Background: an optimization exercise with open tools, aiming at small area and a short achievable clock period. Do not read the settings as production practice. RTL that was checked went through simulation tests only; none was proved equivalent to the original. The series may have gaps, and a smaller design here may also do less where the tests do not look. For runs 1 to 7 and 9 to 11, only the layout was checked, not whether the RTL still works.

--- flow/design.v: outline only ---
// module div_uu: 11156 lines
// module g0: 5 lines
// module g1: 5 lines
// module g2: 5 lines
// module g3: 5 lines
// module g4: 5 lines
// module g5: 5 lines
// module g6: 5 lines
// module g7: 5 lines
// module g8: 5 lines
// module g9: 5 lines
// module g10: 5 lines
// module g11: 5 lines
// module g12: 5 lines
// module g13: 5 lines
// module g14: 5 lines
// module g15: 5 lines
// module g16: 5 lines
// module g17: 5 lines
// module g18: 5 lines
// module g19: 5 lines
// module g20: 5 lines
// module g21: 5 lines
// module g22: 5 lines
module div_uu(clk, rst, ena, iready, z, d, q, s, div0, ovf, oready);
  // ...
==> flow/run.sh <==
#!/bin/bash
# synth_recipe.tcl (not shown) runs the flow's synth.tcl, then flattens the netlist and writes it again
# the make line also repeats each setting of config.mk as NAME=value (left out here)
make -C /OpenROAD-flow-scripts/flow DESIGN_CONFIG=/design/flow/config.mk WORK_HOME=/design/flow/orfs CLKGATE_MAP_FILE= SYNTH_SCRIPT=/design/flow/synth_recipe.tcl finish
==> flow/config.mk <==
export PLATFORM = sky130hd
export DESIGN_NAME = div_uu
export DESIGN_NICKNAME = div_uu
export VERILOG_FILES = /design/flow/design.v
export SDC_FILE = /design/flow/constraint.sdc
export NUM_CORES = 4
export LEC_CHECK = 0
export CAP_MARGIN = 20
export CORE_MARGIN = 2
export CORE_UTILIZATION = 55
export SETUP_SLACK_MARGIN = 1.8
export SLEW_MARGIN = 20
export SYNTH_HIERARCHICAL = 1
export SYNTH_MINIMUM_KEEP_SIZE = 0
==> flow/constraint.sdc <==
create_clock -name core_clock -period 5.5 [get_ports {clk}]
set_input_delay 1.1000 -clock core_clock [delete_from_list [all_inputs] [get_ports {clk}]]
set_output_delay 1.1000 -clock core_clock [all_outputs]
set_load 0.01 [all_outputs]
run_1/metal_stack.png
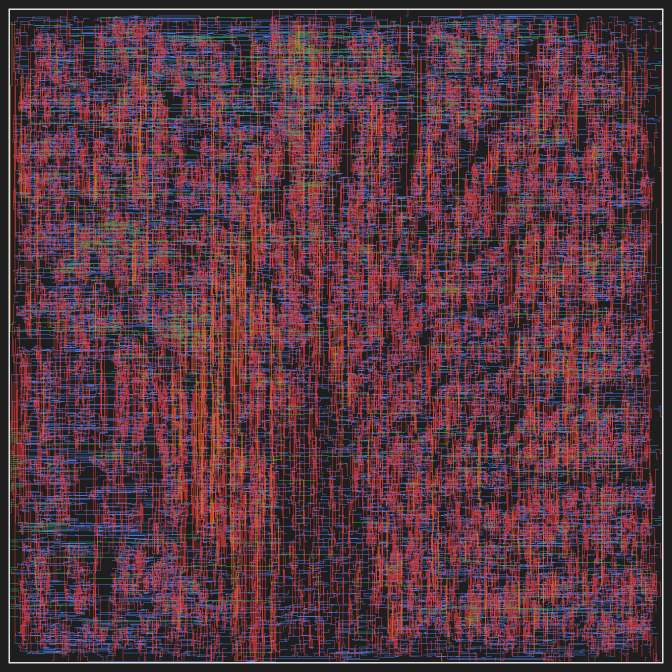
met2 -> red  # wire length 170 mm
met3 -> green  # wire length 14,400 microns
met1 -> blue  # wire length 131 mm
met4 -> orange  # wire length 11,400 microns
via count: 100,759
WL final: 327,000 microns
GR Util All Layers: 0.287
DR WL/cell: 18.2 microns

run_1/met2.png
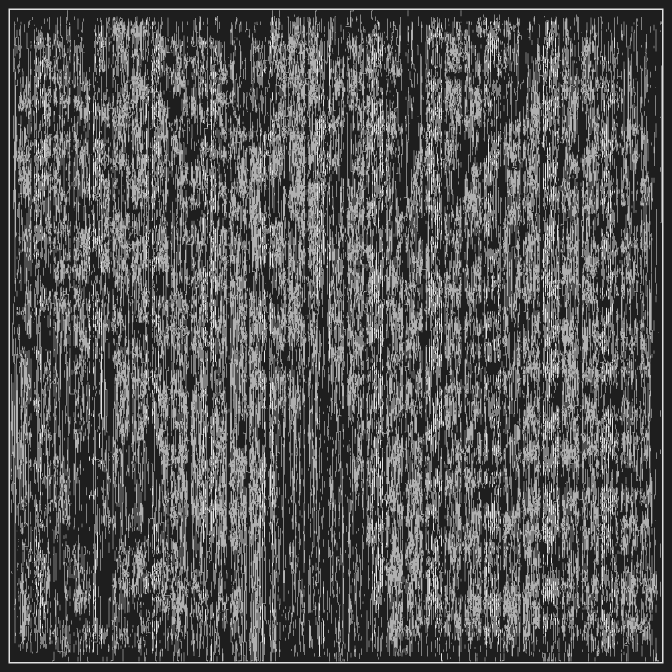
share of all routed wire = 52%
nets with wire on the layer = 13,801
longest straight run = 194 microns
wire length on this layer = 170 mm
main direction = vertical
GR Util met2: 0.524

run_1/final_all.png
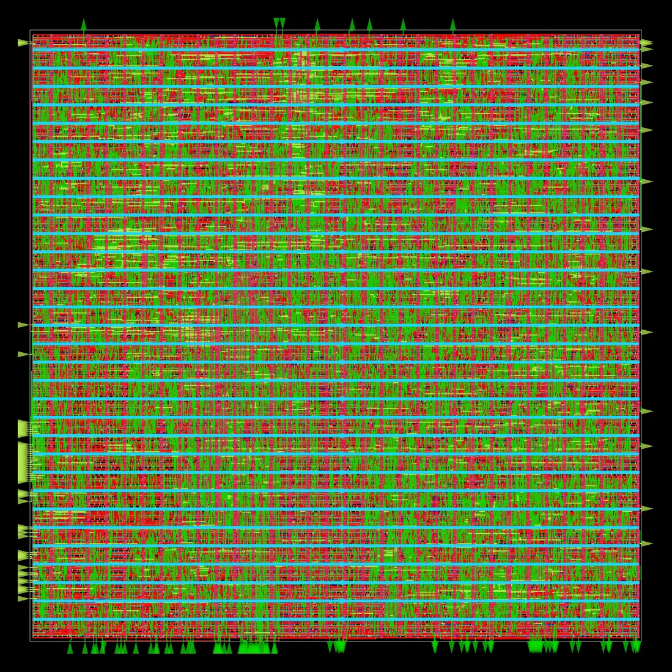
chip height: 453 microns
io pins: 167
cell row count: 164
DIE WIDTH: 453 microns
final core occ: 0.783

==> flow_summary.ini, run 1 <==
[synth]
ys_seq_area_frac = 0.416
synthTopCellsByCount = 1,906 x nor2_1, 1,879 x nand2_1, 1,845 x o21ai_1
synth_adder_area_share = 0
netlist_area_sq_um = 111000
syn_inst = 12520
syn_nets = 12620
ys_top_cells_by_area = edfxtp_1 41%, a21oi_2 15%, mux2i_1 9.4%
synth_simple_gate_area_frac = 0.132
synth_area_per_cell_sq_um = 8.84
synth_top_family_by_area = compound AO/OA/AOI/OAI gates
synth_mux_area_frac = 0.0941
synthArstFlopShare = 0
synthFlopType = edfxtp_1
synth_top_area_cell = edfxtp_1
synth-seq-cells = 1537
ys_warn_count = 7

[drt]
viasPerCell = 5.60
drt-pass1-iter-count = 8
drt-initial-drc-count = 7164
ant_nets = 0
wl_met1_microns = 131000

[worst_setup_path]
crit_path_end_kind = register
crit_arrival_ns = 4.71
crit_cells = 19
crit_path_start_kind = register
critPathMaxFanout = 8
crit_slowest_cell = edfxtp_1
worstRegToRegCells = 19
r2r_slack_ns = 1.36
cp.required_ns = 6.07
crit_family = compound AO/OA/AOI/OAI gates

[global_routing]
grt_pass1_vias = 95989
grt_busiest_layer = met2
met1_usage = 0.349
grt_pass1_wl_microns = 482000
antenna_found_initial = 3

[clock_tree]
h-tree-depth = 4
cts_tree = built
clk_path_buf_depth = 3
post_cts_resized = 2148
numCtsBuffers = 174
cts.sink_count = 1537
cts_hold_buf = 0
cts_setup_buffers = 1455

[layout]
final_nets = 15290
inv_count = 1392
drive_above_1_share = 0.451
clock_cell_area_share = 0.0381
multi_input_area_share = 0.478
fillers = 12458
layout_commonest_cell = buf_4
fin_cells = 17993
final-seq-area_sq_um = 46000

[timing]
finalSetupViolations = 0
min_period_ns = 4.14
setup_tns_ns = 0
layout_setup_ws_ns = 1.36
hold_viol_final = 0

[place]
dp_cells = 15437
placed_cell_area_sq_um = 119000
place_hpwl_microns = 204000
place_ws_ns = 0.200
io_buffers = 166
gp_congestion = 0.896

[hold_path]
whs_path_depth = 0
hold_path.class = register to register

[run_status]
status = no timing/DRC/antenna violations

[floorplan]
start_util = 0.554

[flow_run]
max-cap-violations = 0
run_1/pins.png
Pins as bars across the die edge, other pins in grey.
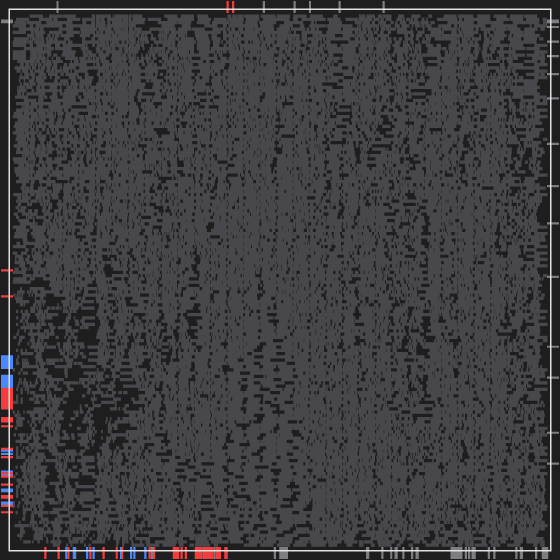

## Run 2: what changed since run 1
--- a/flow/design.v
+++ b/flow/design.v
@@ -11149,7 +11149,7 @@
   wire n11066; g20 un11066(n11001, n11065, n10740, n11066);
   always @(posedge clk) begin
     if (ena) begin
-      q <= {X30[29], X30[28], X30[27], X30[26], X30[25], X30[24], X30[23], X30[22], X30[21], X30[20], X30[19], X30[18], X30[17], X30[16], X30[15], X30[14], X30[13], X30[12], X30[11], X30[10], X30[9], X30[8], X30[7], X30[6], X30[5], X30[4], X30[3], X30[2], X30[1], X30[0], n10743, n11001}; s <= {n11066, n11064, n11062, n11060, n11058, n11056, n11054, n11052, n11050, n11048, n11046, n11044, n11042, n11040, n11038, n11036, n11034, n11032, n11030, n11028, n11026, n11024, n11022, n11020, n11018, n11016, n11014, n11012, n11010, n11008, n11006, n11004}; ovf <= O30; div0 <= &{N30[31], N30[30], N30[29], N30[28], N30[27], N30[26], N30[25], N30[24], N30[23], N30[22], N30[21], N30[20], N30[19], N30[18], N30[17], N30[16], N30[15], N30[14], N30[13], N30[12], N30[11], N30[10], N30[9], N30[8], N30[7], N30[6], N30[5], N30[4], N30[3], N30[2], N30[1], N30[0]};
+      q <= {X30[29], X30[28], X30[27], X30[26], X30[25], X30[24], X30[23], X30[22], X30[21], X30[20], X30[19], X30[18], X30[17], X30[16], X30[15], X30[14], X30[13], X30[12], X30[11], X30[10], X30[9], X30[8], X30[7], X30[6], X30[5], X30[4], X30[3], X30[2], X30[1], X30[0], n10743, n11001}; s <= {n11066, n11064, n11062, n11060, n11058, n11056, n11054, n11052, n11050, n11048, n11046, n11044, n11042, n11040, n11038, n11036, n11034, n11032, n11030, n11028, n11026, n11024, n11022, n11020, n11018, n11016, n11014, n11012, n11010, n11008, n11006, n11004}; ovf <= O30; div0 <= ~|{n10420, n10419, n10418, n10417, n10416, n10415, n10414, n10413, n10412, n10411, n10410, n10409, n10408, n10407, n10406, n10405, n10404, n10403, n10402, n10401, n10400, n10399, n10398, n10397, n10396, n10395, n10394, n10393, n10392, n10391, n10390, n10389};
     end
     if (rst) oready <= 1'b0; else if (ena) oready <= V30;
   end
--- a/flow/config.mk
+++ b/flow/config.mk
@@ -7,8 +7,8 @@
 export LEC_CHECK = 0
 export CAP_MARGIN = 20
 export CORE_MARGIN = 2
-export CORE_UTILIZATION = 55
-export SETUP_SLACK_MARGIN = 1.8
+export CORE_UTILIZATION = 45
+export SETUP_SLACK_MARGIN = 1.0
 export SLEW_MARGIN = 20
 export SYNTH_HIERARCHICAL = 1
 export SYNTH_MINIMUM_KEEP_SIZE = 0
run_2/pins.png
Pins as bars across the die edge, other pins in grey.
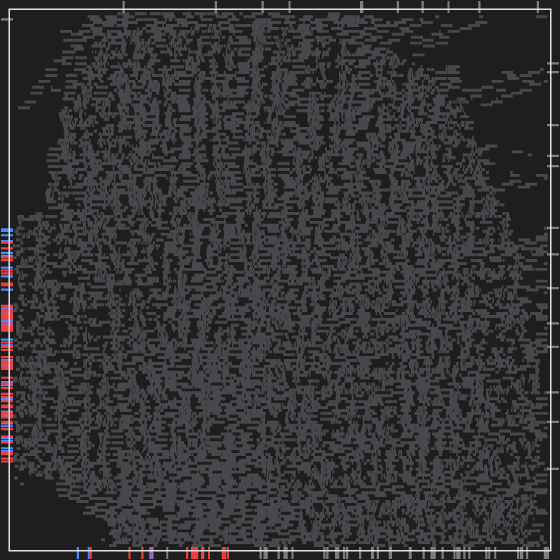
oready -> purple  # pins 1, direction output, edge bottom
d -> blue  # pins 32, direction input, edge 30 left, 2 bottom
z -> red  # pins 64, direction input, edge 49 left, 15 bottom
all pins by edge = 80 left, 63 bottom, 13 right, 11 top
port bufs: 166
DIE WIDTH: 500 microns
chip height: 500 microns

run_2/met2.png
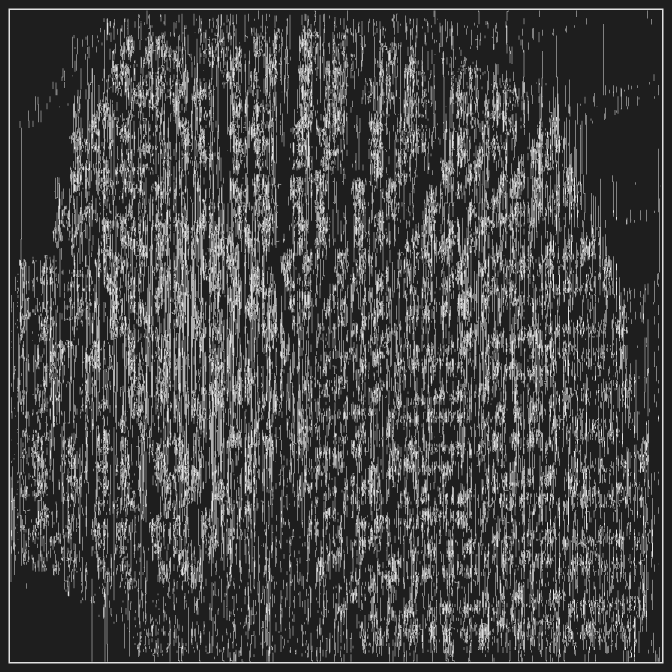
share of all routed wire = 50%
wire length on this layer = 134 mm
longest straight run = 133 microns

==> run 2 against run 1 <==
Still clean on timing, DRC and antenna. Register-to-register slack got worse by 0.23 ns. Worst hold slack got worse by 0.0032 ns. Count of clock-buffer cells in the layout rose by 6. First-iteration DRC count fell by 25%. Critical path depth rose by 5.
==> flow_summary.ini, run 2 <==
[drt]
viasPerCell = 5.30
drt-pass1-iter-count = 6
drt-initial-drc-count = 5368
wire_per_inst_microns = 15.9

[floorplan]
ios = 167
start_util = 0.451

[layout]
final_nets = 13578
clock_cell_area_share = 0.0483
drive_above_1_share = 0.252
inv_count = 1392
fin_cells = 16855
layout_commonest_cell = nand2_1

[synth]
ys_seq_area_frac = 0.416
ys_top_cells_by_area = edfxtp_1 41%, a21oi_2 15%, mux2i_1 9.4%
synth-seq-cells = 1537
syn_inst = 12520
synth_mux_area_frac = 0.0941
ys_warn_count = 7
synth_adder_area_share = 0

[global_routing]
grt_busiest_layer = met2
grt_pass1_wl_microns = 429000
grtUsageMet2 = 0.371

[worst_setup_path]
crit_slowest_cell = edfxtp_1
crit_cells = 24
critPathMaxFanout = 8

[clock_tree]
numCtsBuffers = 183
cts_tree = built
cts_setup_buffers = 71
post_cts_resized = 277
h-tree-depth = 4

[run_status]
status = no timing/DRC/antenna violations

[place]
place_hpwl_microns = 204000
dp_cells = 16267
placed_cell_area_sq_um = 120000

[timing]
layout_setup_ws_ns = 1.13
finalSetupViolations = 0
setup_tns_ns = 0
min_period_ns = 4.37

[hold_path]
whs_path_depth = 0

[flow_run]
max-cap-violations = 0
run_2/metal_stack.png
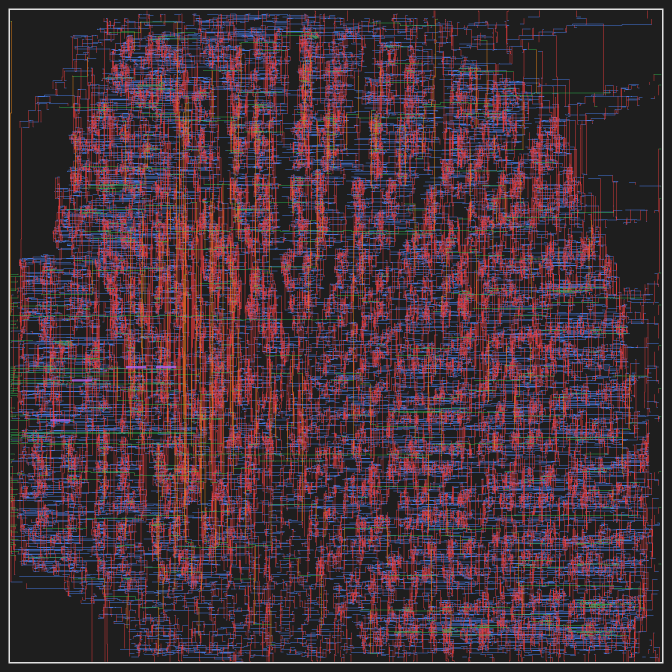
met1 -> blue  # wire length 117 mm
met4 -> orange  # wire length 8,300 microns
met5 -> purple  # wire length 55.2 microns
met2 -> red  # wire length 134 mm
met3 -> green  # wire length 9,330 microns

run_2/final_all.png
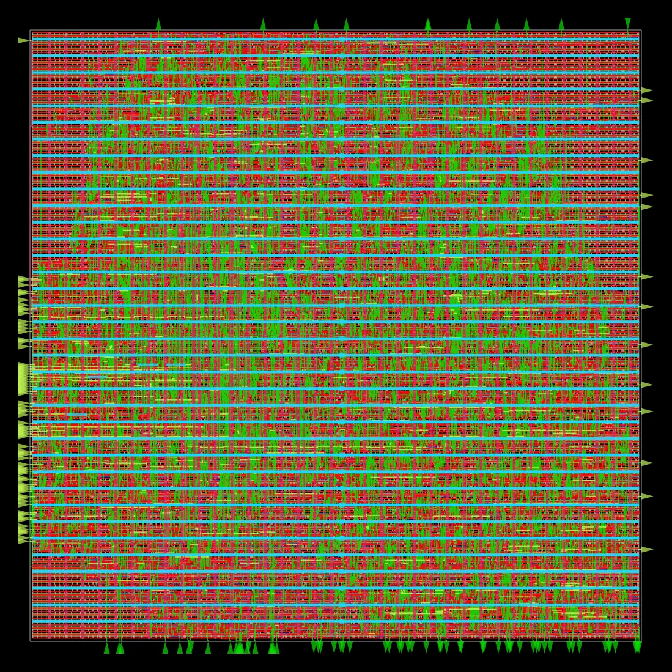
cell row count: 182
WL final: 268,000 microns
final core occ: 0.536

## Run 3: large edit since run 2, in outline
flow/design.v: 11271 -> 12125 lines; modules unchanged: 8
  div_uu: edited, 11156 -> 12020 lines
  g8: edited, 5 -> 5 lines
  g9: edited, 5 -> 5 lines
  g10: edited, 5 -> 5 lines
  g11: edited, 5 -> 5 lines
  g12: edited, 5 -> 5 lines
  g13: edited, 5 -> 5 lines
  g14: edited, 5 -> 5 lines
  g15: edited, 5 -> 5 lines
  g16: edited, 5 -> 5 lines
  g17: edited, 5 -> 5 lines
  g18: edited, 5 -> 5 lines
  g19: edited, 5 -> 5 lines
  g20: edited, 5 -> 5 lines
  removed: g21, g22
==> module g16 as of run 3 <==
module g16(a, b, y);
  input a, b;
  output y;
  assign y = ((~a) | (~b));
endmodule
==> module g11 as of run 3 <==
module g11(a, b, y);
  input a, b;
  output y;
  assign y = (a ^ (~b));
endmodule
==> module g13 as of run 3 <==
module g13(a, b, y);
  input a, b;
  output y;
  assign y = ((~a) & ~b);
endmodule
==> module g9 as of run 3 <==
module g9(a, y);
  input a;
  output y;
  assign y = ~a;
endmodule
==> module g14 as of run 3 <==
module g14(a, b, y);
  input a, b;
  output y;
  assign y = ((~a) | ~b);
endmodule
==> module g10 as of run 3 <==
module g10(a, b, c, y);
  input a, b, c;
  output y;
  assign y = ~((a ? c : b));
endmodule
==> module g8 as of run 3 <==
module g8(a, b, c, y);
  input a, b, c;
  output y;
  assign y = ~((a & b) | ~(~c));
endmodule
==> module g18 as of run 3 <==
module g18(a, b, c, y);
  input a, b, c;
  output y;
  assign y = ~((a ? b : c));
endmodule
==> module g15 as of run 3 <==
module g15(a, b, c, y);
  input a, b, c;
  output y;
  assign y = ~((c & ~((~a) & ~b)));
endmodule
==> module g12 as of run 3 <==
module g12(a, b, y);
  input a, b;
  output y;
  assign y = (a ^ b);
endmodule
==> module g20 as of run 3 <==
module g20(a, b, y);
  input a, b;
  output y;
  assign y = ~(((~a) ^ (~b)));
endmodule
==> module g19 as of run 3 <==
module g19(a, b, y);
  input a, b;
  output y;
  assign y = ~(((~a) ^ b));
endmodule
==> module g17 as of run 3 <==
module g17(a, y);
  input a;
  output y;
  assign y = ~(~(~a));
endmodule
==> flow/flow/run.sh (new file) <==
#!/bin/bash
# Standard layout, with one change: after the standard synthesis, every
# sky130_fd_sc_hd__a21oi_2 that synthesis picked for a gate module is set
# back to sky130_fd_sc_hd__a21oi_1 (same pins and function); the later
# repair steps size up again whatever timing needs.
set -euo pipefail
bash standard.sh synth > synth.log 2>&1
R=orfs/results/${FLOW_PLATFORM}/div_uu/base
grep -c 'sky130_fd_sc_hd__a21oi_2 ' "$R/1_2_yosys.v" > downsize.log || true
sed -i 's/\bsky130_fd_sc_hd__a21oi_2 /sky130_fd_sc_hd__a21oi_1 /' "$R/1_2_yosys.v"
grep -c 'sky130_fd_sc_hd__a21oi_1 ' "$R/1_2_yosys.v" >> downsize.log || true
rm -f "$R/1_synth.odb" "$R/1_synth.sdc"
bash standard.sh finish > finish.log 2>&1
==> flow/standard.sh (new file) <==
#!/bin/bash
# synth_recipe.tcl (not shown) runs the flow's synth.tcl, then flattens the netlist and writes it again
# the make line also repeats each setting of config.mk as NAME=value (left out here)
make -C /OpenROAD-flow-scripts/flow DESIGN_CONFIG=/design/flow/config.mk WORK_HOME=/design/flow/orfs CLKGATE_MAP_FILE= SYNTH_SCRIPT=/design/flow/synth_recipe.tcl "${@:-finish}"
--- a/flow/config.mk
+++ b/flow/config.mk
@@ -8,6 +8,6 @@
 export CAP_MARGIN = 20
 export CORE_MARGIN = 2
-export CORE_UTILIZATION = 45
-export SETUP_SLACK_MARGIN = 1.0
+export CORE_UTILIZATION = 60
+export SETUP_SLACK_MARGIN = 3.0
 export SLEW_MARGIN = 20
 export SYNTH_HIERARCHICAL = 1
removed: flow/run.sh
run_3/final_all.png
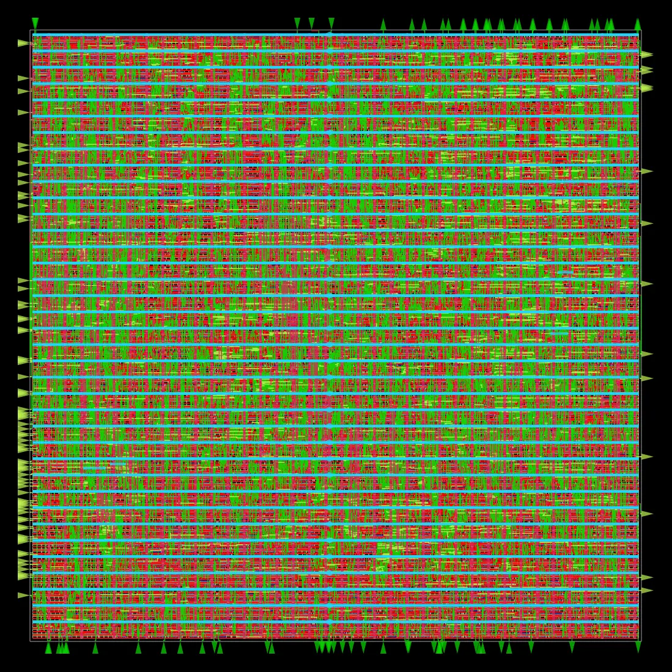
DIE WIDTH: 510 microns
WL final: 358,000 microns

run_3/pins.png
Pins as bars across the die edge, other pins in grey.
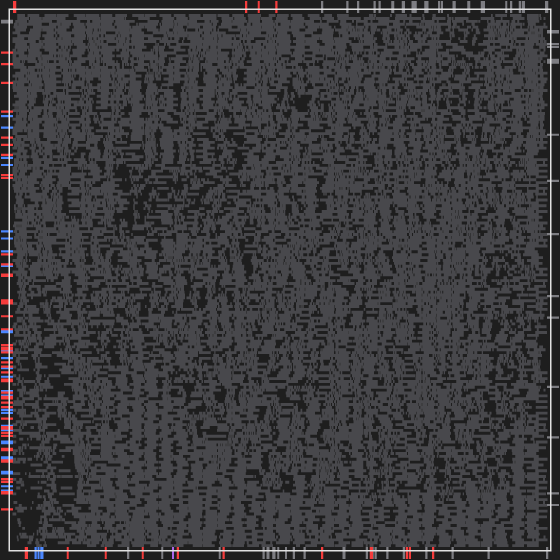
oready -> purple  # pins 1, direction output, edge bottom
z -> red  # pins 64, direction input, edge 46 left, 13 bottom, 5 top
d -> blue  # pins 32, direction input, edge 28 left, 4 bottom
all pins by edge = 76 left, 41 bottom, 34 top, 16 right

==> run 3 against run 2 <==
First-iteration DRC count is 64% higher. Die area is 4.0% higher. Fmax is 68% higher. Count of clock-buffer cells in the layout is 194 higher. Setup slack better by 1.8 ns. Still clean. Synthesized cell count is 19% higher. Register-to-register slack better by 1.8 ns.
==> flow_summary.ini, run 3 <==
[timing]
setup_tns_ns = 0
finalSetupViolations = 0
layout_setup_ws_ns = 2.90
hold_viol_final = 0

[synth]
synth_area_per_cell_sq_um = 10.3
syn_nets = 14959
netlist_area_sq_um = 154000
ys_warn_count = 7

[worst_setup_path]
crit_cells = 1
crit_family = flip-flops
critPathMaxFanout = 1
crit_slowest_cell = edfxtp_1
crit_path_start_kind = register
crit_arrival_ns = 1.50

[layout]
multi_input_area_share = 0.326
clock_cell_area_share = 0.0593
utilization = 0.713
layout_commonest_cell = edfxtp_1
final_nets = 16061
fillers = 17529
fin_cells = 19584
inv_count = 1888
final-seq-area_sq_um = 92900

[hold_path]
whs_path_depth = 0
hold_path.class = register to register

[global_routing]
met1_usage = 0.310
grt_usage = 0.261
grt_pass1_wl_microns = 548000
grt_busiest_layer = met2
grt_pass1_vias = 107379
antenna_found_initial = 13

[clock_tree]
h-tree-depth = 5
post_cts_resized = 835
cts_setup_buffers = 172
clk_path_buf_depth = 4
cts.sink_count = 3105
numCtsBuffers = 341

[place]
place_hpwl_microns = 246000
dp_cells = 18477
placed_cell_area_sq_um = 161000
gp_congestion = 0.908
place_ws_ns = 1.33
io_buffers = 166

[floorplan]
start_util = 0.604
rows = 185
ios = 167

[drt]
ant_nets = 0
wl_met1_microns = 141000
drt-pass1-iter-count = 7
viasPerCell = 5.71

[run_status]
status = no timing/DRC/antenna violations

[flow_run]
max-cap-violations = 0
run_3/metal_stack.png
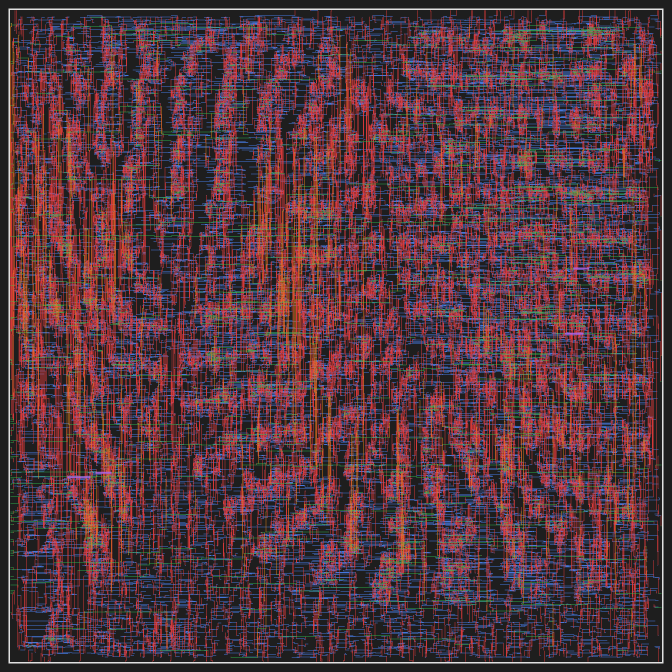
met5 -> purple  # wire length 51.5 microns
met1 -> blue  # wire length 141 mm
met4 -> orange  # wire length 15,400 microns
met2 -> red  # wire length 185 mm
met3 -> green  # wire length 17,400 microns
via count: 111,801
DR WL/cell: 18.3 microns

run_3/met2.png
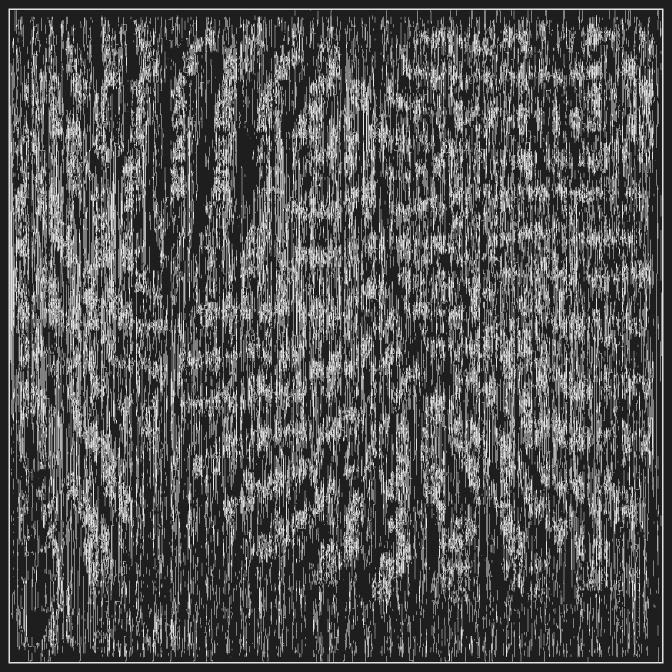
main direction = vertical
wire length on this layer = 185 mm
longest straight run = 199 microns
GR Util met2: 0.472

==> run 4: too many edits to list; what changed since run 3 <==
flow/design.v: 12125 -> 10483 lines; modules unchanged: 21
  div_uu: edited, 12020 -> 10378 lines
--- a/flow/config.mk
+++ b/flow/config.mk
@@ -8,5 +8,6 @@
 export CAP_MARGIN = 20
 export CORE_MARGIN = 2
-export CORE_UTILIZATION = 60
+export CORE_UTILIZATION = 55
+export CTS_CLUSTER_SIZE = 30
 export SETUP_SLACK_MARGIN = 3.0
 export SLEW_MARGIN = 20
run_4/metal_stack.png
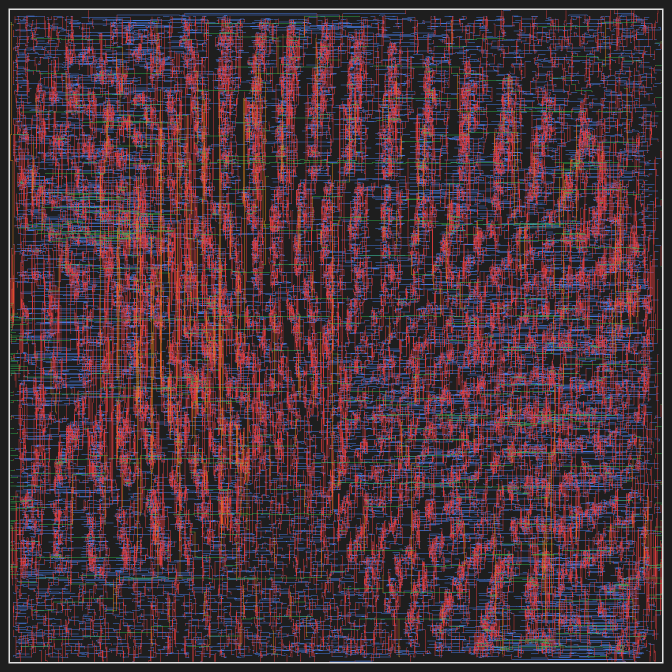
met2 -> red  # wire length 157 mm
met1 -> blue  # wire length 123 mm
met3 -> green  # wire length 11,700 microns
met4 -> orange  # wire length 10,400 microns
DR WL/cell: 16.7 microns
GR Util All Layers: 0.212
WL final: 303,000 microns
via count: 97,985

run_4/pins.png
Pins as bars across the die edge, other pins in grey.
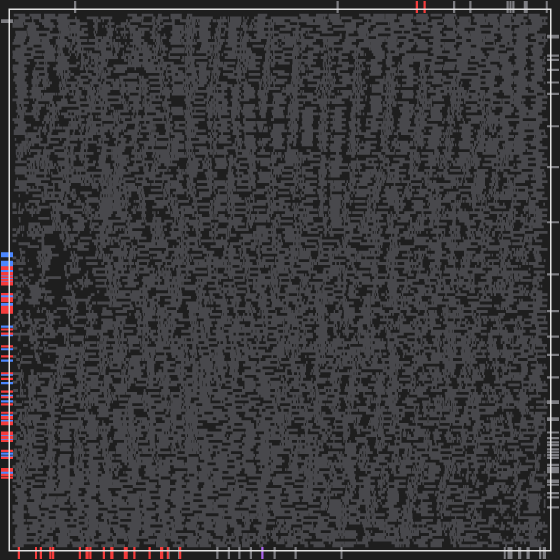
z -> red  # pins 64, direction input, edge 42 left, 20 bottom, 2 top
d -> blue  # pins 32, direction input, edge left
oready -> purple  # pins 1, direction output, edge bottom
all pins by edge = 76 left, 41 bottom, 38 right, 12 top

==> run 4 against run 3 <==
Final area shrank 3.4%. First-iteration DRC count fell by 35%. Still clean. Fmax decreased by 5.0%. Setup slack worse by 0.14 ns.
==> flow_summary.ini, run 4 <==
[run_status]
status = no timing/DRC/antenna violations

[worst_setup_path]
r2r_slack_ns = 2.87
critPathMaxFanout = 1
crit_path_start_kind = register
crit_arrival_ns = 1.64
cp.required_ns = 4.40
worstRegToRegCells = 11
crit_slowest_cell = edfxtp_1
crit_cells = 1
slowest_delay_ns = 0.54
crit_family = flip-flops
crit_chain = buf_6
crit_path_end_kind = output pin
worst-setup-path-type = register to output pin

[place]
dp_cells = 17032
io_buffers = 166
place_hpwl_microns = 206000
placed_cell_area_sq_um = 154000
gp_congestion = 0.847
place_ws_ns = 1.67

[clock_tree]
post_cts_resized = 854
numCtsBuffers = 337
cts_setup_buffers = 222
clk_path_buf_depth = 4
cts_hold_buf = 0
h-tree-depth = 5
cts.sink_count = 3105
cts_tree = built

[timing]
setup_tns_ns = 0
worst_pin_slew_ns = 1.20
finalSetupViolations = 0
slew_violations = 0
min_period_ns = 2.74
layout_setup_ws_ns = 2.76
relSlewSlack = 0.201
max_freq_ghz = 0.365
hold_viol_final = 0
rsz0062_at_grt = true
whs_ns = 0.375
fin_skew_ns = 0.0693

[layout]
drive_above_1_share = 0.152
buf_share = 0.0409
design.seq.count = 3105
layout_commonest_cell = edfxtp_1
buffers = 734
antennaDiodeCount = 3
clock_cell_area_share = 0.0628
inv_count = 1632
seq_share = 0.531
final-seq-area_sq_um = 92900
utilization = 0.661
multiInputCombCellCount = 8521
fillers = 19796
area_delta_synth_final_pct = 19.4
final_nets = 14431
final_cell_mix = 3,073 x edfxtp_1, 1,571 x inv_1, 1,515 x nand2_1
clkbuf_count = 405
multi_input_area_share = 0.305

[global_routing]
grt_pass1_wl_microns = 472000
antenna_found_initial = 5
grt_pass1_vias = 95359
grt_busiest_layer = met2
grt_max_degree = 207
met1_usage = 0.254

[synth]
netlist_area_sq_um = 147000
ys_warn_count = 7
synth_area_per_cell_sq_um = 11.1
syn_nets = 13359
syn_inst = 13259

[drt]
viasPerCell = 5.40
wl_met2_microns = 157000
ant_nets = 0
drt-initial-drc-count = 5729
wl_met1_microns = 123000
drt-pass1-iter-count = 8

[floorplan]
rows = 189
tap_cells = 3533
start_util = 0.553
die_width_microns = 520
die_y_microns = 520
ios = 167
dieArea_sq_um = 271000

[hold_path]
hold_path.class = register to register
whs_path_depth = 0

[flow_run]
max-cap-violations = 0
run_4/final_all.png
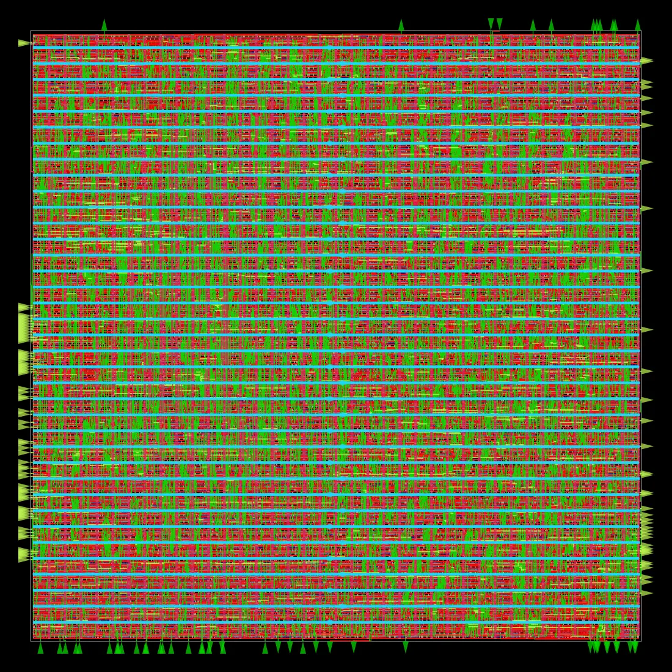
fin area: 175,000 sq um
final cell count without fillers: 18,142

run_4/met2.png
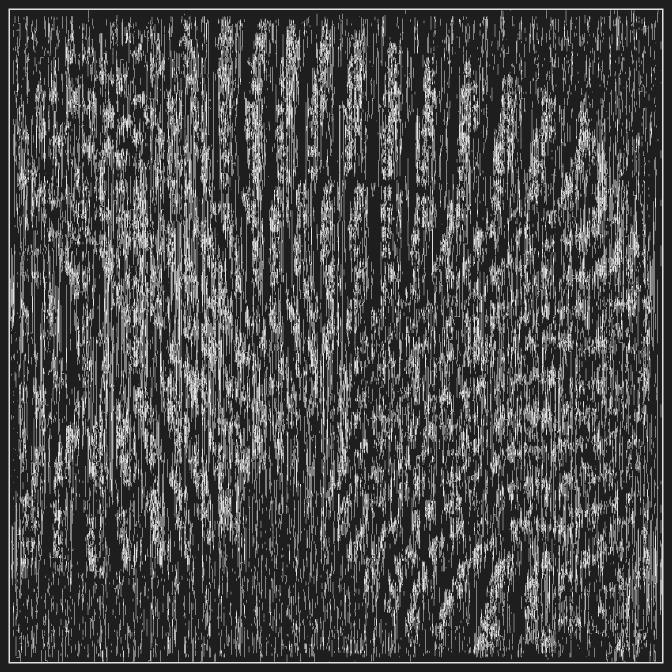
longest straight run = 168 microns
main direction = vertical
nets with wire on the layer = 12,668
wire length on this layer = 157 mm
share of all routed wire = 52%
GR Util met2: 0.387

## Run 5: what changed since run 4
--- a/flow/design.v
+++ b/flow/design.v
@@ -10369,11 +10369,78 @@
   wire n10206; g18 un10206(n10144, n10205, R31[29], n10206);
   wire n10207; g20 un10207(n10023, n10136, n10207);
   wire n10208; g18 un10208(n10144, n10207, R31[30], n10208);
+  wire div0n = ~|{N31[31], N31[30], N31[29], N31[28], N31[27], N31[26], N31[25], N31[24], N31[23], N31[22], N31[21], N31[20], N31[19], N31[18], N31[17], N31[16], N31[15], N31[14], N31[13], N31[12], N31[11], N31[10], N31[9], N31[8], N31[7], N31[6], N31[5], N31[4], N31[3], N31[2], N31[1], N31[0]};
+  wire ovfn = O31;
+  wire n10209; g21 un10209(ena, n10144, q[0], n10209);
+  wire n10210; g21 un10210(ena, X31[0], q[1], n10210);
+  wire n10211; g21 un10211(ena, X31[1], q[2], n10211);
+  wire n10212; g21 un10212(ena, X31[2], q[3], n10212);
+  wire n10213; g21 un10213(ena, X31[3], q[4], n10213);
+  wire n10214; g21 un10214(ena, X31[4], q[5], n10214);
+  wire n10215; g21 un10215(ena, X31[5], q[6], n10215);
+  wire n10216; g21 un10216(ena, X31[6], q[7], n10216);
+  wire n10217; g21 un10217(ena, X31[7], q[8], n10217);
+  wire n10218; g21 un10218(ena, X31[8], q[9], n10218);
+  wire n10219; g21 un10219(ena, X31[9], q[10], n10219);
+  wire n10220; g21 un10220(ena, X31[10], q[11], n10220);
+  wire n10221; g21 un10221(ena, X31[11], q[12], n10221);
+  wire n10222; g21 un10222(ena, X31[12], q[13], n10222);
+  wire n10223; g21 un10223(ena, X31[13], q[14], n10223);
+  wire n10224; g21 un10224(ena, X31[14], q[15], n10224);
+  wire n10225; g21 un10225(ena, X31[15], q[16], n10225);
+  wire n10226; g21 un10226(ena, X31[16], q[17], n10226);
+  wire n10227; g21 un10227(ena, X31[17], q[18], n10227);
+  wire n10228; g21 un10228(ena, X31[18], q[19], n10228);
+  wire n10229; g21 un10229(ena, X31[19], q[20], n10229);
+  wire n10230; g21 un10230(ena, X31[20], q[21], n10230);
+  wire n10231; g21 un10231(ena, X31[21], q[22], n10231);
+  wire n10232; g21 un10232(ena, X31[22], q[23], n10232);
+  wire n10233; g21 un10233(ena, X31[23], q[24], n10233);
+  wire n10234; g21 un10234(ena, X31[24], q[25], n10234);
+  wire n10235; g21 un10235(ena, X31[25], q[26], n10235);
+  wire n10236; g21 un10236(ena, X31[26], q[27], n10236);
+  wire n10237; g21 un10237(ena, X31[27], q[28], n10237);
+  wire n10238; g21 un10238(ena, X31[28], q[29], n10238);
+  wire n10239; g21 un10239(ena, X31[29], q[30], n10239);
+  wire n10240; g21 un10240(ena, X31[30], q[31], n10240);
+  wire n10241; g21 un10241(ena, n10146, s[0], n10241);
+  wire n10242; g21 un10242(ena, n10148, s[1], n10242);
+  wire n10243; g21 un10243(ena, n10150, s[2], n10243);
+  wire n10244; g21 un10244(ena, n10152, s[3], n10244);
+  wire n10245; g21 un10245(ena, n10154, s[4], n10245);
+  wire n10246; g21 un10246(ena, n10156, s[5], n10246);
+  wire n10247; g21 un10247(ena, n10158, s[6], n10247);
+  wire n10248; g21 un10248(ena, n10160, s[7], n10248);
+  wire n10249; g21 un10249(ena, n10162, s[8], n10249);
+  wire n10250; g21 un10250(ena, n10164, s[9], n10250);
+  wire n10251; g21 un10251(ena, n10166, s[10], n10251);
+  wire n10252; g21 un10252(ena, n10168, s[11], n10252);
+  wire n10253; g21 un10253(ena, n10170, s[12], n10253);
+  wire n10254; g21 un10254(ena, n10172, s[13], n10254);
+  wire n10255; g21 un10255(ena, n10174, s[14], n10255);
+  wire n10256; g21 un10256(ena, n10176, s[15], n10256);
+  wire n10257; g21 un10257(ena, n10178, s[16], n10257);
+  wire n10258; g21 un10258(ena, n10180, s[17], n10258);
+  wire n10259; g21 un10259(ena, n10182, s[18], n10259);
+  wire n10260; g21 un10260(ena, n10184, s[19], n10260);
+  wire n10261; g21 un10261(ena, n10186, s[20], n10261);
+  wire n10262; g21 un10262(ena, n10188, s[21], n10262);
+  wire n10263; g21 un10263(ena, n10190, s[22], n10263);
+  wire n10264; g21 un10264(ena, n10192, s[23], n10264);
+  wire n10265; g21 un10265(ena, n10194, s[24], n10265);
+  wire n10266; g21 un10266(ena, n10196, s[25], n10266);
+  wire n10267; g21 un10267(ena, n10198, s[26], n10267);
+  wire n10268; g21 un10268(ena, n10200, s[27], n10268);
+  wire n10269; g21 un10269(ena, n10202, s[28], n10269);
+  wire n10270; g21 un10270(ena, n10204, s[29], n10270);
+  wire n10271; g21 un10271(ena, n10206, s[30], n10271);
+  wire n10272; g21 un10272(ena, n10208, s[31], n10272);
+  wire n10273; g21 un10273(ena, ovfn, ovf, n10273);
+  wire n10274; g21 un10274(ena, div0n, div0, n10274);
+  wire n10275; g21 un10275(ena, V31, oready, n10275);
   always @(posedge clk) begin
-    if (ena) begin
-      q <= {X31[30], X31[29], X31[28], X31[27], X31[26], X31[25], X31[24], X31[23], X31[22], X31[21], X31[20], X31[19], X31[18], X31[17], X31[16], X31[15], X31[14], X31[13], X31[12], X31[11], X31[10], X31[9], X31[8], X31[7], X31[6], X31[5], X31[4], X31[3], X31[2], X31[1], X31[0], n10144}; s <= {n10208, n10206, n10204, n10202, n10200, n10198, n10196, n10194, n10192, n10190, n10188, n10186, n10184, n10182, n10180, n10178, n10176, n10174, n10172, n10170, n10168, n10166, n10164, n10162, n10160, n10158, n10156, n10154, n10152, n10150, n10148, n10146}; ovf <= O31; div0 <= ~|{N31[31], N31[30], N31[29], N31[28], N31[27], N31[26], N31[25], N31[24], N31[23], N31[22], N31[21], N31[20], N31[19], N31[18], N31[17], N31[16], N31[15], N31[14], N31[13], N31[12], N31[11], N31[10], N31[9], N31[8], N31[7], N31[6], N31[5], N31[4], N31[3], N31[2], N31[1], N31[0]};
-    end
-    if (rst) oready <= 1'b0; else if (ena) oready <= V31;
+    q <= {n10240, n10239, n10238, n10237, n10236, n10235, n10234, n10233, n10232, n10231, n10230, n10229, n10228, n10227, n10226, n10225, n10224, n10223, n10222, n10221, n10220, n10219, n10218, n10217, n10216, n10215, n10214, n10213, n10212, n10211, n10210, n10209}; s <= {n10272, n10271, n10270, n10269, n10268, n10267, n10266, n10265, n10264, n10263, n10262, n10261, n10260, n10259, n10258, n10257, n10256, n10255, n10254, n10253, n10252, n10251, n10250, n10249, n10248, n10247, n10246, n10245, n10244, n10243, n10242, n10241}; ovf <= n10273; div0 <= n10274;
+    if (rst) oready <= 1'b0; else oready <= n10275;
   end
 endmodule
 module g0(a, y);
@@ -10481,3 +10548,8 @@
   output y;
   assign y = ~(((~a) ^ (~b)));
 endmodule
+module g21(a, b, c, y);
+  input a, b, c;
+  output y;
+  assign y = (a ? b : c);
+endmodule
==> flow/flow/run.sh (replaced) <==
#!/bin/bash
# Standard layout, with one change: after the standard synthesis, the gate
# cells that synthesis sized up for each small gate module
# (sky130_fd_sc_hd__a21oi_2, mux2_4, nor2b_4) are set back to size 1 (same
# pins and function); the later repair steps size up again whatever timing
# needs.
set -euo pipefail
bash standard.sh synth > synth.log 2>&1
R=orfs/results/${FLOW_PLATFORM}/div_uu/base
for c in a21oi_2 mux2_4 nor2b_4; do
  echo "$c $(grep -c "sky130_fd_sc_hd__$c " "$R/1_2_yosys.v" || true)" >> downsize.log
done
sed -i -e 's/\bsky130_fd_sc_hd__a21oi_2 /sky130_fd_sc_hd__a21oi_1 /' \
       -e 's/\bsky130_fd_sc_hd__mux2_4 /sky130_fd_sc_hd__mux2_1 /' \
       -e 's/\bsky130_fd_sc_hd__nor2b_4 /sky130_fd_sc_hd__nor2b_1 /' "$R/1_2_yosys.v"
rm -f "$R/1_synth.odb" "$R/1_synth.sdc"
bash standard.sh finish > finish.log 2>&1
--- a/flow/config.mk
+++ b/flow/config.mk
@@ -8,7 +8,6 @@
 export CAP_MARGIN = 20
 export CORE_MARGIN = 2
 export CORE_UTILIZATION = 55
-export CTS_CLUSTER_SIZE = 30
 export SETUP_SLACK_MARGIN = 3.0
 export SLEW_MARGIN = 20
 export SYNTH_HIERARCHICAL = 1
run_5/final_all.png
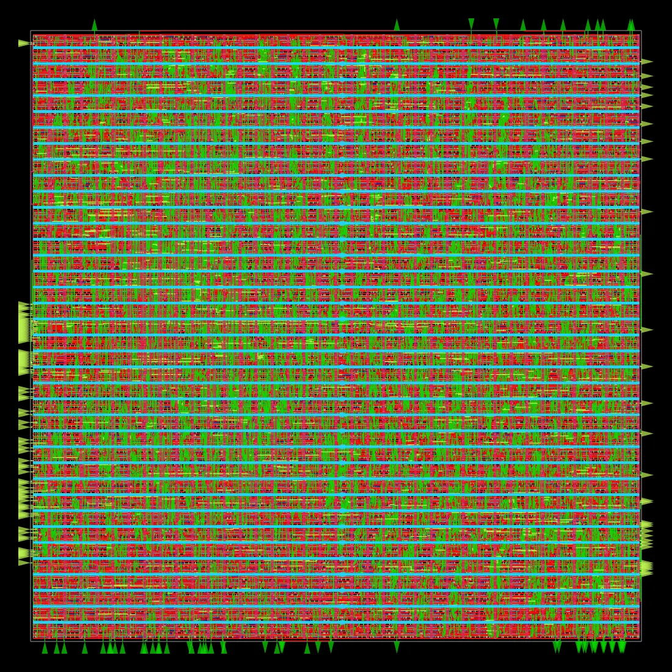
WL final: 303,000 microns
final core occ: 0.666

run_5/met2.png
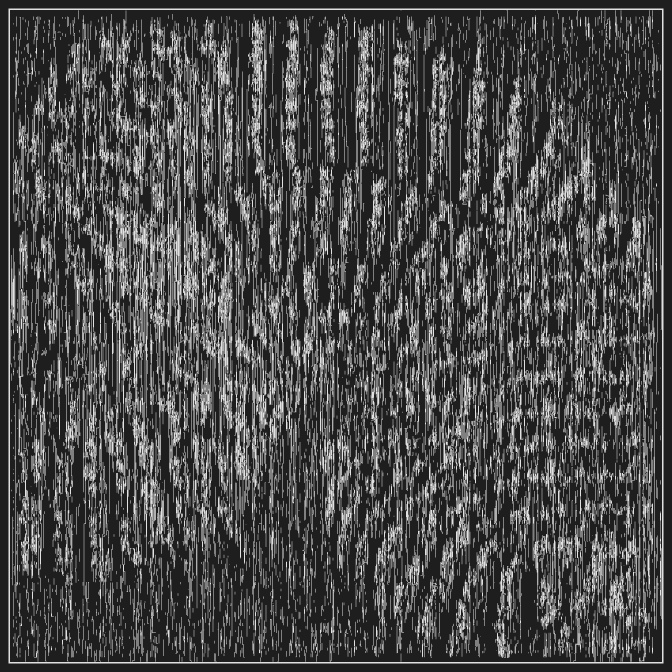
main direction = vertical
nets with wire on the layer = 12,854
wire length on this layer = 156 mm

==> run 5 against run 4 <==
Clock skew decreased by 0.012 ns. Critical path depth up 11. Utilization up 0.58 points. First-iteration DRC count grew 3.0%. Via count up 0.32%. Worst hold slack improved by 0.014 ns. Non-clock buffer count up 91. Highest routed layer unchanged.
==> flow_summary.ini, run 5 <==
[synth]
ys_warn_count = 7
syn_inst = 13325
synth_area_per_cell_sq_um = 11.0

[layout]
design.seq.count = 3105
area_delta_synth_final_pct = 20.5
multiInputCombCellCount = 8589
buffers = 825
final_nets = 14588
fillers = 19617
final-seq-area_sq_um = 92300
clock_cell_area_share = 0.0615
stdcell_area_sq_um = 177000
seq_share = 0.522
drive_above_1_share = 0.165
final_cell_mix = 3,007 x edfxtp_1, 1,571 x inv_1, 1,494 x nand2_1
multi_input_area_share = 0.308
inv_count = 1632
clkbuf_count = 426
buf_share = 0.0475

[drt]
ant_nets = 0
drt-initial-drc-count = 5900
wl_met1_microns = 124000
dr_total_vias = 98302
wl_met2_microns = 156000

[floorplan]
dieArea_sq_um = 271000
rows = 189
start_util = 0.553
tap_cells = 3533
ios = 167

[timing]
layout_setup_ws_ns = 2.87
fin_skew_ns = 0.0574
rsz0062_at_grt = true
min_period_ns = 2.63
worst_pin_slew_ns = 1.28
setup_tns_ns = 0
finalSetupViolations = 0
hold_viol_final = 0
relSlewSlack = 0.148

[worst_setup_path]
crit_path_start_kind = register
worst-setup-path-type = register to register
crit_cells = 12
crit_path_end_kind = register
crit_arrival_ns = 3.30
r2r_slack_ns = 2.87
worstRegToRegCells = 12
critPathMaxFanout = 7

[place]
io_buffers = 166
dp_cells = 17092
place_ws_ns = 1.64
placed_cell_area_sq_um = 154000

[global_routing]
grt_usage = 0.211
met1_usage = 0.253
grtUsageMet2 = 0.385
grt_pass1_wl_microns = 471000
grt_pass1_vias = 95298

[flow_run]
max-cap-violations = 0

[clock_tree]
numCtsBuffers = 335
cts_tree = built
cts.sink_count = 3105
cts_hold_buf = 0
post_cts_resized = 977
clk_path_buf_depth = 4

[run_status]
status = no timing/DRC/antenna violations
run_5/metal_stack.png
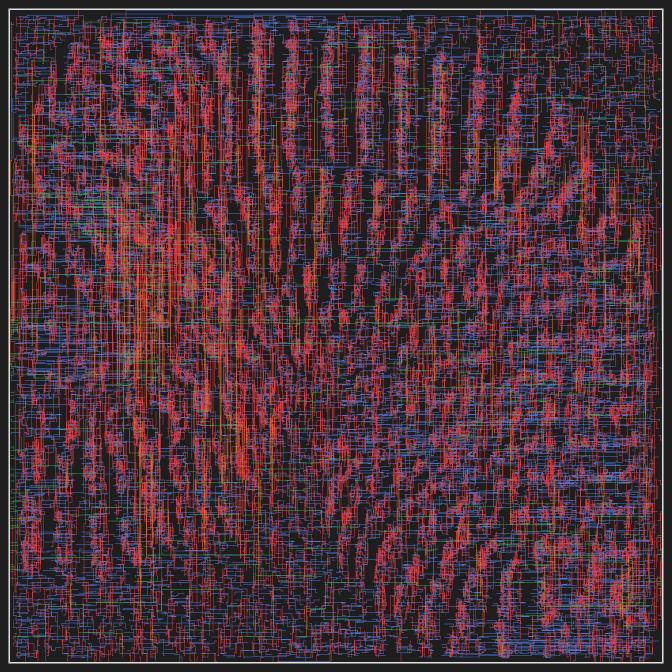
met1 -> blue  # wire length 124 mm
met2 -> red  # wire length 156 mm
met3 -> green  # wire length 10,200 microns
met4 -> orange  # wire length 12,000 microns

run_5/pins.png
Pins as bars across the die edge, other pins in grey.
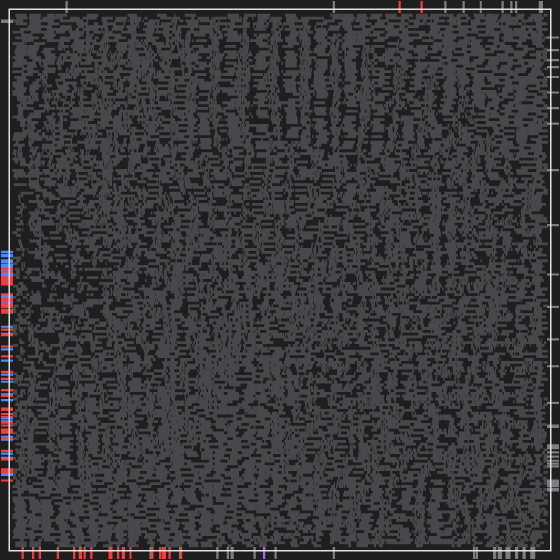
z -> red  # pins 64, direction input, edge 41 left, 21 bottom, 2 top
oready -> purple  # pins 1, direction output, edge bottom
d -> blue  # pins 32, direction input, edge left
DIE WIDTH: 521 microns
chip height: 521 microns

## Run 6: large edit since run 5, in outline
flow/design.v: 10555 -> 12601 lines; modules unchanged: 20
  div_uu: edited, 10445 -> 12491 lines
  g6: edited, 5 -> 5 lines
  g7: edited, 5 -> 5 lines
==> module g6 as of run 6 <==
module g6(a, y);
  input a;
  output y;
  assign y = (~a);
endmodule
==> module g7 as of run 6 <==
module g7(a, b, c, y);
  input a, b, c;
  output y;
  assign y = ~((a | (b & c)));
endmodule
run_6/pins.png
Pins as bars across the die edge, other pins in grey.
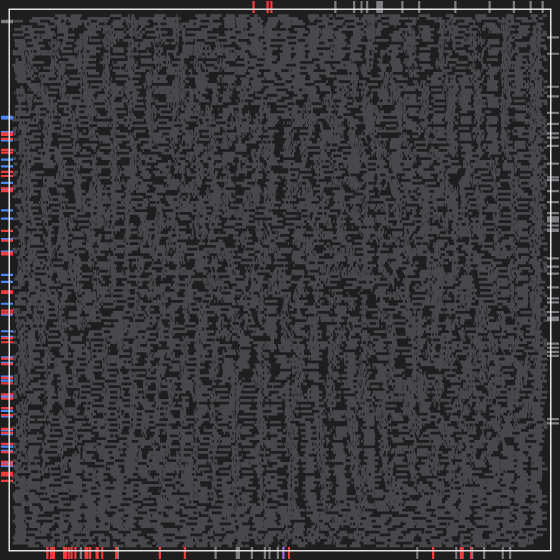
z -> red  # pins 64, direction input, edge 37 left, 24 bottom, 3 top
d -> blue  # pins 32, direction input, edge left
oready -> purple  # pins 1, direction output, edge bottom

run_6/metal_stack.png
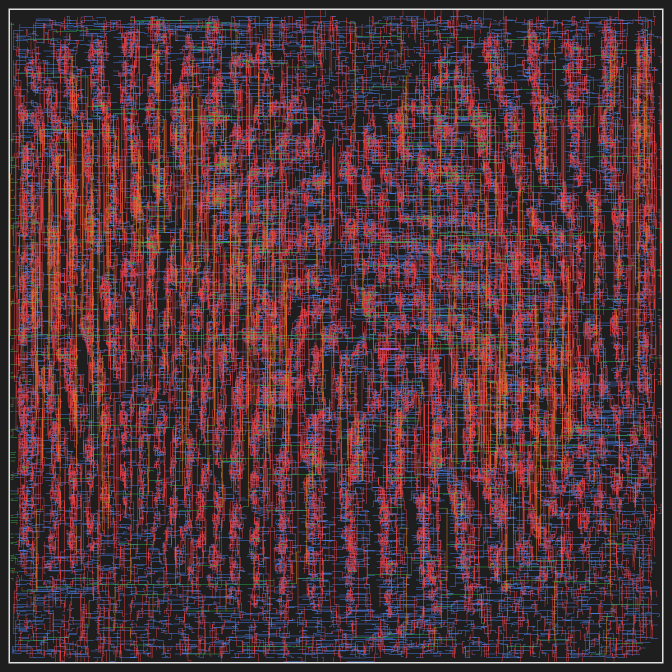
met2 -> red  # wire length 184 mm
met1 -> blue  # wire length 123 mm
met3 -> green  # wire length 11,500 microns
met5 -> purple  # wire length 13.8 microns
met4 -> orange  # wire length 20.5 mm

run_6/met2.png
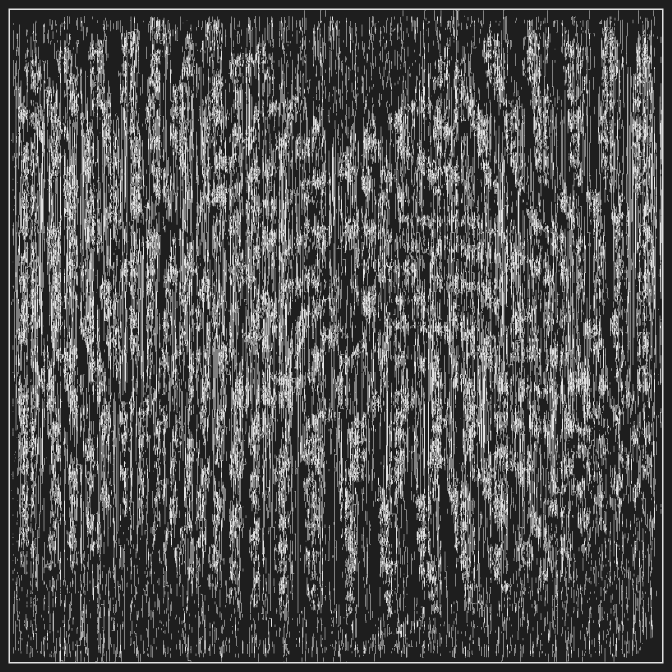
wire length on this layer = 184 mm
nets with wire on the layer = 14,074

run_6/final_all.png
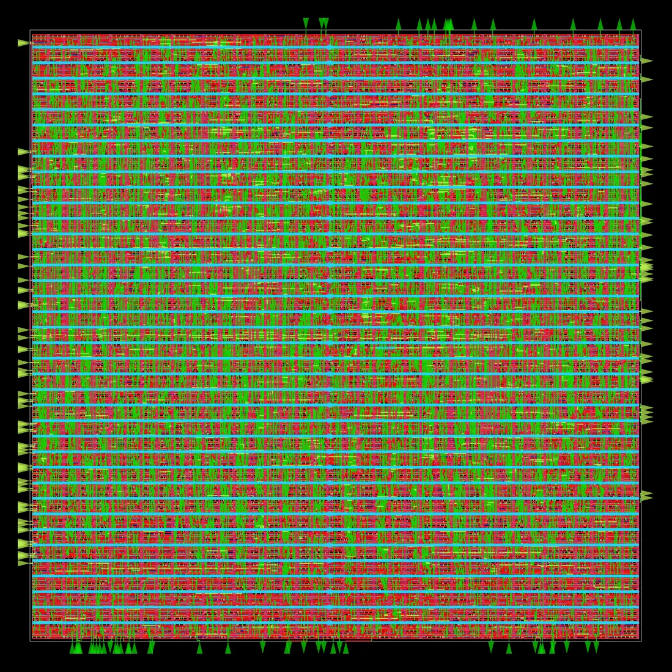
final core occ: 0.653
DIE WIDTH: 535 microns

==> run 6 against run 5 <==
Still clean on timing, DRC and antenna. Area after synthesis grew 5.5%. Sequential share of layout area fell by 1.7 points. Wire length is 12% higher. Final area grew 3.3%. Via count up 11%. Synthesized cell count rose by 15%. First-iteration DRC count rose by 8.9%. Critical path type is now input port to register. Critical endpoint is now R1[1].
==> flow_summary.ini, run 6 <==
[worst_setup_path]
crit_cells = 12
worst-setup-path-type = input port to register
crit_top_cell = buf_12
crit_chain = clkdlybuf4s50_1, inv_1, nor2_2, o21ai_1, a21oi_2, o21ai_4, a21oi_4, buf_12, o21ai_2, nor2_4, buf_12, mux2i_2
slowest_delay_ns = 0.50
crit_family = buffers and inverters
cp.required_ns = 6.24
worstRegToRegCells = 8
critPathMaxFanout = 8
r2r_slack_ns = 3.01
crit_path_start_kind = input port
crit_slowest_cell = clkdlybuf4s50_1
crit_path_end_kind = register
crit_arrival_ns = 3.24

[drt]
drt-initial-drc-count = 6428
drt-pass1-iter-count = 10
wirelength_microns = 340000
wl_met1_microns = 123000
viasPerCell = 5.39
wire_per_inst_microns = 16.7
top_layer = met5
dr_total_vias = 109540
wl_met2_microns = 184000
ant_nets = 0

[layout]
inv_count = 2528
fin_cells = 20331
antennaDiodeCount = 1
final-seq-area_sq_um = 92300
seq_share = 0.505
multiInputCombCellCount = 9699
buf_share = 0.0391
fillers = 21237
multi_input_area_share = 0.317
final_nets = 16428
buffers = 657
design.seq.count = 3105
clkbuf_count = 431
clock_cell_area_share = 0.0610
drive_above_1_share = 0.115
stdcell_area_sq_um = 183000
area_delta_synth_final_pct = 18.0
layout_commonest_cell = edfxtp_1
final_cell_mix = 3,007 x edfxtp_1, 2,514 x inv_1, 1,784 x nand2_1

[clock_tree]
cts.clk_slew.worst_paths_ns = 0.06
cts.sink_count = 3105
cts_setup_buffers = 231
cts_tree = built
h-tree-depth = 5
post_cts_resized = 890
clk_path_buf_depth = 4
numCtsBuffers = 337
cts_hold_buf = 0

[place]
place_ws_ns = 1.55
gp_congestion = 0.869
place_hpwl_microns = 227000
dp_cells = 19267
placed_cell_area_sq_um = 163000
io_buffers = 166

[floorplan]
start_util = 0.554
ios = 167
rows = 194
dieArea_sq_um = 286000
tap_cells = 3724

[timing]
rsz0062_at_grt = true
layout_setup_ws_ns = 3.00
whs_ns = 0.403
setup_tns_ns = 0
finalSetupViolations = 0
max_freq_ghz = 0.400
slew_violations = 0
relSlewSlack = 0.359
hold_viol_final = 0
min_period_ns = 2.50
fin_skew_ns = 0.0367
worst_pin_slew_ns = 0.962

[global_routing]
grt_pass1_wl_microns = 532000
antenna_found_initial = 4
grt_pass1_vias = 108403
met1_usage = 0.231
grtUsageMet2 = 0.448
grt_max_degree = 149
gr-usage-met3 = 0.0259
grt_usage = 0.228
grt_busiest_layer = met2

[synth]
syn_nets = 15409
ys_warn_count = 7
netlist_area_sq_um = 155000
synth_area_per_cell_sq_um = 10.1
syn_inst = 15309

[hold_path]
hold_path.class = register to register
whs_path_depth = 0

[run_status]
status = no timing/DRC/antenna violations

[flow_run]
max-cap-violations = 0
--- run 7: outline of the changes from run 6 ---
flow/design.v: 12601 -> 11151 lines; modules unchanged: 20
  div_uu: edited, 12491 -> 11041 lines
  g6: edited, 5 -> 5 lines
  g7: edited, 5 -> 5 lines
==> module g6 as of run 7 <==
module g6(a, b, c, y);
  input a, b, c;
  output y;
  assign y = ~((a | (b & c)));
endmodule
==> module g7 as of run 7 <==
module g7(a, y);
  input a;
  output y;
  assign y = (~a);
endmodule
run_7/final_all.png
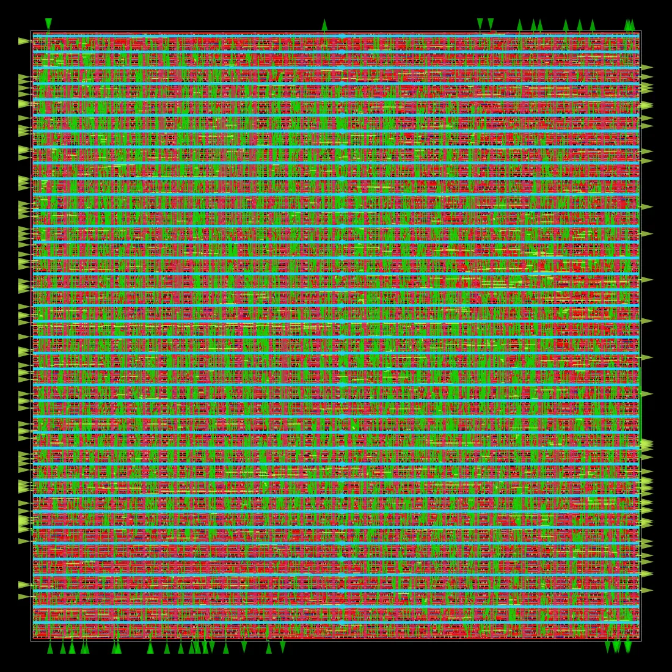
fin area: 173,000 sq um
final core occ: 0.640
WL final: 284,000 microns

run_7/met2.png
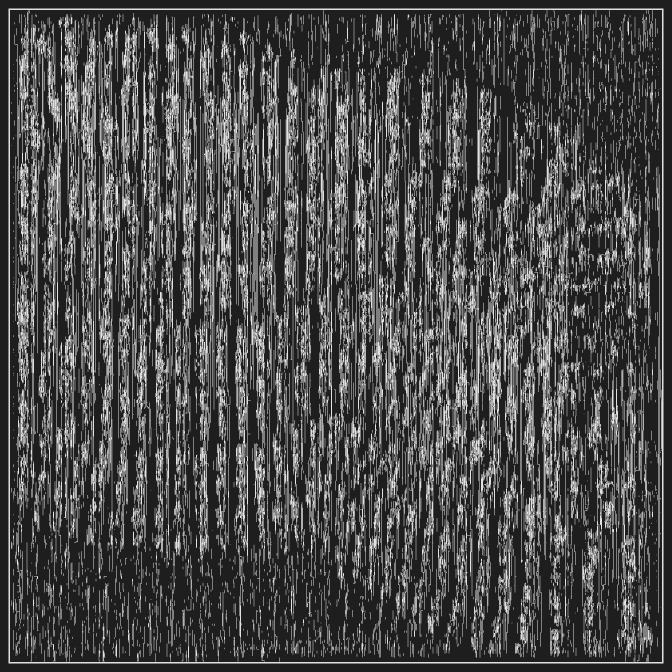
share of all routed wire = 57%
main direction = vertical
wire length on this layer = 161 mm

==> run 7 against run 6 <==
Die area down 3.9%. Still clean on timing, DRC and antenna. Sequential share of layout area up 2.9 points.
==> flow_summary.ini, run 7 <==
[run_status]
status = no timing/DRC/antenna violations

[worst_setup_path]
worst-setup-path-type = input port to register
crit_cells = 11
worstRegToRegCells = 8
crit_family = simple AND/OR/NAND/NOR gates
crit_path_start_kind = input port
crit_top_cell = nor2_4
crit_path_end_kind = register

[timing]
max_freq_ghz = 0.394
worst_pin_slew_ns = 0.938
setup_tns_ns = 0
layout_setup_ws_ns = 2.96
fin_skew_ns = 0.0465
whs_ns = 0.385
min_period_ns = 2.54

[hold_path]
hold_path.class = register to register
whs_path_depth = 0

[place]
placed_cell_area_sq_um = 156000
place_ws_ns = 1.51
place_hpwl_microns = 194000
io_buffers = 166

[layout]
area_delta_synth_final_pct = 16.1
drive_above_1_share = 0.103
multiInputCombCellCount = 8534
multi_input_area_share = 0.299
final-seq-area_sq_um = 92300
clkbuf_count = 434
final_nets = 14819
final_cell_mix = 3,007 x edfxtp_1, 2,259 x inv_1, 1,545 x nand2_1
clock_cell_area_share = 0.0618

[global_routing]
grt_busiest_layer = met2
gr-usage-met3 = 0.0232
grt_pass1_vias = 96676
grtUsageMet2 = 0.401
grt_max_degree = 143
grt_usage = 0.197

[drt]
wl_met1_microns = 100000
ant_nets = 0
drt-initial-drc-count = 4895
top_layer = met4
drt-pass1-iter-count = 5
wire_per_inst_microns = 15.3
wl_met2_microns = 161000

[clock_tree]
post_cts_resized = 693
numCtsBuffers = 336
cts_hold_buf = 0
cts.clk_slew.worst_paths_ns = 0.06
h-tree-depth = 5
cts_setup_buffers = 133
cts.sink_count = 3105
clk_path_buf_depth = 4

[flow_run]
max-cap-violations = 0

[floorplan]
tap_cells = 3570
die_width_microns = 524
die_y_microns = 524

[synth]
syn_nets = 14001
run_7/metal_stack.png
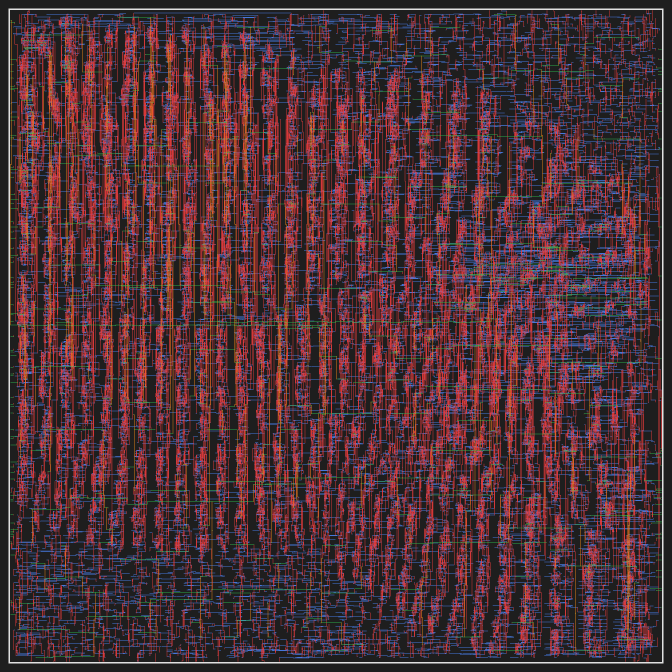
met1 -> blue  # wire length 100 mm
met4 -> orange  # wire length 14,200 microns
met2 -> red  # wire length 161 mm
met3 -> green  # wire length 8,060 microns

run_7/pins.png
Pins as bars across the die edge, other pins in grey.
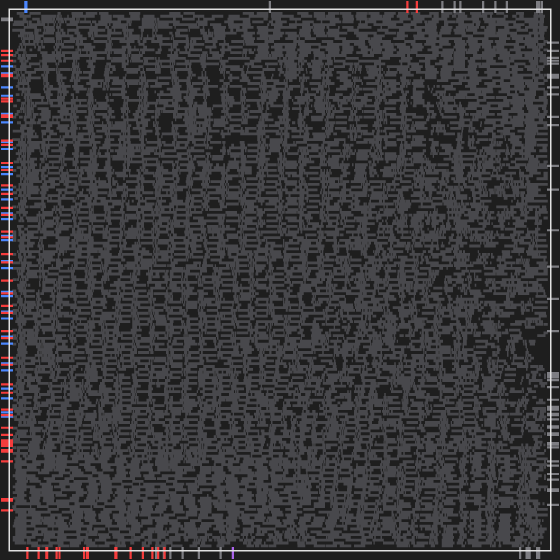
oready -> purple  # pins 1, direction output, edge bottom
d -> blue  # pins 32, direction input, edge 30 left, 2 top
z -> red  # pins 64, direction input, edge 46 left, 16 bottom, 2 top

==> run 8: too many edits to list; what changed since run 7 <==
flow/design.v: 11151 -> 11863 lines; modules unchanged: 8
  div_uu: edited, 11041 -> 11748 lines
  g8: edited, 5 -> 5 lines
  g9: edited, 5 -> 5 lines
  g10: edited, 5 -> 5 lines
  g11: edited, 5 -> 5 lines
  g12: edited, 5 -> 5 lines
  g13: edited, 5 -> 5 lines
  g14: edited, 5 -> 5 lines
  g15: edited, 5 -> 5 lines
  g16: edited, 5 -> 5 lines
  g17: edited, 5 -> 5 lines
  g18: edited, 5 -> 5 lines
  g19: edited, 5 -> 5 lines
  g20: edited, 5 -> 5 lines
  g21: edited, 5 -> 5 lines
  g22: new, 5 lines
==> module g19 as of run 8 <==
module g19(a, y);
  input a;
  output y;
  assign y = ~(~a);
endmodule
==> module g15 as of run 8 <==
module g15(a, b, y);
  input a, b;
  output y;
  assign y = ((~a) & ~b);
endmodule
==> module g20 as of run 8 <==
module g20(a, b, c, y);
  input a, b, c;
  output y;
  assign y = ~((a ? b : c));
endmodule
==> module g9 as of run 8 <==
module g9(a, b, c, y);
  input a, b, c;
  output y;
  assign y = ~((a & b) | ~(~c));
endmodule
==> module g21 as of run 8 <==
module g21(a, b, y);
  input a, b;
  output y;
  assign y = ~(((~a) ^ b));
endmodule
==> module g8 as of run 8 <==
module g8(a, b, y);
  input a, b;
  output y;
  assign y = (a ^ ~b);
endmodule
==> module g16 as of run 8 <==
module g16(a, b, y);
  input a, b;
  output y;
  assign y = ((~a) | ~b);
endmodule
==> module g12 as of run 8 <==
module g12(a, b, y);
  input a, b;
  output y;
  assign y = (a ^ (~b));
endmodule
==> module g17 as of run 8 <==
module g17(a, b, c, y);
  input a, b, c;
  output y;
  assign y = ~((c & ~((~a) & ~b)));
endmodule
==> module g13 as of run 8 <==
module g13(a, b, y);
  input a, b;
  output y;
  assign y = (a ^ b);
endmodule
==> module g11 as of run 8 <==
module g11(a, b, c, y);
  input a, b, c;
  output y;
  assign y = ~((a ? c : b));
endmodule
==> module g22 as of run 8 <==
module g22(a, b, y);
  input a, b;
  output y;
  assign y = ~(((~a) ^ (~b)));
endmodule
==> module g14 as of run 8 <==
module g14(a, b, y);
  input a, b;
  output y;
  assign y = (a | ~b);
endmodule
==> module g18 as of run 8 <==
module g18(a, b, y);
  input a, b;
  output y;
  assign y = ((~a) | (~b));
endmodule
==> module g10 as of run 8 <==
module g10(a, y);
  input a;
  output y;
  assign y = ~a;
endmodule
==> flow/run.sh (new file) <==
#!/bin/bash
# synth_recipe.tcl (not shown) runs the flow's synth.tcl, then flattens the netlist and writes it again
# the make line also repeats each setting of config.mk as NAME=value (left out here)
make -C /OpenROAD-flow-scripts/flow DESIGN_CONFIG=/design/flow/config.mk WORK_HOME=/design/flow/orfs CLKGATE_MAP_FILE= SYNTH_SCRIPT=/design/flow/synth_recipe.tcl finish
--- a/flow/config.mk
+++ b/flow/config.mk
@@ -8,6 +8,6 @@
 export CAP_MARGIN = 20
 export CORE_MARGIN = 2
-export CORE_UTILIZATION = 55
-export SETUP_SLACK_MARGIN = 3.0
+export CORE_UTILIZATION = 50
+export SETUP_SLACK_MARGIN = 2.5
 export SLEW_MARGIN = 20
 export SYNTH_HIERARCHICAL = 1
removed: flow/flow/run.sh
removed: flow/standard.sh
run_8/final_all.png
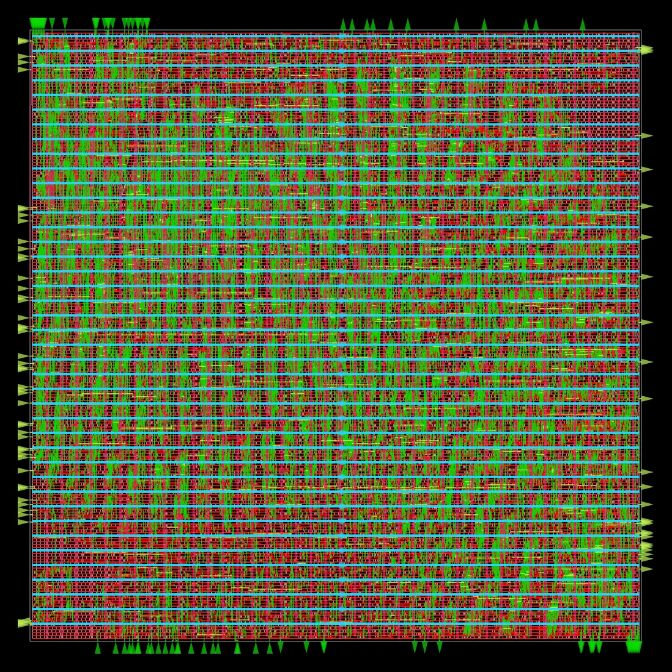
final cell count without fillers: 19,265
fin area: 179,000 sq um
final core occ: 0.567
WL final: 319,000 microns

run_8/metal_stack.png
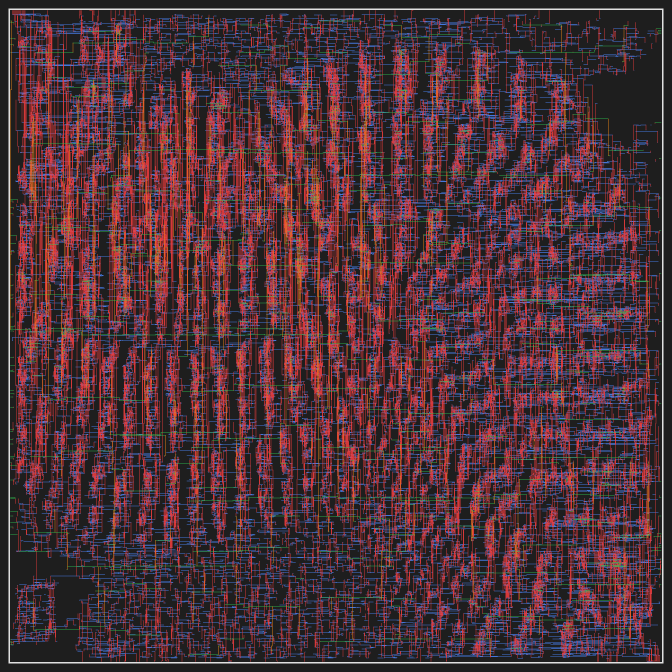
met4 -> orange  # wire length 13,200 microns
met1 -> blue  # wire length 121 mm
met2 -> red  # wire length 174 mm
met3 -> green  # wire length 10,100 microns

==> run 8 against run 7 <==
Sequential share of layout area fell by 1.4 points. Utilization shrank 7.3 points. Clock skew is 0.012 ns higher. Setup slack got worse by 0.37 ns. Critical path depth is 1 higher. Final area up 3.3%. Die area is 17% higher. Count of clock-buffer cells in the layout is 19 lower. Fmax is 13% lower. Via count up 5.6%. Register-to-register slack got worse by 0.43 ns.
==> flow_summary.ini, run 8 <==
[worst_setup_path]
crit_path_start_kind = input port
worstRegToRegCells = 10
cp.required_ns = 6.11
r2r_slack_ns = 2.61
crit_arrival_ns = 3.52
critPathMaxFanout = 8
slowest_delay_ns = 0.59
crit_path_end_kind = register
worst-setup-path-type = input port to register
crit_cells = 12
crit_slowest_cell = clkdlybuf4s50_1
crit_family = buffers and inverters

[timing]
max_freq_ghz = 0.344
slew_violations = 0
worst_pin_slew_ns = 0.983
finalSetupViolations = 0
whs_ns = 0.404
setup_tns_ns = 0
fin_skew_ns = 0.0581
hold_viol_final = 0
layout_setup_ws_ns = 2.59
rsz0062_at_grt = false
relSlewSlack = 0.345

[synth]
synthArstFlopShare = 0
synth-seq-cells = 3105
syn_inst = 14170
syn_nets = 14270
synth_top_area_cell = edfxtp_1
synthFlopType = edfxtp_1
synth_top_family_by_area = compound AO/OA/AOI/OAI gates
synthTopCellsByCount = 3,073 x edfxtp_1, 1,922 x nor2_1, 1,879 x nand2_1
netlist_area_sq_um = 158000
synth_adder_area_share = 0
synth_mux_area_frac = 0.0669
synth_simple_gate_area_frac = 0.0928
ys_seq_area_frac = 0.588
ys_top_cells_by_area = edfxtp_1 58%, a21oi_2 10%, mux2i_1 6.7%

[layout]
multiInputCombCellCount = 9603
buf_share = 0.0200
clock_cell_area_share = 0.0616
final_cell_mix = 3,073 x edfxtp_1, 1,857 x nor2_1, 1,843 x nand2_1
final_nets = 14941
clkbuf_count = 415
drive_above_1_share = 0.176
fillers = 25587
seq_share = 0.520
dominant-cell-class = flip-flops and latches
area_delta_synth_final_pct = 13.0
multi_input_area_share = 0.338
design.seq.count = 3105

[floorplan]
tap_cells = 4160
die_y_microns = 566
rows = 206
ios = 167
die_width_microns = 566
start_util = 0.502
dieArea_sq_um = 320000

[place]
place_hpwl_microns = 232000
place_ws_ns = 1.14
gp_congestion = 0.883
dp_cells = 18599
io_buffers = 166

[clock_tree]
post_cts_resized = 136
h-tree-depth = 5
clk_path_buf_depth = 4
cts.sink_count = 3105
cts_setup_buffers = 17
cts_hold_buf = 0
numCtsBuffers = 339
cts.clk_slew.worst_paths_ns = 0.06

[global_routing]
grt_usage = 0.193
grt_max_degree = 159
grt_pass1_wl_microns = 510000
grt_pass1_vias = 103187
gr-usage-met3 = 0.0255
met1_usage = 0.202
antenna_found_initial = 1
grt_busiest_layer = met2

[drt]
drt-initial-drc-count = 6061
wl_met1_microns = 121000
wire_per_inst_microns = 16.6
top_layer = met4
wl_met2_microns = 174000
drt-pass1-iter-count = 6
ant_nets = 0

[hold_path]
hold_path.class = register to register
whs_path_depth = 0

[run_status]
status = no timing/DRC/antenna violations
run_8/met2.png
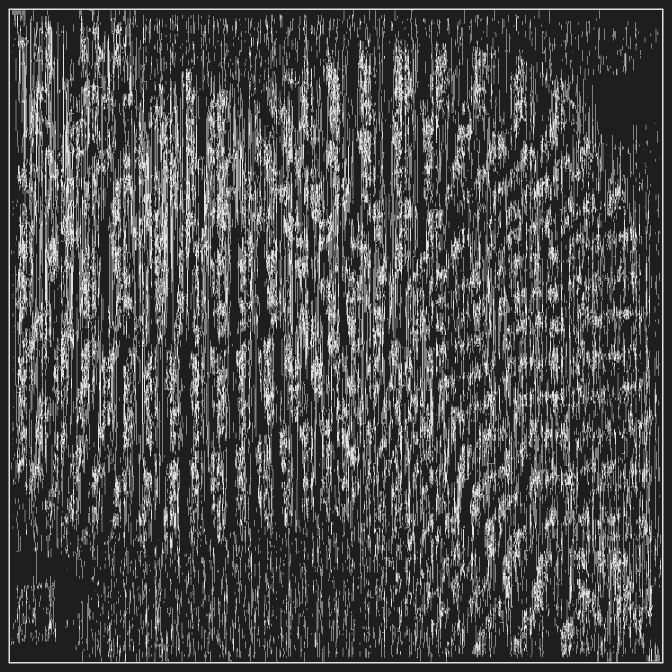
nets with wire on the layer = 13,049
wire length on this layer = 174 mm
share of all routed wire = 55%
GR Util met2: 0.379
via count: 102,686

run_8/pins.png
Pins as bars across the die edge, other pins in grey.
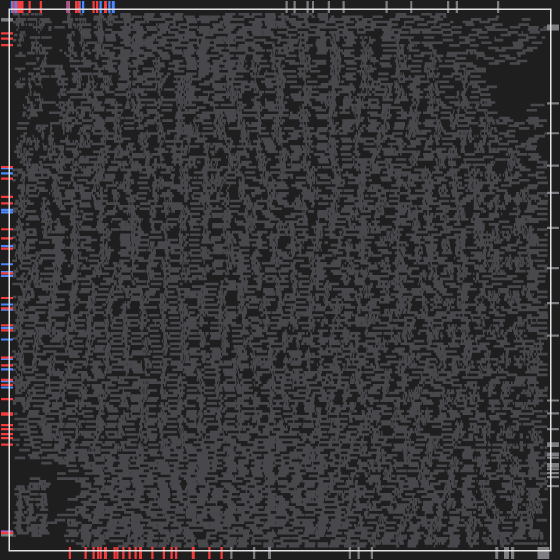
z -> red  # pins 64, direction input, edge 28 left, 22 bottom, 14 top
oready -> purple  # pins 1, direction output, edge left
d -> blue  # pins 32, direction input, edge 16 left, 16 top

==> run 9: too many edits to list; what changed since run 8 <==
flow/design.v: 11863 -> 11874 lines; modules unchanged: 8
  div_uu: edited, 11748 -> 11769 lines
  g8: edited, 5 -> 5 lines
  g9: edited, 5 -> 5 lines
  g10: edited, 5 -> 5 lines
  g11: edited, 5 -> 5 lines
  g12: edited, 5 -> 5 lines
  g13: edited, 5 -> 5 lines
  g14: edited, 5 -> 5 lines
  g15: edited, 5 -> 5 lines
  g16: edited, 5 -> 5 lines
  g17: edited, 5 -> 5 lines
  g18: edited, 5 -> 5 lines
  g19: edited, 5 -> 5 lines
  g20: edited, 5 -> 5 lines
  removed: g21, g22
==> module g20 as of run 9 <==
module g20(a, b, y);
  input a, b;
  output y;
  assign y = ~(((~a) ^ (~b)));
endmodule
==> module g19 as of run 9 <==
module g19(a, b, y);
  input a, b;
  output y;
  assign y = ~(((~a) ^ b));
endmodule
==> module g12 as of run 9 <==
module g12(a, b, y);
  input a, b;
  output y;
  assign y = (a ^ b);
endmodule
==> module g17 as of run 9 <==
module g17(a, y);
  input a;
  output y;
  assign y = ~(~(~a));
endmodule
==> module g18 as of run 9 <==
module g18(a, b, c, y);
  input a, b, c;
  output y;
  assign y = ~((a ? b : c));
endmodule
==> module g8 as of run 9 <==
module g8(a, b, c, y);
  input a, b, c;
  output y;
  assign y = ~((a & b) | ~(~c));
endmodule
==> module g10 as of run 9 <==
module g10(a, b, c, y);
  input a, b, c;
  output y;
  assign y = ~((a ? c : b));
endmodule
==> module g11 as of run 9 <==
module g11(a, b, y);
  input a, b;
  output y;
  assign y = (a ^ (~b));
endmodule
==> module g15 as of run 9 <==
module g15(a, b, c, y);
  input a, b, c;
  output y;
  assign y = ~((c & ~((~a) & ~b)));
endmodule
==> module g14 as of run 9 <==
module g14(a, b, y);
  input a, b;
  output y;
  assign y = ((~a) | ~b);
endmodule
==> module g16 as of run 9 <==
module g16(a, b, y);
  input a, b;
  output y;
  assign y = ((~a) | (~b));
endmodule
==> module g9 as of run 9 <==
module g9(a, y);
  input a;
  output y;
  assign y = ~a;
endmodule
==> module g13 as of run 9 <==
module g13(a, b, y);
  input a, b;
  output y;
  assign y = ((~a) & ~b);
endmodule
--- a/flow/config.mk
+++ b/flow/config.mk
@@ -9,5 +9,5 @@
 export CORE_MARGIN = 2
 export CORE_UTILIZATION = 50
-export SETUP_SLACK_MARGIN = 2.5
+export SETUP_SLACK_MARGIN = 2.9
 export SLEW_MARGIN = 20
 export SYNTH_HIERARCHICAL = 1
run_9/met2.png
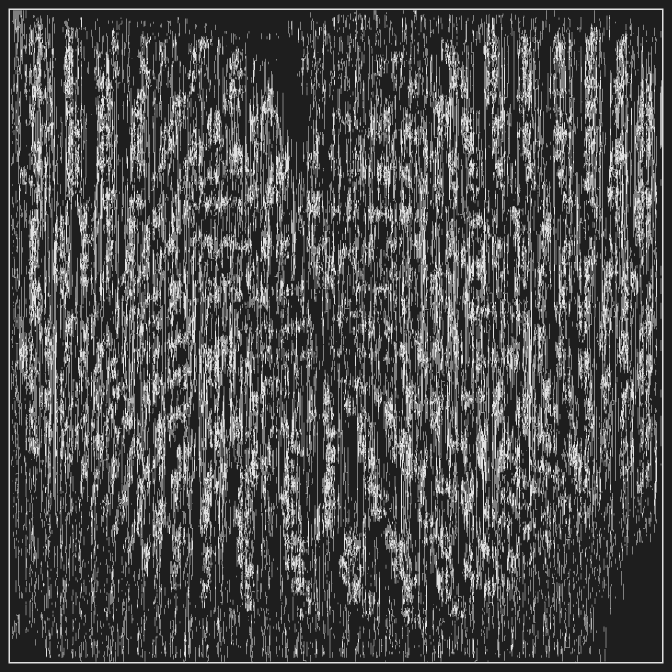
main direction = vertical
longest straight run = 226 microns
nets with wire on the layer = 13,837
share of all routed wire = 53%
WL final: 341,000 microns
GR Util met2: 0.378
via count: 107,489

run_9/pins.png
Pins as bars across the die edge, other pins in grey.
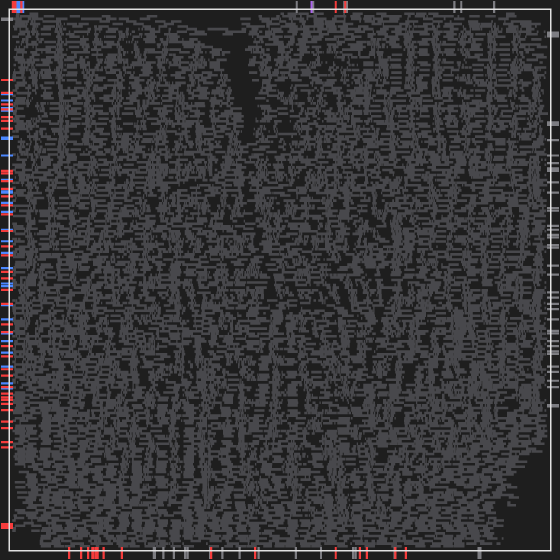
oready -> purple  # pins 1, direction output, edge top
d -> blue  # pins 32, direction input, edge 26 left, 6 top
z -> red  # pins 64, direction input, edge 41 left, 16 bottom, 7 top
all pins by edge = 69 left, 42 right, 33 bottom, 23 top

==> run 9 against run 8 <==
Cell count up 5.9%. Die area increased by 2.8%. Register-to-register slack better by 0.32 ns. Utilization up 1.9 points. Via count is 4.7% higher. Fmax up 11%. Critical path type is now register to output pin. Largest cell class unchanged. Highest routed layer unchanged.
==> flow_summary.ini, run 9 <==
[global_routing]
antenna_found_initial = 3
grt_max_degree = 164
grt_pass1_vias = 107963
grt_pass1_wl_microns = 540000
gr-usage-met3 = 0.0264
grt_busiest_layer = met2
met1_usage = 0.223

[synth]
synth_mux_area_frac = 0.0652
synth_top_family_by_area = compound AO/OA/AOI/OAI gates
ys_seq_area_frac = 0.590
netlist_area_sq_um = 162000
synthTopCellsByCount = 3,169 x edfxtp_1, 1,939 x nor2_1, 1,920 x inv_1
synthFlopType = edfxtp_1
synth_simple_gate_area_frac = 0.0891
ys_top_cells_by_area = edfxtp_1 59%, a21oi_2 10%, mux2i_1 6.5%
ys_warn_count = 7
synth-seq-cells = 3202
synthArstFlopShare = 0
syn_nets = 14835

[place]
placed_cell_area_sq_um = 171000
dp_cells = 19311
io_buffers = 166
place_ws_ns = 1.79
place_hpwl_microns = 242000
gp_congestion = 0.861

[clock_tree]
cts_hold_buf = 0
cts.sink_count = 3202
cts_setup_buffers = 179
clk_path_buf_depth = 4
post_cts_resized = 728
h-tree-depth = 5
cts.clk_slew.worst_paths_ns = 0.06

[layout]
final_nets = 15902
final_cell_mix = 3,169 x edfxtp_1, 1,889 x inv_1, 1,800 x a21oi_2
final-seq-area_sq_um = 95800
multi_input_area_share = 0.332
multiInputCombCellCount = 9607
antennaDiodeCount = 2
inv_count = 1920
seq_share = 0.505
buffers = 720
area_delta_synth_final_pct = 16.9
layout_commonest_cell = edfxtp_1
fillers = 26427
clock_cell_area_share = 0.0587
drive_above_1_share = 0.229
design.seq.count = 3202

[drt]
wl_met2_microns = 182000
wl_met1_microns = 135000
viasPerCell = 5.27
drt-pass1-iter-count = 6
top_layer = met4

[worst_setup_path]
cp.required_ns = 4.40
crit_family = flip-flops
crit_slowest_cell = edfxtp_1
crit_arrival_ns = 1.52
crit_path_start_kind = register
r2r_slack_ns = 2.93
worstRegToRegCells = 8
crit_chain = buf_2
worst-setup-path-type = register to output pin
slowest_delay_ns = 0.41
critPathMaxFanout = 1
crit_path_end_kind = output pin

[timing]
whs_ns = 0.400
hold_viol_final = 0
layout_setup_ws_ns = 2.88
rsz0062_at_grt = true
relSlewSlack = 0.391
setup_tns_ns = 0
slew_violations = 0
finalSetupViolations = 0
max_freq_ghz = 0.382
fin_skew_ns = 0.0642

[hold_path]
whs_path_depth = 0

[flow_run]
max-cap-violations = 0

[floorplan]
dieArea_sq_um = 329000
ios = 167

[run_status]
status = no timing/DRC/antenna violations
run_9/final_all.png
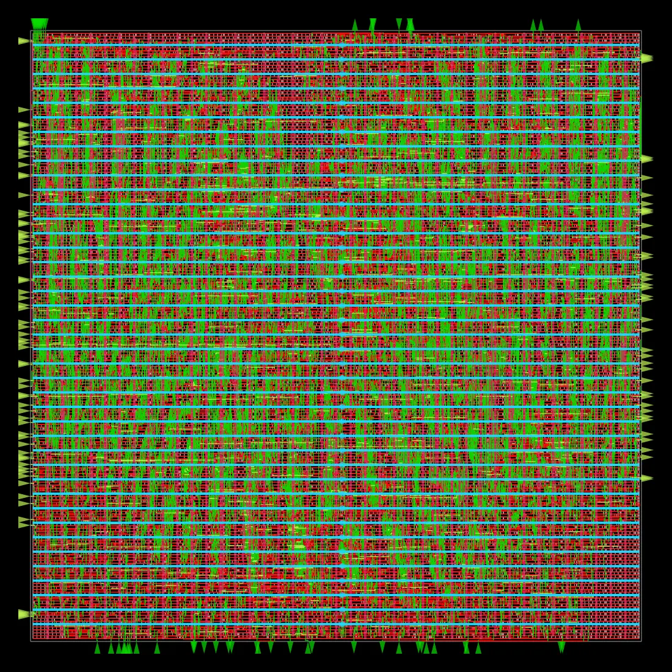
fin area: 190,000 sq um
DIE WIDTH: 574 microns
final cell count without fillers: 20,397
final core occ: 0.586
cell row count: 209

run_9/metal_stack.png
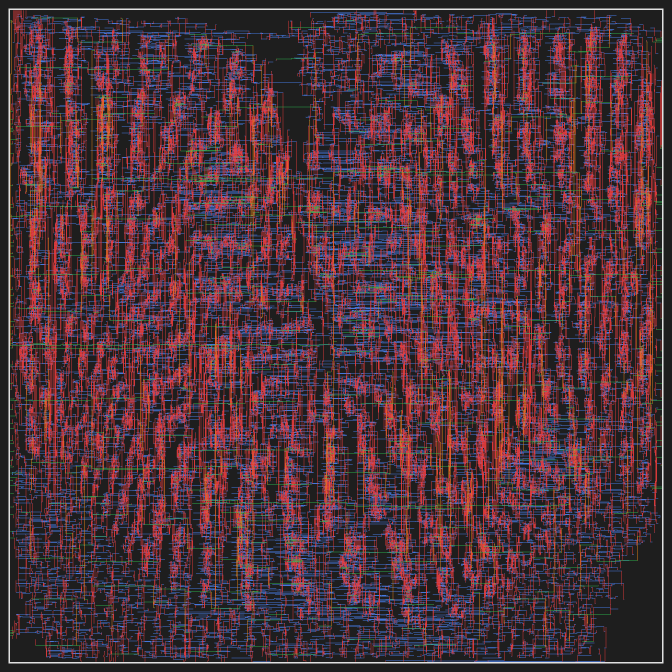
met3 -> green  # wire length 11,000 microns
met4 -> orange  # wire length 13,200 microns
met2 -> red  # wire length 182 mm
met1 -> blue  # wire length 135 mm
GR Util All Layers: 0.199
DR WL/cell: 16.7 microns

## Run 10: what changed since run 9
==> flow/flow/run.sh (new file) <==
#!/bin/bash
# Standard layout, with one change: after the standard synthesis, every
# sky130_fd_sc_hd__a21oi_2 that synthesis picked for a gate module is set
# back to sky130_fd_sc_hd__a21oi_1 (same pins and function); the later
# repair steps size up again whatever timing needs.
set -euo pipefail
bash standard.sh synth > synth.log 2>&1
R=orfs/results/${FLOW_PLATFORM}/div_uu/base
grep -c 'sky130_fd_sc_hd__a21oi_2 ' "$R/1_2_yosys.v" > downsize.log || true
sed -i 's/\bsky130_fd_sc_hd__a21oi_2 /sky130_fd_sc_hd__a21oi_1 /' "$R/1_2_yosys.v"
grep -c 'sky130_fd_sc_hd__a21oi_1 ' "$R/1_2_yosys.v" >> downsize.log || true
rm -f "$R/1_synth.odb" "$R/1_synth.sdc"
bash standard.sh finish > finish.log 2>&1
==> flow/standard.sh (new file) <==
#!/bin/bash
# synth_recipe.tcl (not shown) runs the flow's synth.tcl, then flattens the netlist and writes it again
# the make line also repeats each setting of config.mk as NAME=value (left out here)
make -C /OpenROAD-flow-scripts/flow DESIGN_CONFIG=/design/flow/config.mk WORK_HOME=/design/flow/orfs CLKGATE_MAP_FILE= SYNTH_SCRIPT=/design/flow/synth_recipe.tcl "${@:-finish}"
removed: flow/run.sh
run_10/pins.png
Pins as bars across the die edge, other pins in grey.
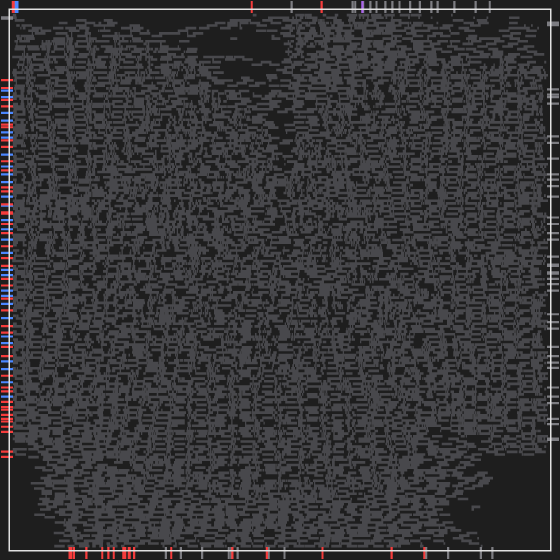
oready -> purple  # pins 1, direction output, edge top
d -> blue  # pins 32, direction input, edge 28 left, 4 top
z -> red  # pins 64, direction input, edge 41 left, 19 bottom, 4 top
all pins by edge = 71 left, 40 right, 31 bottom, 25 top

run_10/met2.png
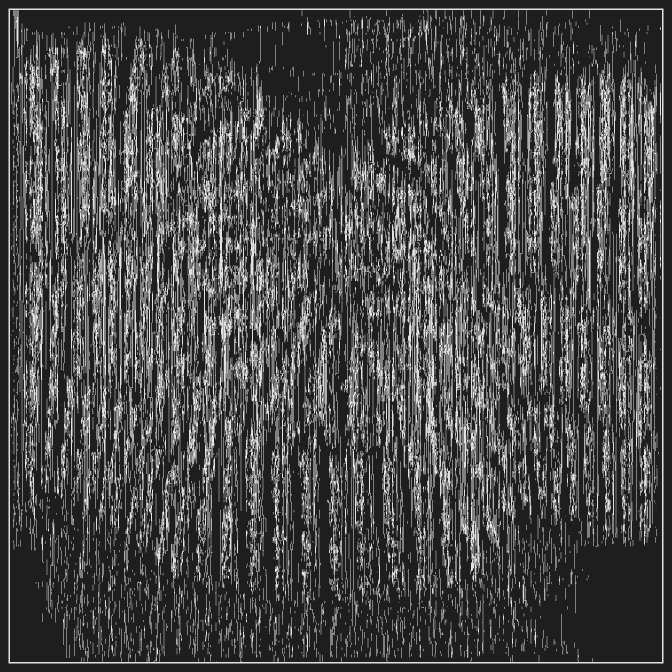
wire length on this layer = 164 mm
longest straight run = 201 microns
share of all routed wire = 55%

run_10/metal_stack.png
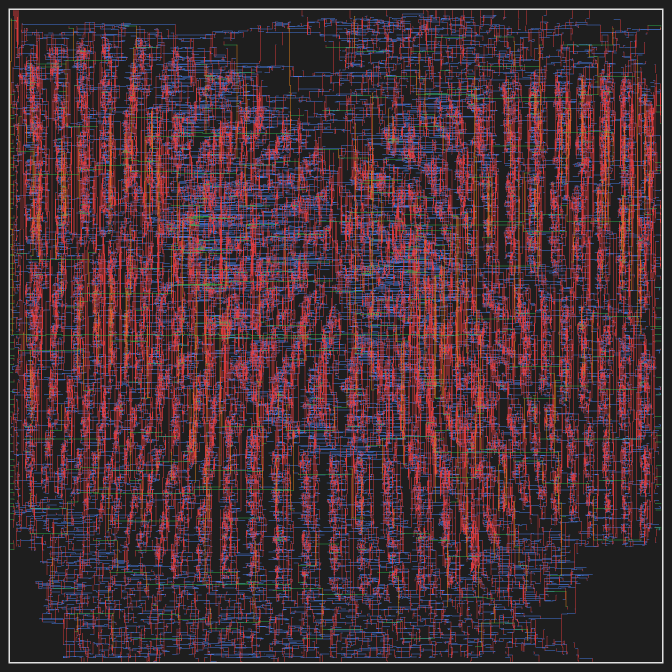
met3 -> green  # wire length 8,050 microns
met2 -> red  # wire length 164 mm
met1 -> blue  # wire length 113 mm
met4 -> orange  # wire length 11,200 microns

run_10/final_all.png
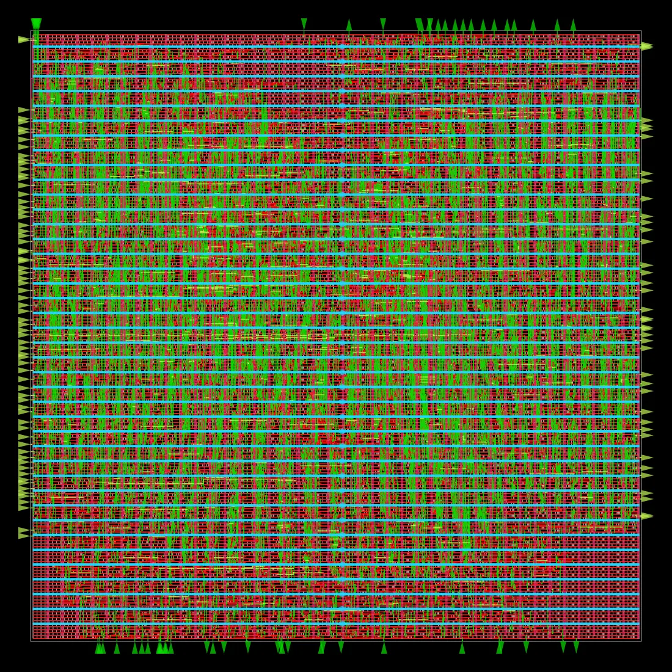
fin area: 180,000 sq um
chip height: 562 microns
final cell count without fillers: 20,017
WL final: 296,000 microns

==> run 10 against run 9 <==
Worst hold slack lost 0.0036 ns. Critical path depth is the same. Synthesized cell count is the same. Cell count shrank 1.9%. Largest cell class unchanged. Fmax grew 1.4%. Setup slack gained 0.035 ns. Critical path type unchanged. Wire length shrank 13%. Area after synthesis shrank 4.3%.
==> flow_summary.ini, run 10 <==
[timing]
layout_setup_ws_ns = 2.91
fin_skew_ns = 0.0527
whs_ns = 0.397
slew_violations = 0
relSlewSlack = 0.298
min_period_ns = 2.59
hold_viol_final = 0
max_freq_ghz = 0.387
setup_tns_ns = 0
rsz0062_at_grt = true
finalSetupViolations = 0
worst_pin_slew_ns = 1.05

[global_routing]
grt_busiest_layer = met2
grt_pass1_wl_microns = 470000
grt_usage = 0.181
antenna_found_initial = 1
grtUsageMet2 = 0.363
gr-usage-met3 = 0.0203
grt_max_degree = 171
met1_usage = 0.189
grt_pass1_vias = 97014

[layout]
multiInputCombCellCount = 9605
final_cell_mix = 3,169 x edfxtp_1, 1,892 x inv_1, 1,814 x nand2_1
inv_count = 1920
buffers = 539
largest_reg_flops = 64
seq_share = 0.532
dominant-cell-class = flip-flops and latches
clkbuf_count = 435
layout_commonest_cell = edfxtp_1
multi_input_area_share = 0.308
fillers = 25595
final-seq-area_sq_um = 95800
antennaDiodeCount = 1
final_nets = 15718
drive_above_1_share = 0.100
clock_cell_area_share = 0.0613
utilization = 0.583
area_delta_synth_final_pct = 15.9
design.seq.count = 3202
buf_share = 0.0297

[worst_setup_path]
critPathMaxFanout = 1
crit_slowest_cell = edfxtp_1
worst-setup-path-type = register to output pin
crit_cells = 1
crit_path_end_kind = output pin
crit_arrival_ns = 1.49
crit_chain = buf_2
crit_path_start_kind = register
crit_family = flip-flops
r2r_slack_ns = 2.92
slowest_delay_ns = 0.41
cp.required_ns = 4.40
worstRegToRegCells = 12

[place]
place_ws_ns = 1.86
gp_congestion = 0.865
io_buffers = 166
place_hpwl_microns = 208000
placed_cell_area_sq_um = 164000
dp_cells = 19116

[flow_run]
max-cap-violations = 0

[drt]
wl_met1_microns = 113000
top_layer = met4
wl_met3_microns = 8050
viasPerCell = 5.10
drt-pass1-iter-count = 6
wire_per_inst_microns = 14.8
dr_total_vias = 101996
wl_met2_microns = 164000
drt-initial-drc-count = 5427
ant_nets = 0

[synth]
synth_area_per_cell_sq_um = 10.5
ys_warn_count = 7
netlist_area_sq_um = 155000
syn_inst = 14735
syn_nets = 14835

[run_status]
status = no timing/DRC/antenna violations

[floorplan]
ios = 167
rows = 204
dieArea_sq_um = 315000
tap_cells = 4120
die_width_microns = 562
start_util = 0.503

[clock_tree]
cts_tree = built
h-tree-depth = 5
numCtsBuffers = 350
clk_path_buf_depth = 4
cts.clk_slew.worst_paths_ns = 0.06
cts.sink_count = 3202
cts_setup_buffers = 124
cts_hold_buf = 0
post_cts_resized = 683

[hold_path]
whs_path_depth = 0
hold_path.class = register to register
## Run 11: what changed since run 10
--- a/flow/config.mk
+++ b/flow/config.mk
@@ -7,8 +7,9 @@
 export LEC_CHECK = 0
 export CAP_MARGIN = 20
 export CORE_MARGIN = 2
-export CORE_UTILIZATION = 50
-export SETUP_SLACK_MARGIN = 2.9
+export CORE_UTILIZATION = 55
+export CTS_CLUSTER_SIZE = 30
+export SETUP_SLACK_MARGIN = 3.0
 export SLEW_MARGIN = 20
 export SYNTH_HIERARCHICAL = 1
 export SYNTH_MINIMUM_KEEP_SIZE = 0
run_11/final_all.png
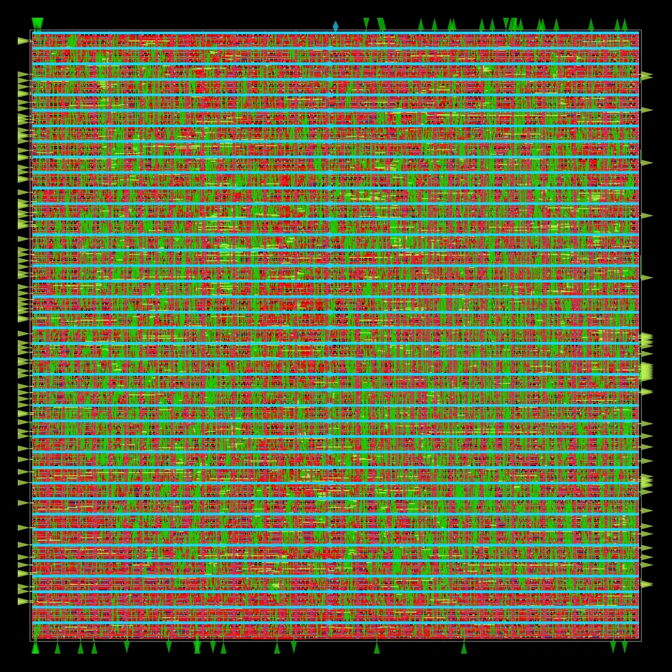
die area: 287,000 sq um
cell row count: 195

run_11/metal_stack.png
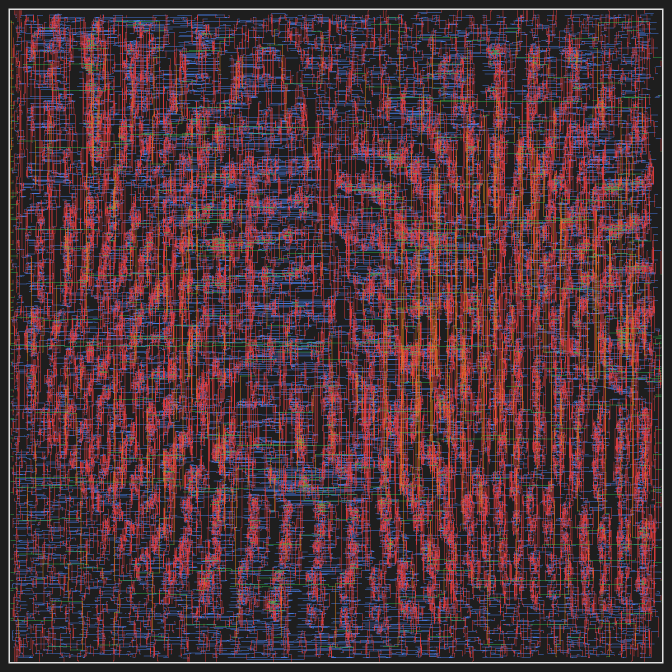
met4 -> orange  # wire length 16,400 microns
met1 -> blue  # wire length 128 mm
met2 -> red  # wire length 180 mm
met3 -> green  # wire length 10,900 microns

run_11/pins.png
Pins as bars across the die edge, other pins in grey.
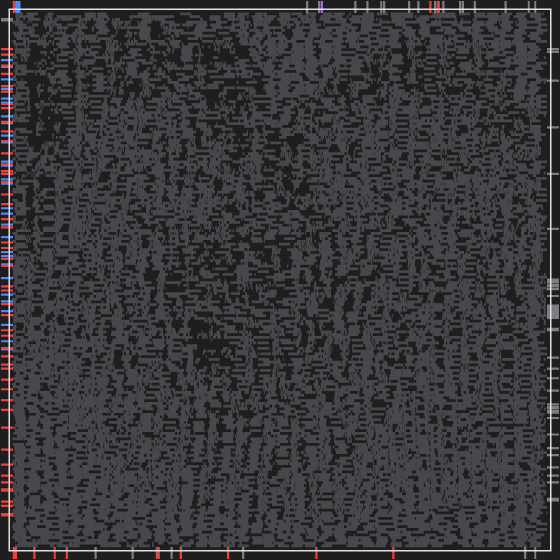
oready -> purple  # pins 1, direction output, edge top
d -> blue  # pins 32, direction input, edge 28 left, 4 top
z -> red  # pins 64, direction input, edge 49 left, 11 bottom, 4 top
all pins by edge = 79 left, 43 right, 26 top, 19 bottom
chip height: 536 microns
DIE WIDTH: 536 microns

run_11/met2.png
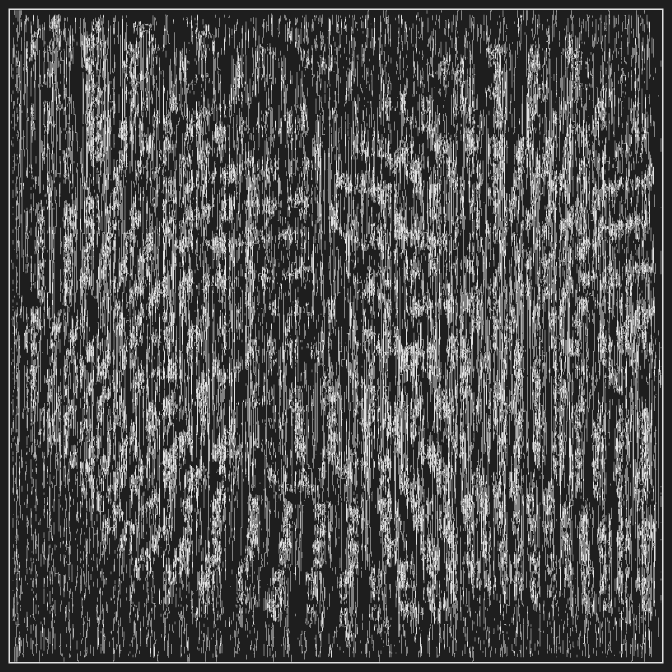
longest straight run = 188 microns
main direction = vertical

==> run 11 against run 10 <==
Non-clock buffer count increased by 208. Wire length rose by 13%. Final area up 2.1%. Setup slack improved by 0.011 ns. First-iteration DRC count is 19% higher. Sequential cell count unchanged. Area after synthesis unchanged.
==> flow_summary.ini, run 11 <==
[run_status]
status = no timing/DRC/antenna violations

[synth]
syn_nets = 14835
synth_area_per_cell_sq_um = 10.5
syn_inst = 14735
netlist_area_sq_um = 155000
ys_warn_count = 7

[layout]
final-seq-area_sq_um = 95800
multiInputCombCellCount = 9608
clkbuf_count = 403
buffers = 747
inv_count = 1920
largest_reg_flops = 64
final_nets = 15923
final_cell_mix = 3,169 x edfxtp_1, 1,889 x inv_1, 1,775 x nand2_1
drive_above_1_share = 0.137
dominant-cell-class = flip-flops and latches
utilization = 0.654
clock_cell_area_share = 0.0617
fillers = 21189
design.seq.count = 3202
area_delta_synth_final_pct = 18.4
antennaDiodeCount = 9
layout_commonest_cell = edfxtp_1
buf_share = 0.0399
fin_cells = 19857

[worst_setup_path]
crit_path_start_kind = register
crit_path_end_kind = register
worst-setup-path-type = register to register
crit_chain = nor2_1, a21oi_2, o21ai_2, a21oi_4, o21ai_4, buf_12, a21oi_1, nand2_4, mux2i_4
crit_cells = 9
worstRegToRegCells = 9
cp.required_ns = 6.12
crit_arrival_ns = 3.20
crit_family = compound AO/OA/AOI/OAI gates
crit_slowest_cell = edfxtp_1
critPathMaxFanout = 8
r2r_slack_ns = 2.92

[timing]
rsz0062_at_grt = true
whs_ns = 0.391
fin_skew_ns = 0.0621
slew_violations = 0
hold_viol_final = 0
max_freq_ghz = 0.388
min_period_ns = 2.58
finalSetupViolations = 0
setup_tns_ns = 0

[drt]
wl_met1_microns = 128000
top_layer = met4
wl_met3_microns = 10900
viasPerCell = 5.43
ant_nets = 0
drt-pass1-iter-count = 6
wirelength_microns = 335000
drt-initial-drc-count = 6466

[hold_path]
hold_path.class = register to register
whs_path_depth = 0

[clock_tree]
cts.sink_count = 3202
h-tree-depth = 5
cts.clk_slew.worst_paths_ns = 0.06
clk_path_buf_depth = 4
post_cts_resized = 810
cts_tree = built
cts_setup_buffers = 242
cts_hold_buf = 0

[global_routing]
antenna_found_initial = 2
met1_usage = 0.242
grt_usage = 0.222
grt_busiest_layer = met2
grt_pass1_vias = 105349
gr-usage-met3 = 0.0237
grtUsageMet2 = 0.425
grt_pass1_wl_microns = 520000

[flow_run]
max-cap-violations = 0

[place]
place_hpwl_microns = 231000
placed_cell_area_sq_um = 163000
dp_cells = 18706
place_ws_ns = 1.64
io_buffers = 166

[floorplan]
start_util = 0.552
tap_cells = 3743
## Run 12: large edit since run 11, in outline
flow/design.v: 11874 -> 11869 lines; modules unchanged: 21
  div_uu: edited, 11769 -> 11764 lines
==> flow/run.sh (new file) <==
#!/bin/bash
# synth_recipe.tcl (not shown) runs the flow's synth.tcl, then flattens the netlist and writes it again
# the make line also repeats each setting of config.mk as NAME=value (left out here)
make -C /OpenROAD-flow-scripts/flow DESIGN_CONFIG=/design/flow/config.mk WORK_HOME=/design/flow/orfs CLKGATE_MAP_FILE= SYNTH_SCRIPT=/design/flow/synth_recipe.tcl finish
--- a/flow/config.mk
+++ b/flow/config.mk
@@ -8,7 +8,7 @@
 export CAP_MARGIN = 20
 export CORE_MARGIN = 2
-export CORE_UTILIZATION = 55
-export CTS_CLUSTER_SIZE = 30
-export SETUP_SLACK_MARGIN = 3.0
+export CORE_UTILIZATION = 50
+export CTS_BUF_LIST = sky130_fd_sc_hd__clkbuf_8
+export SETUP_SLACK_MARGIN = 2.7
 export SLEW_MARGIN = 20
 export SYNTH_HIERARCHICAL = 1
removed: flow/flow/run.sh
removed: flow/standard.sh
run_12/metal_stack.png
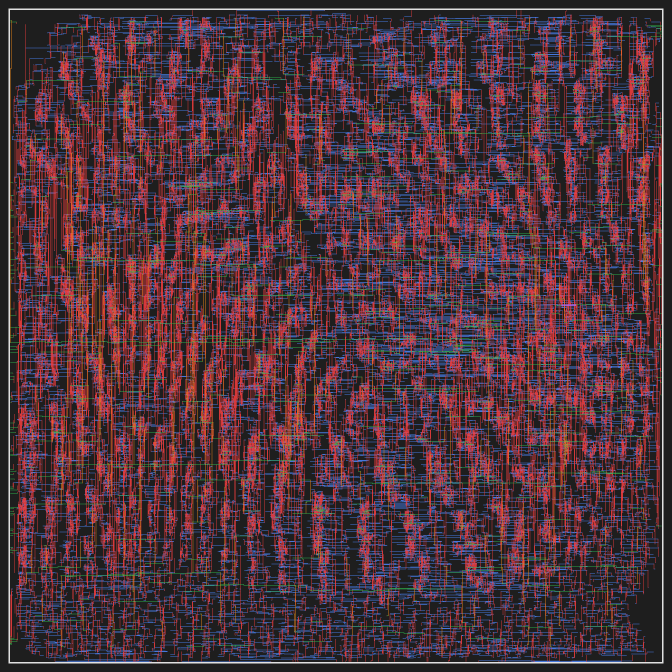
met3 -> green  # wire length 11,200 microns
met5 -> purple  # wire length 11.0 microns
met4 -> orange  # wire length 12,500 microns
met1 -> blue  # wire length 141 mm
met2 -> red  # wire length 178 mm
WL final: 344,000 microns
via count: 106,068
GR Util All Layers: 0.208

run_12/pins.png
Pins as bars across the die edge, other pins in grey.
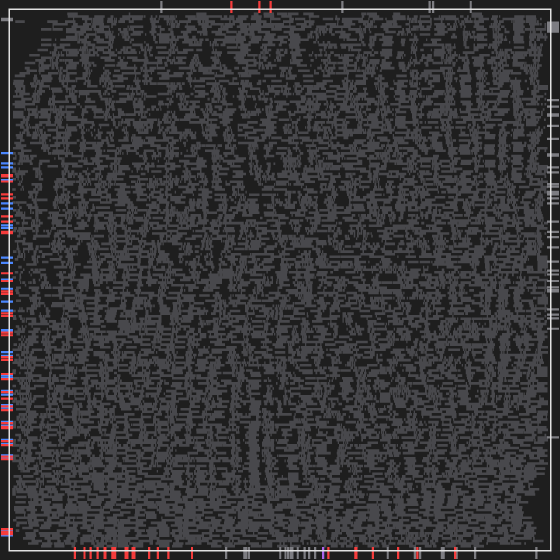
d -> blue  # pins 32, direction input, edge left
oready -> purple  # pins 1, direction output, edge bottom
z -> red  # pins 64, direction input, edge 36 left, 25 bottom, 3 top
chip height: 568 microns
DIE WIDTH: 568 microns

==> run 12 against run 11 <==
Register-to-register slack worse by 0.14 ns. Still clean. Final area is 2.0% lower. Area after synthesis is 2.5% higher. Sequential share of layout area is 0.53 points lower. Critical path depth is 8 lower. Utilization is 8.6 points lower. Sequential cell count is 97 lower. Setup slack worse by 0.23 ns. Fmax is 8.3% lower.
==> flow_summary.ini, run 12 <==
[run_status]
status = no timing/DRC/antenna violations

[synth]
ys_seq_area_frac = 0.583
syn_nets = 14703
ys_warn_count = 7
synth_adder_area_share = 0
synth-seq-cells = 3105
synth_top_area_cell = edfxtp_1
syn_inst = 14603
synthTopCellsByCount = 3,073 x edfxtp_1, 1,938 x nor2_1, 1,895 x nand2_1

[timing]
finalSetupViolations = 0
min_period_ns = 2.81
hold_viol_final = 0
layout_setup_ws_ns = 2.69
slew_violations = 0
worst_pin_slew_ns = 1.02
setup_tns_ns = 0

[hold_path]
whs_path_depth = 0

[global_routing]
met1_usage = 0.242
grt_busiest_layer = met2
grt_max_degree = 173
grt_pass1_wl_microns = 549000

[layout]
seq_share = 0.515
area_delta_synth_final_pct = 13.2
layout_commonest_cell = edfxtp_1
buf_share = 0.0230
drive_above_1_share = 0.200
multi_input_area_share = 0.339
buffers = 417
final-seq-area_sq_um = 92900
final_nets = 15662
design.seq.count = 3105
antennaDiodeCount = 3

[drt]
drt-pass1-iter-count = 8
wl_met2_microns = 178000
wl_met1_microns = 141000
top_layer = met5
drt-initial-drc-count = 5899
ant_nets = 0

[worst_setup_path]
crit_cells = 1
crit_path_start_kind = register
crit_family = flip-flops
worst-setup-path-type = register to output pin
critPathMaxFanout = 1
worstRegToRegCells = 8

[clock_tree]
h-tree-depth = 6
cts.clk_slew.worst_paths_ns = 0.06
cts_tree = built

[flow_run]
max-cap-violations = 0

[place]
gp_congestion = 0.861
placed_cell_area_sq_um = 167000

[floorplan]
ios = 167
rows = 207
run_12/final_all.png
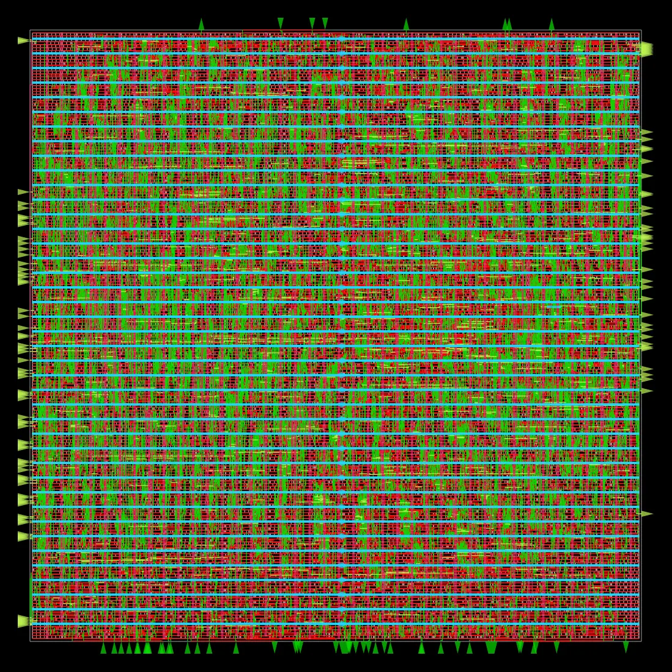
fin area: 180,000 sq um
final core occ: 0.568

run_12/met2.png
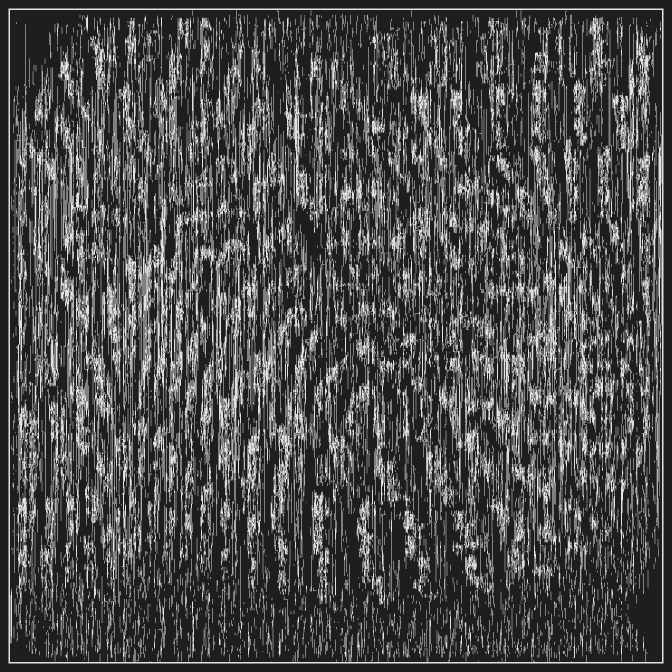
wire length on this layer = 178 mm
nets with wire on the layer = 13,466

port drivers added, routing unchanged:
No port has a modelled driver above. Below, the same layouts with a new extraction and two added sets of constraints.
Step 1 (the two cells are an assumption about what drives the block):
set clk [get_ports {clk}]
set_driving_cell -lib_cell sky130_fd_sc_hd__clkbuf_16 $clk
set_driving_cell -lib_cell sky130_fd_sc_hd__buf_2 [delete_from_list [all_inputs] $clk]
Step 2, shift: input delay + t, output delay - t, t = (earliest + latest rising clock arrival at the registers) / 2. This alone moves slack from input paths to output paths.
Slacks: no drivers / after step 1 / after step 2; pairs: no drivers / after step 1.
run | t (ns) | setup WS [ns] | clock arrival spread, ns | worst data-port slew with drivers (ns)
run 1 | 0.939 | 1.355 / 1.355 / 1.023 | 0.048 / 0.048 | 0.10
run 2 | 0.931 | 1.126 / 1.126 / 0.308 | 0.090 / 0.090 | 0.18
run 3 | 1.057 | 2.899 / 2.794 / 2.073 | 0.105 / 0.106 | 0.25
run 4 | 0.995 | 2.764 / 2.663 / 2.140 | 0.076 / 0.075 | 0.08
run 5 | 0.996 | 2.874 / 2.874 / 2.112 | 0.059 / 0.059 | 0.08
run 6 | 0.989 | 2.998 / 2.938 / 2.084 | 0.040 / 0.040 | 0.08
run 7 | 0.968 | 2.963 / 2.959 / 2.065 | 0.059 / 0.058 | 0.08
run 8 | 0.982 | 2.590 / 2.495 / 1.683 | 0.069 / 0.069 | 0.08
run 9 | 1.019 | 2.879 / 2.776 / 2.395 | 0.072 / 0.072 | 0.10
run 10 | 0.997 | 2.914 / 2.813 / 2.330 | 0.075 / 0.075 | 0.08
run 11 | 1.006 | 2.925 / 2.864 / 2.278 | 0.062 / 0.063 | 0.08
run 12 | 1.213 | 2.692 / 2.597 / 1.731 | 0.084 / 0.084 | 0.09
After both steps setup and hold are still met in every run listed. For run 12, which loses most, drivers alone change the setup slack by -0.095 ns; drivers and shift together by -0.961 ns.
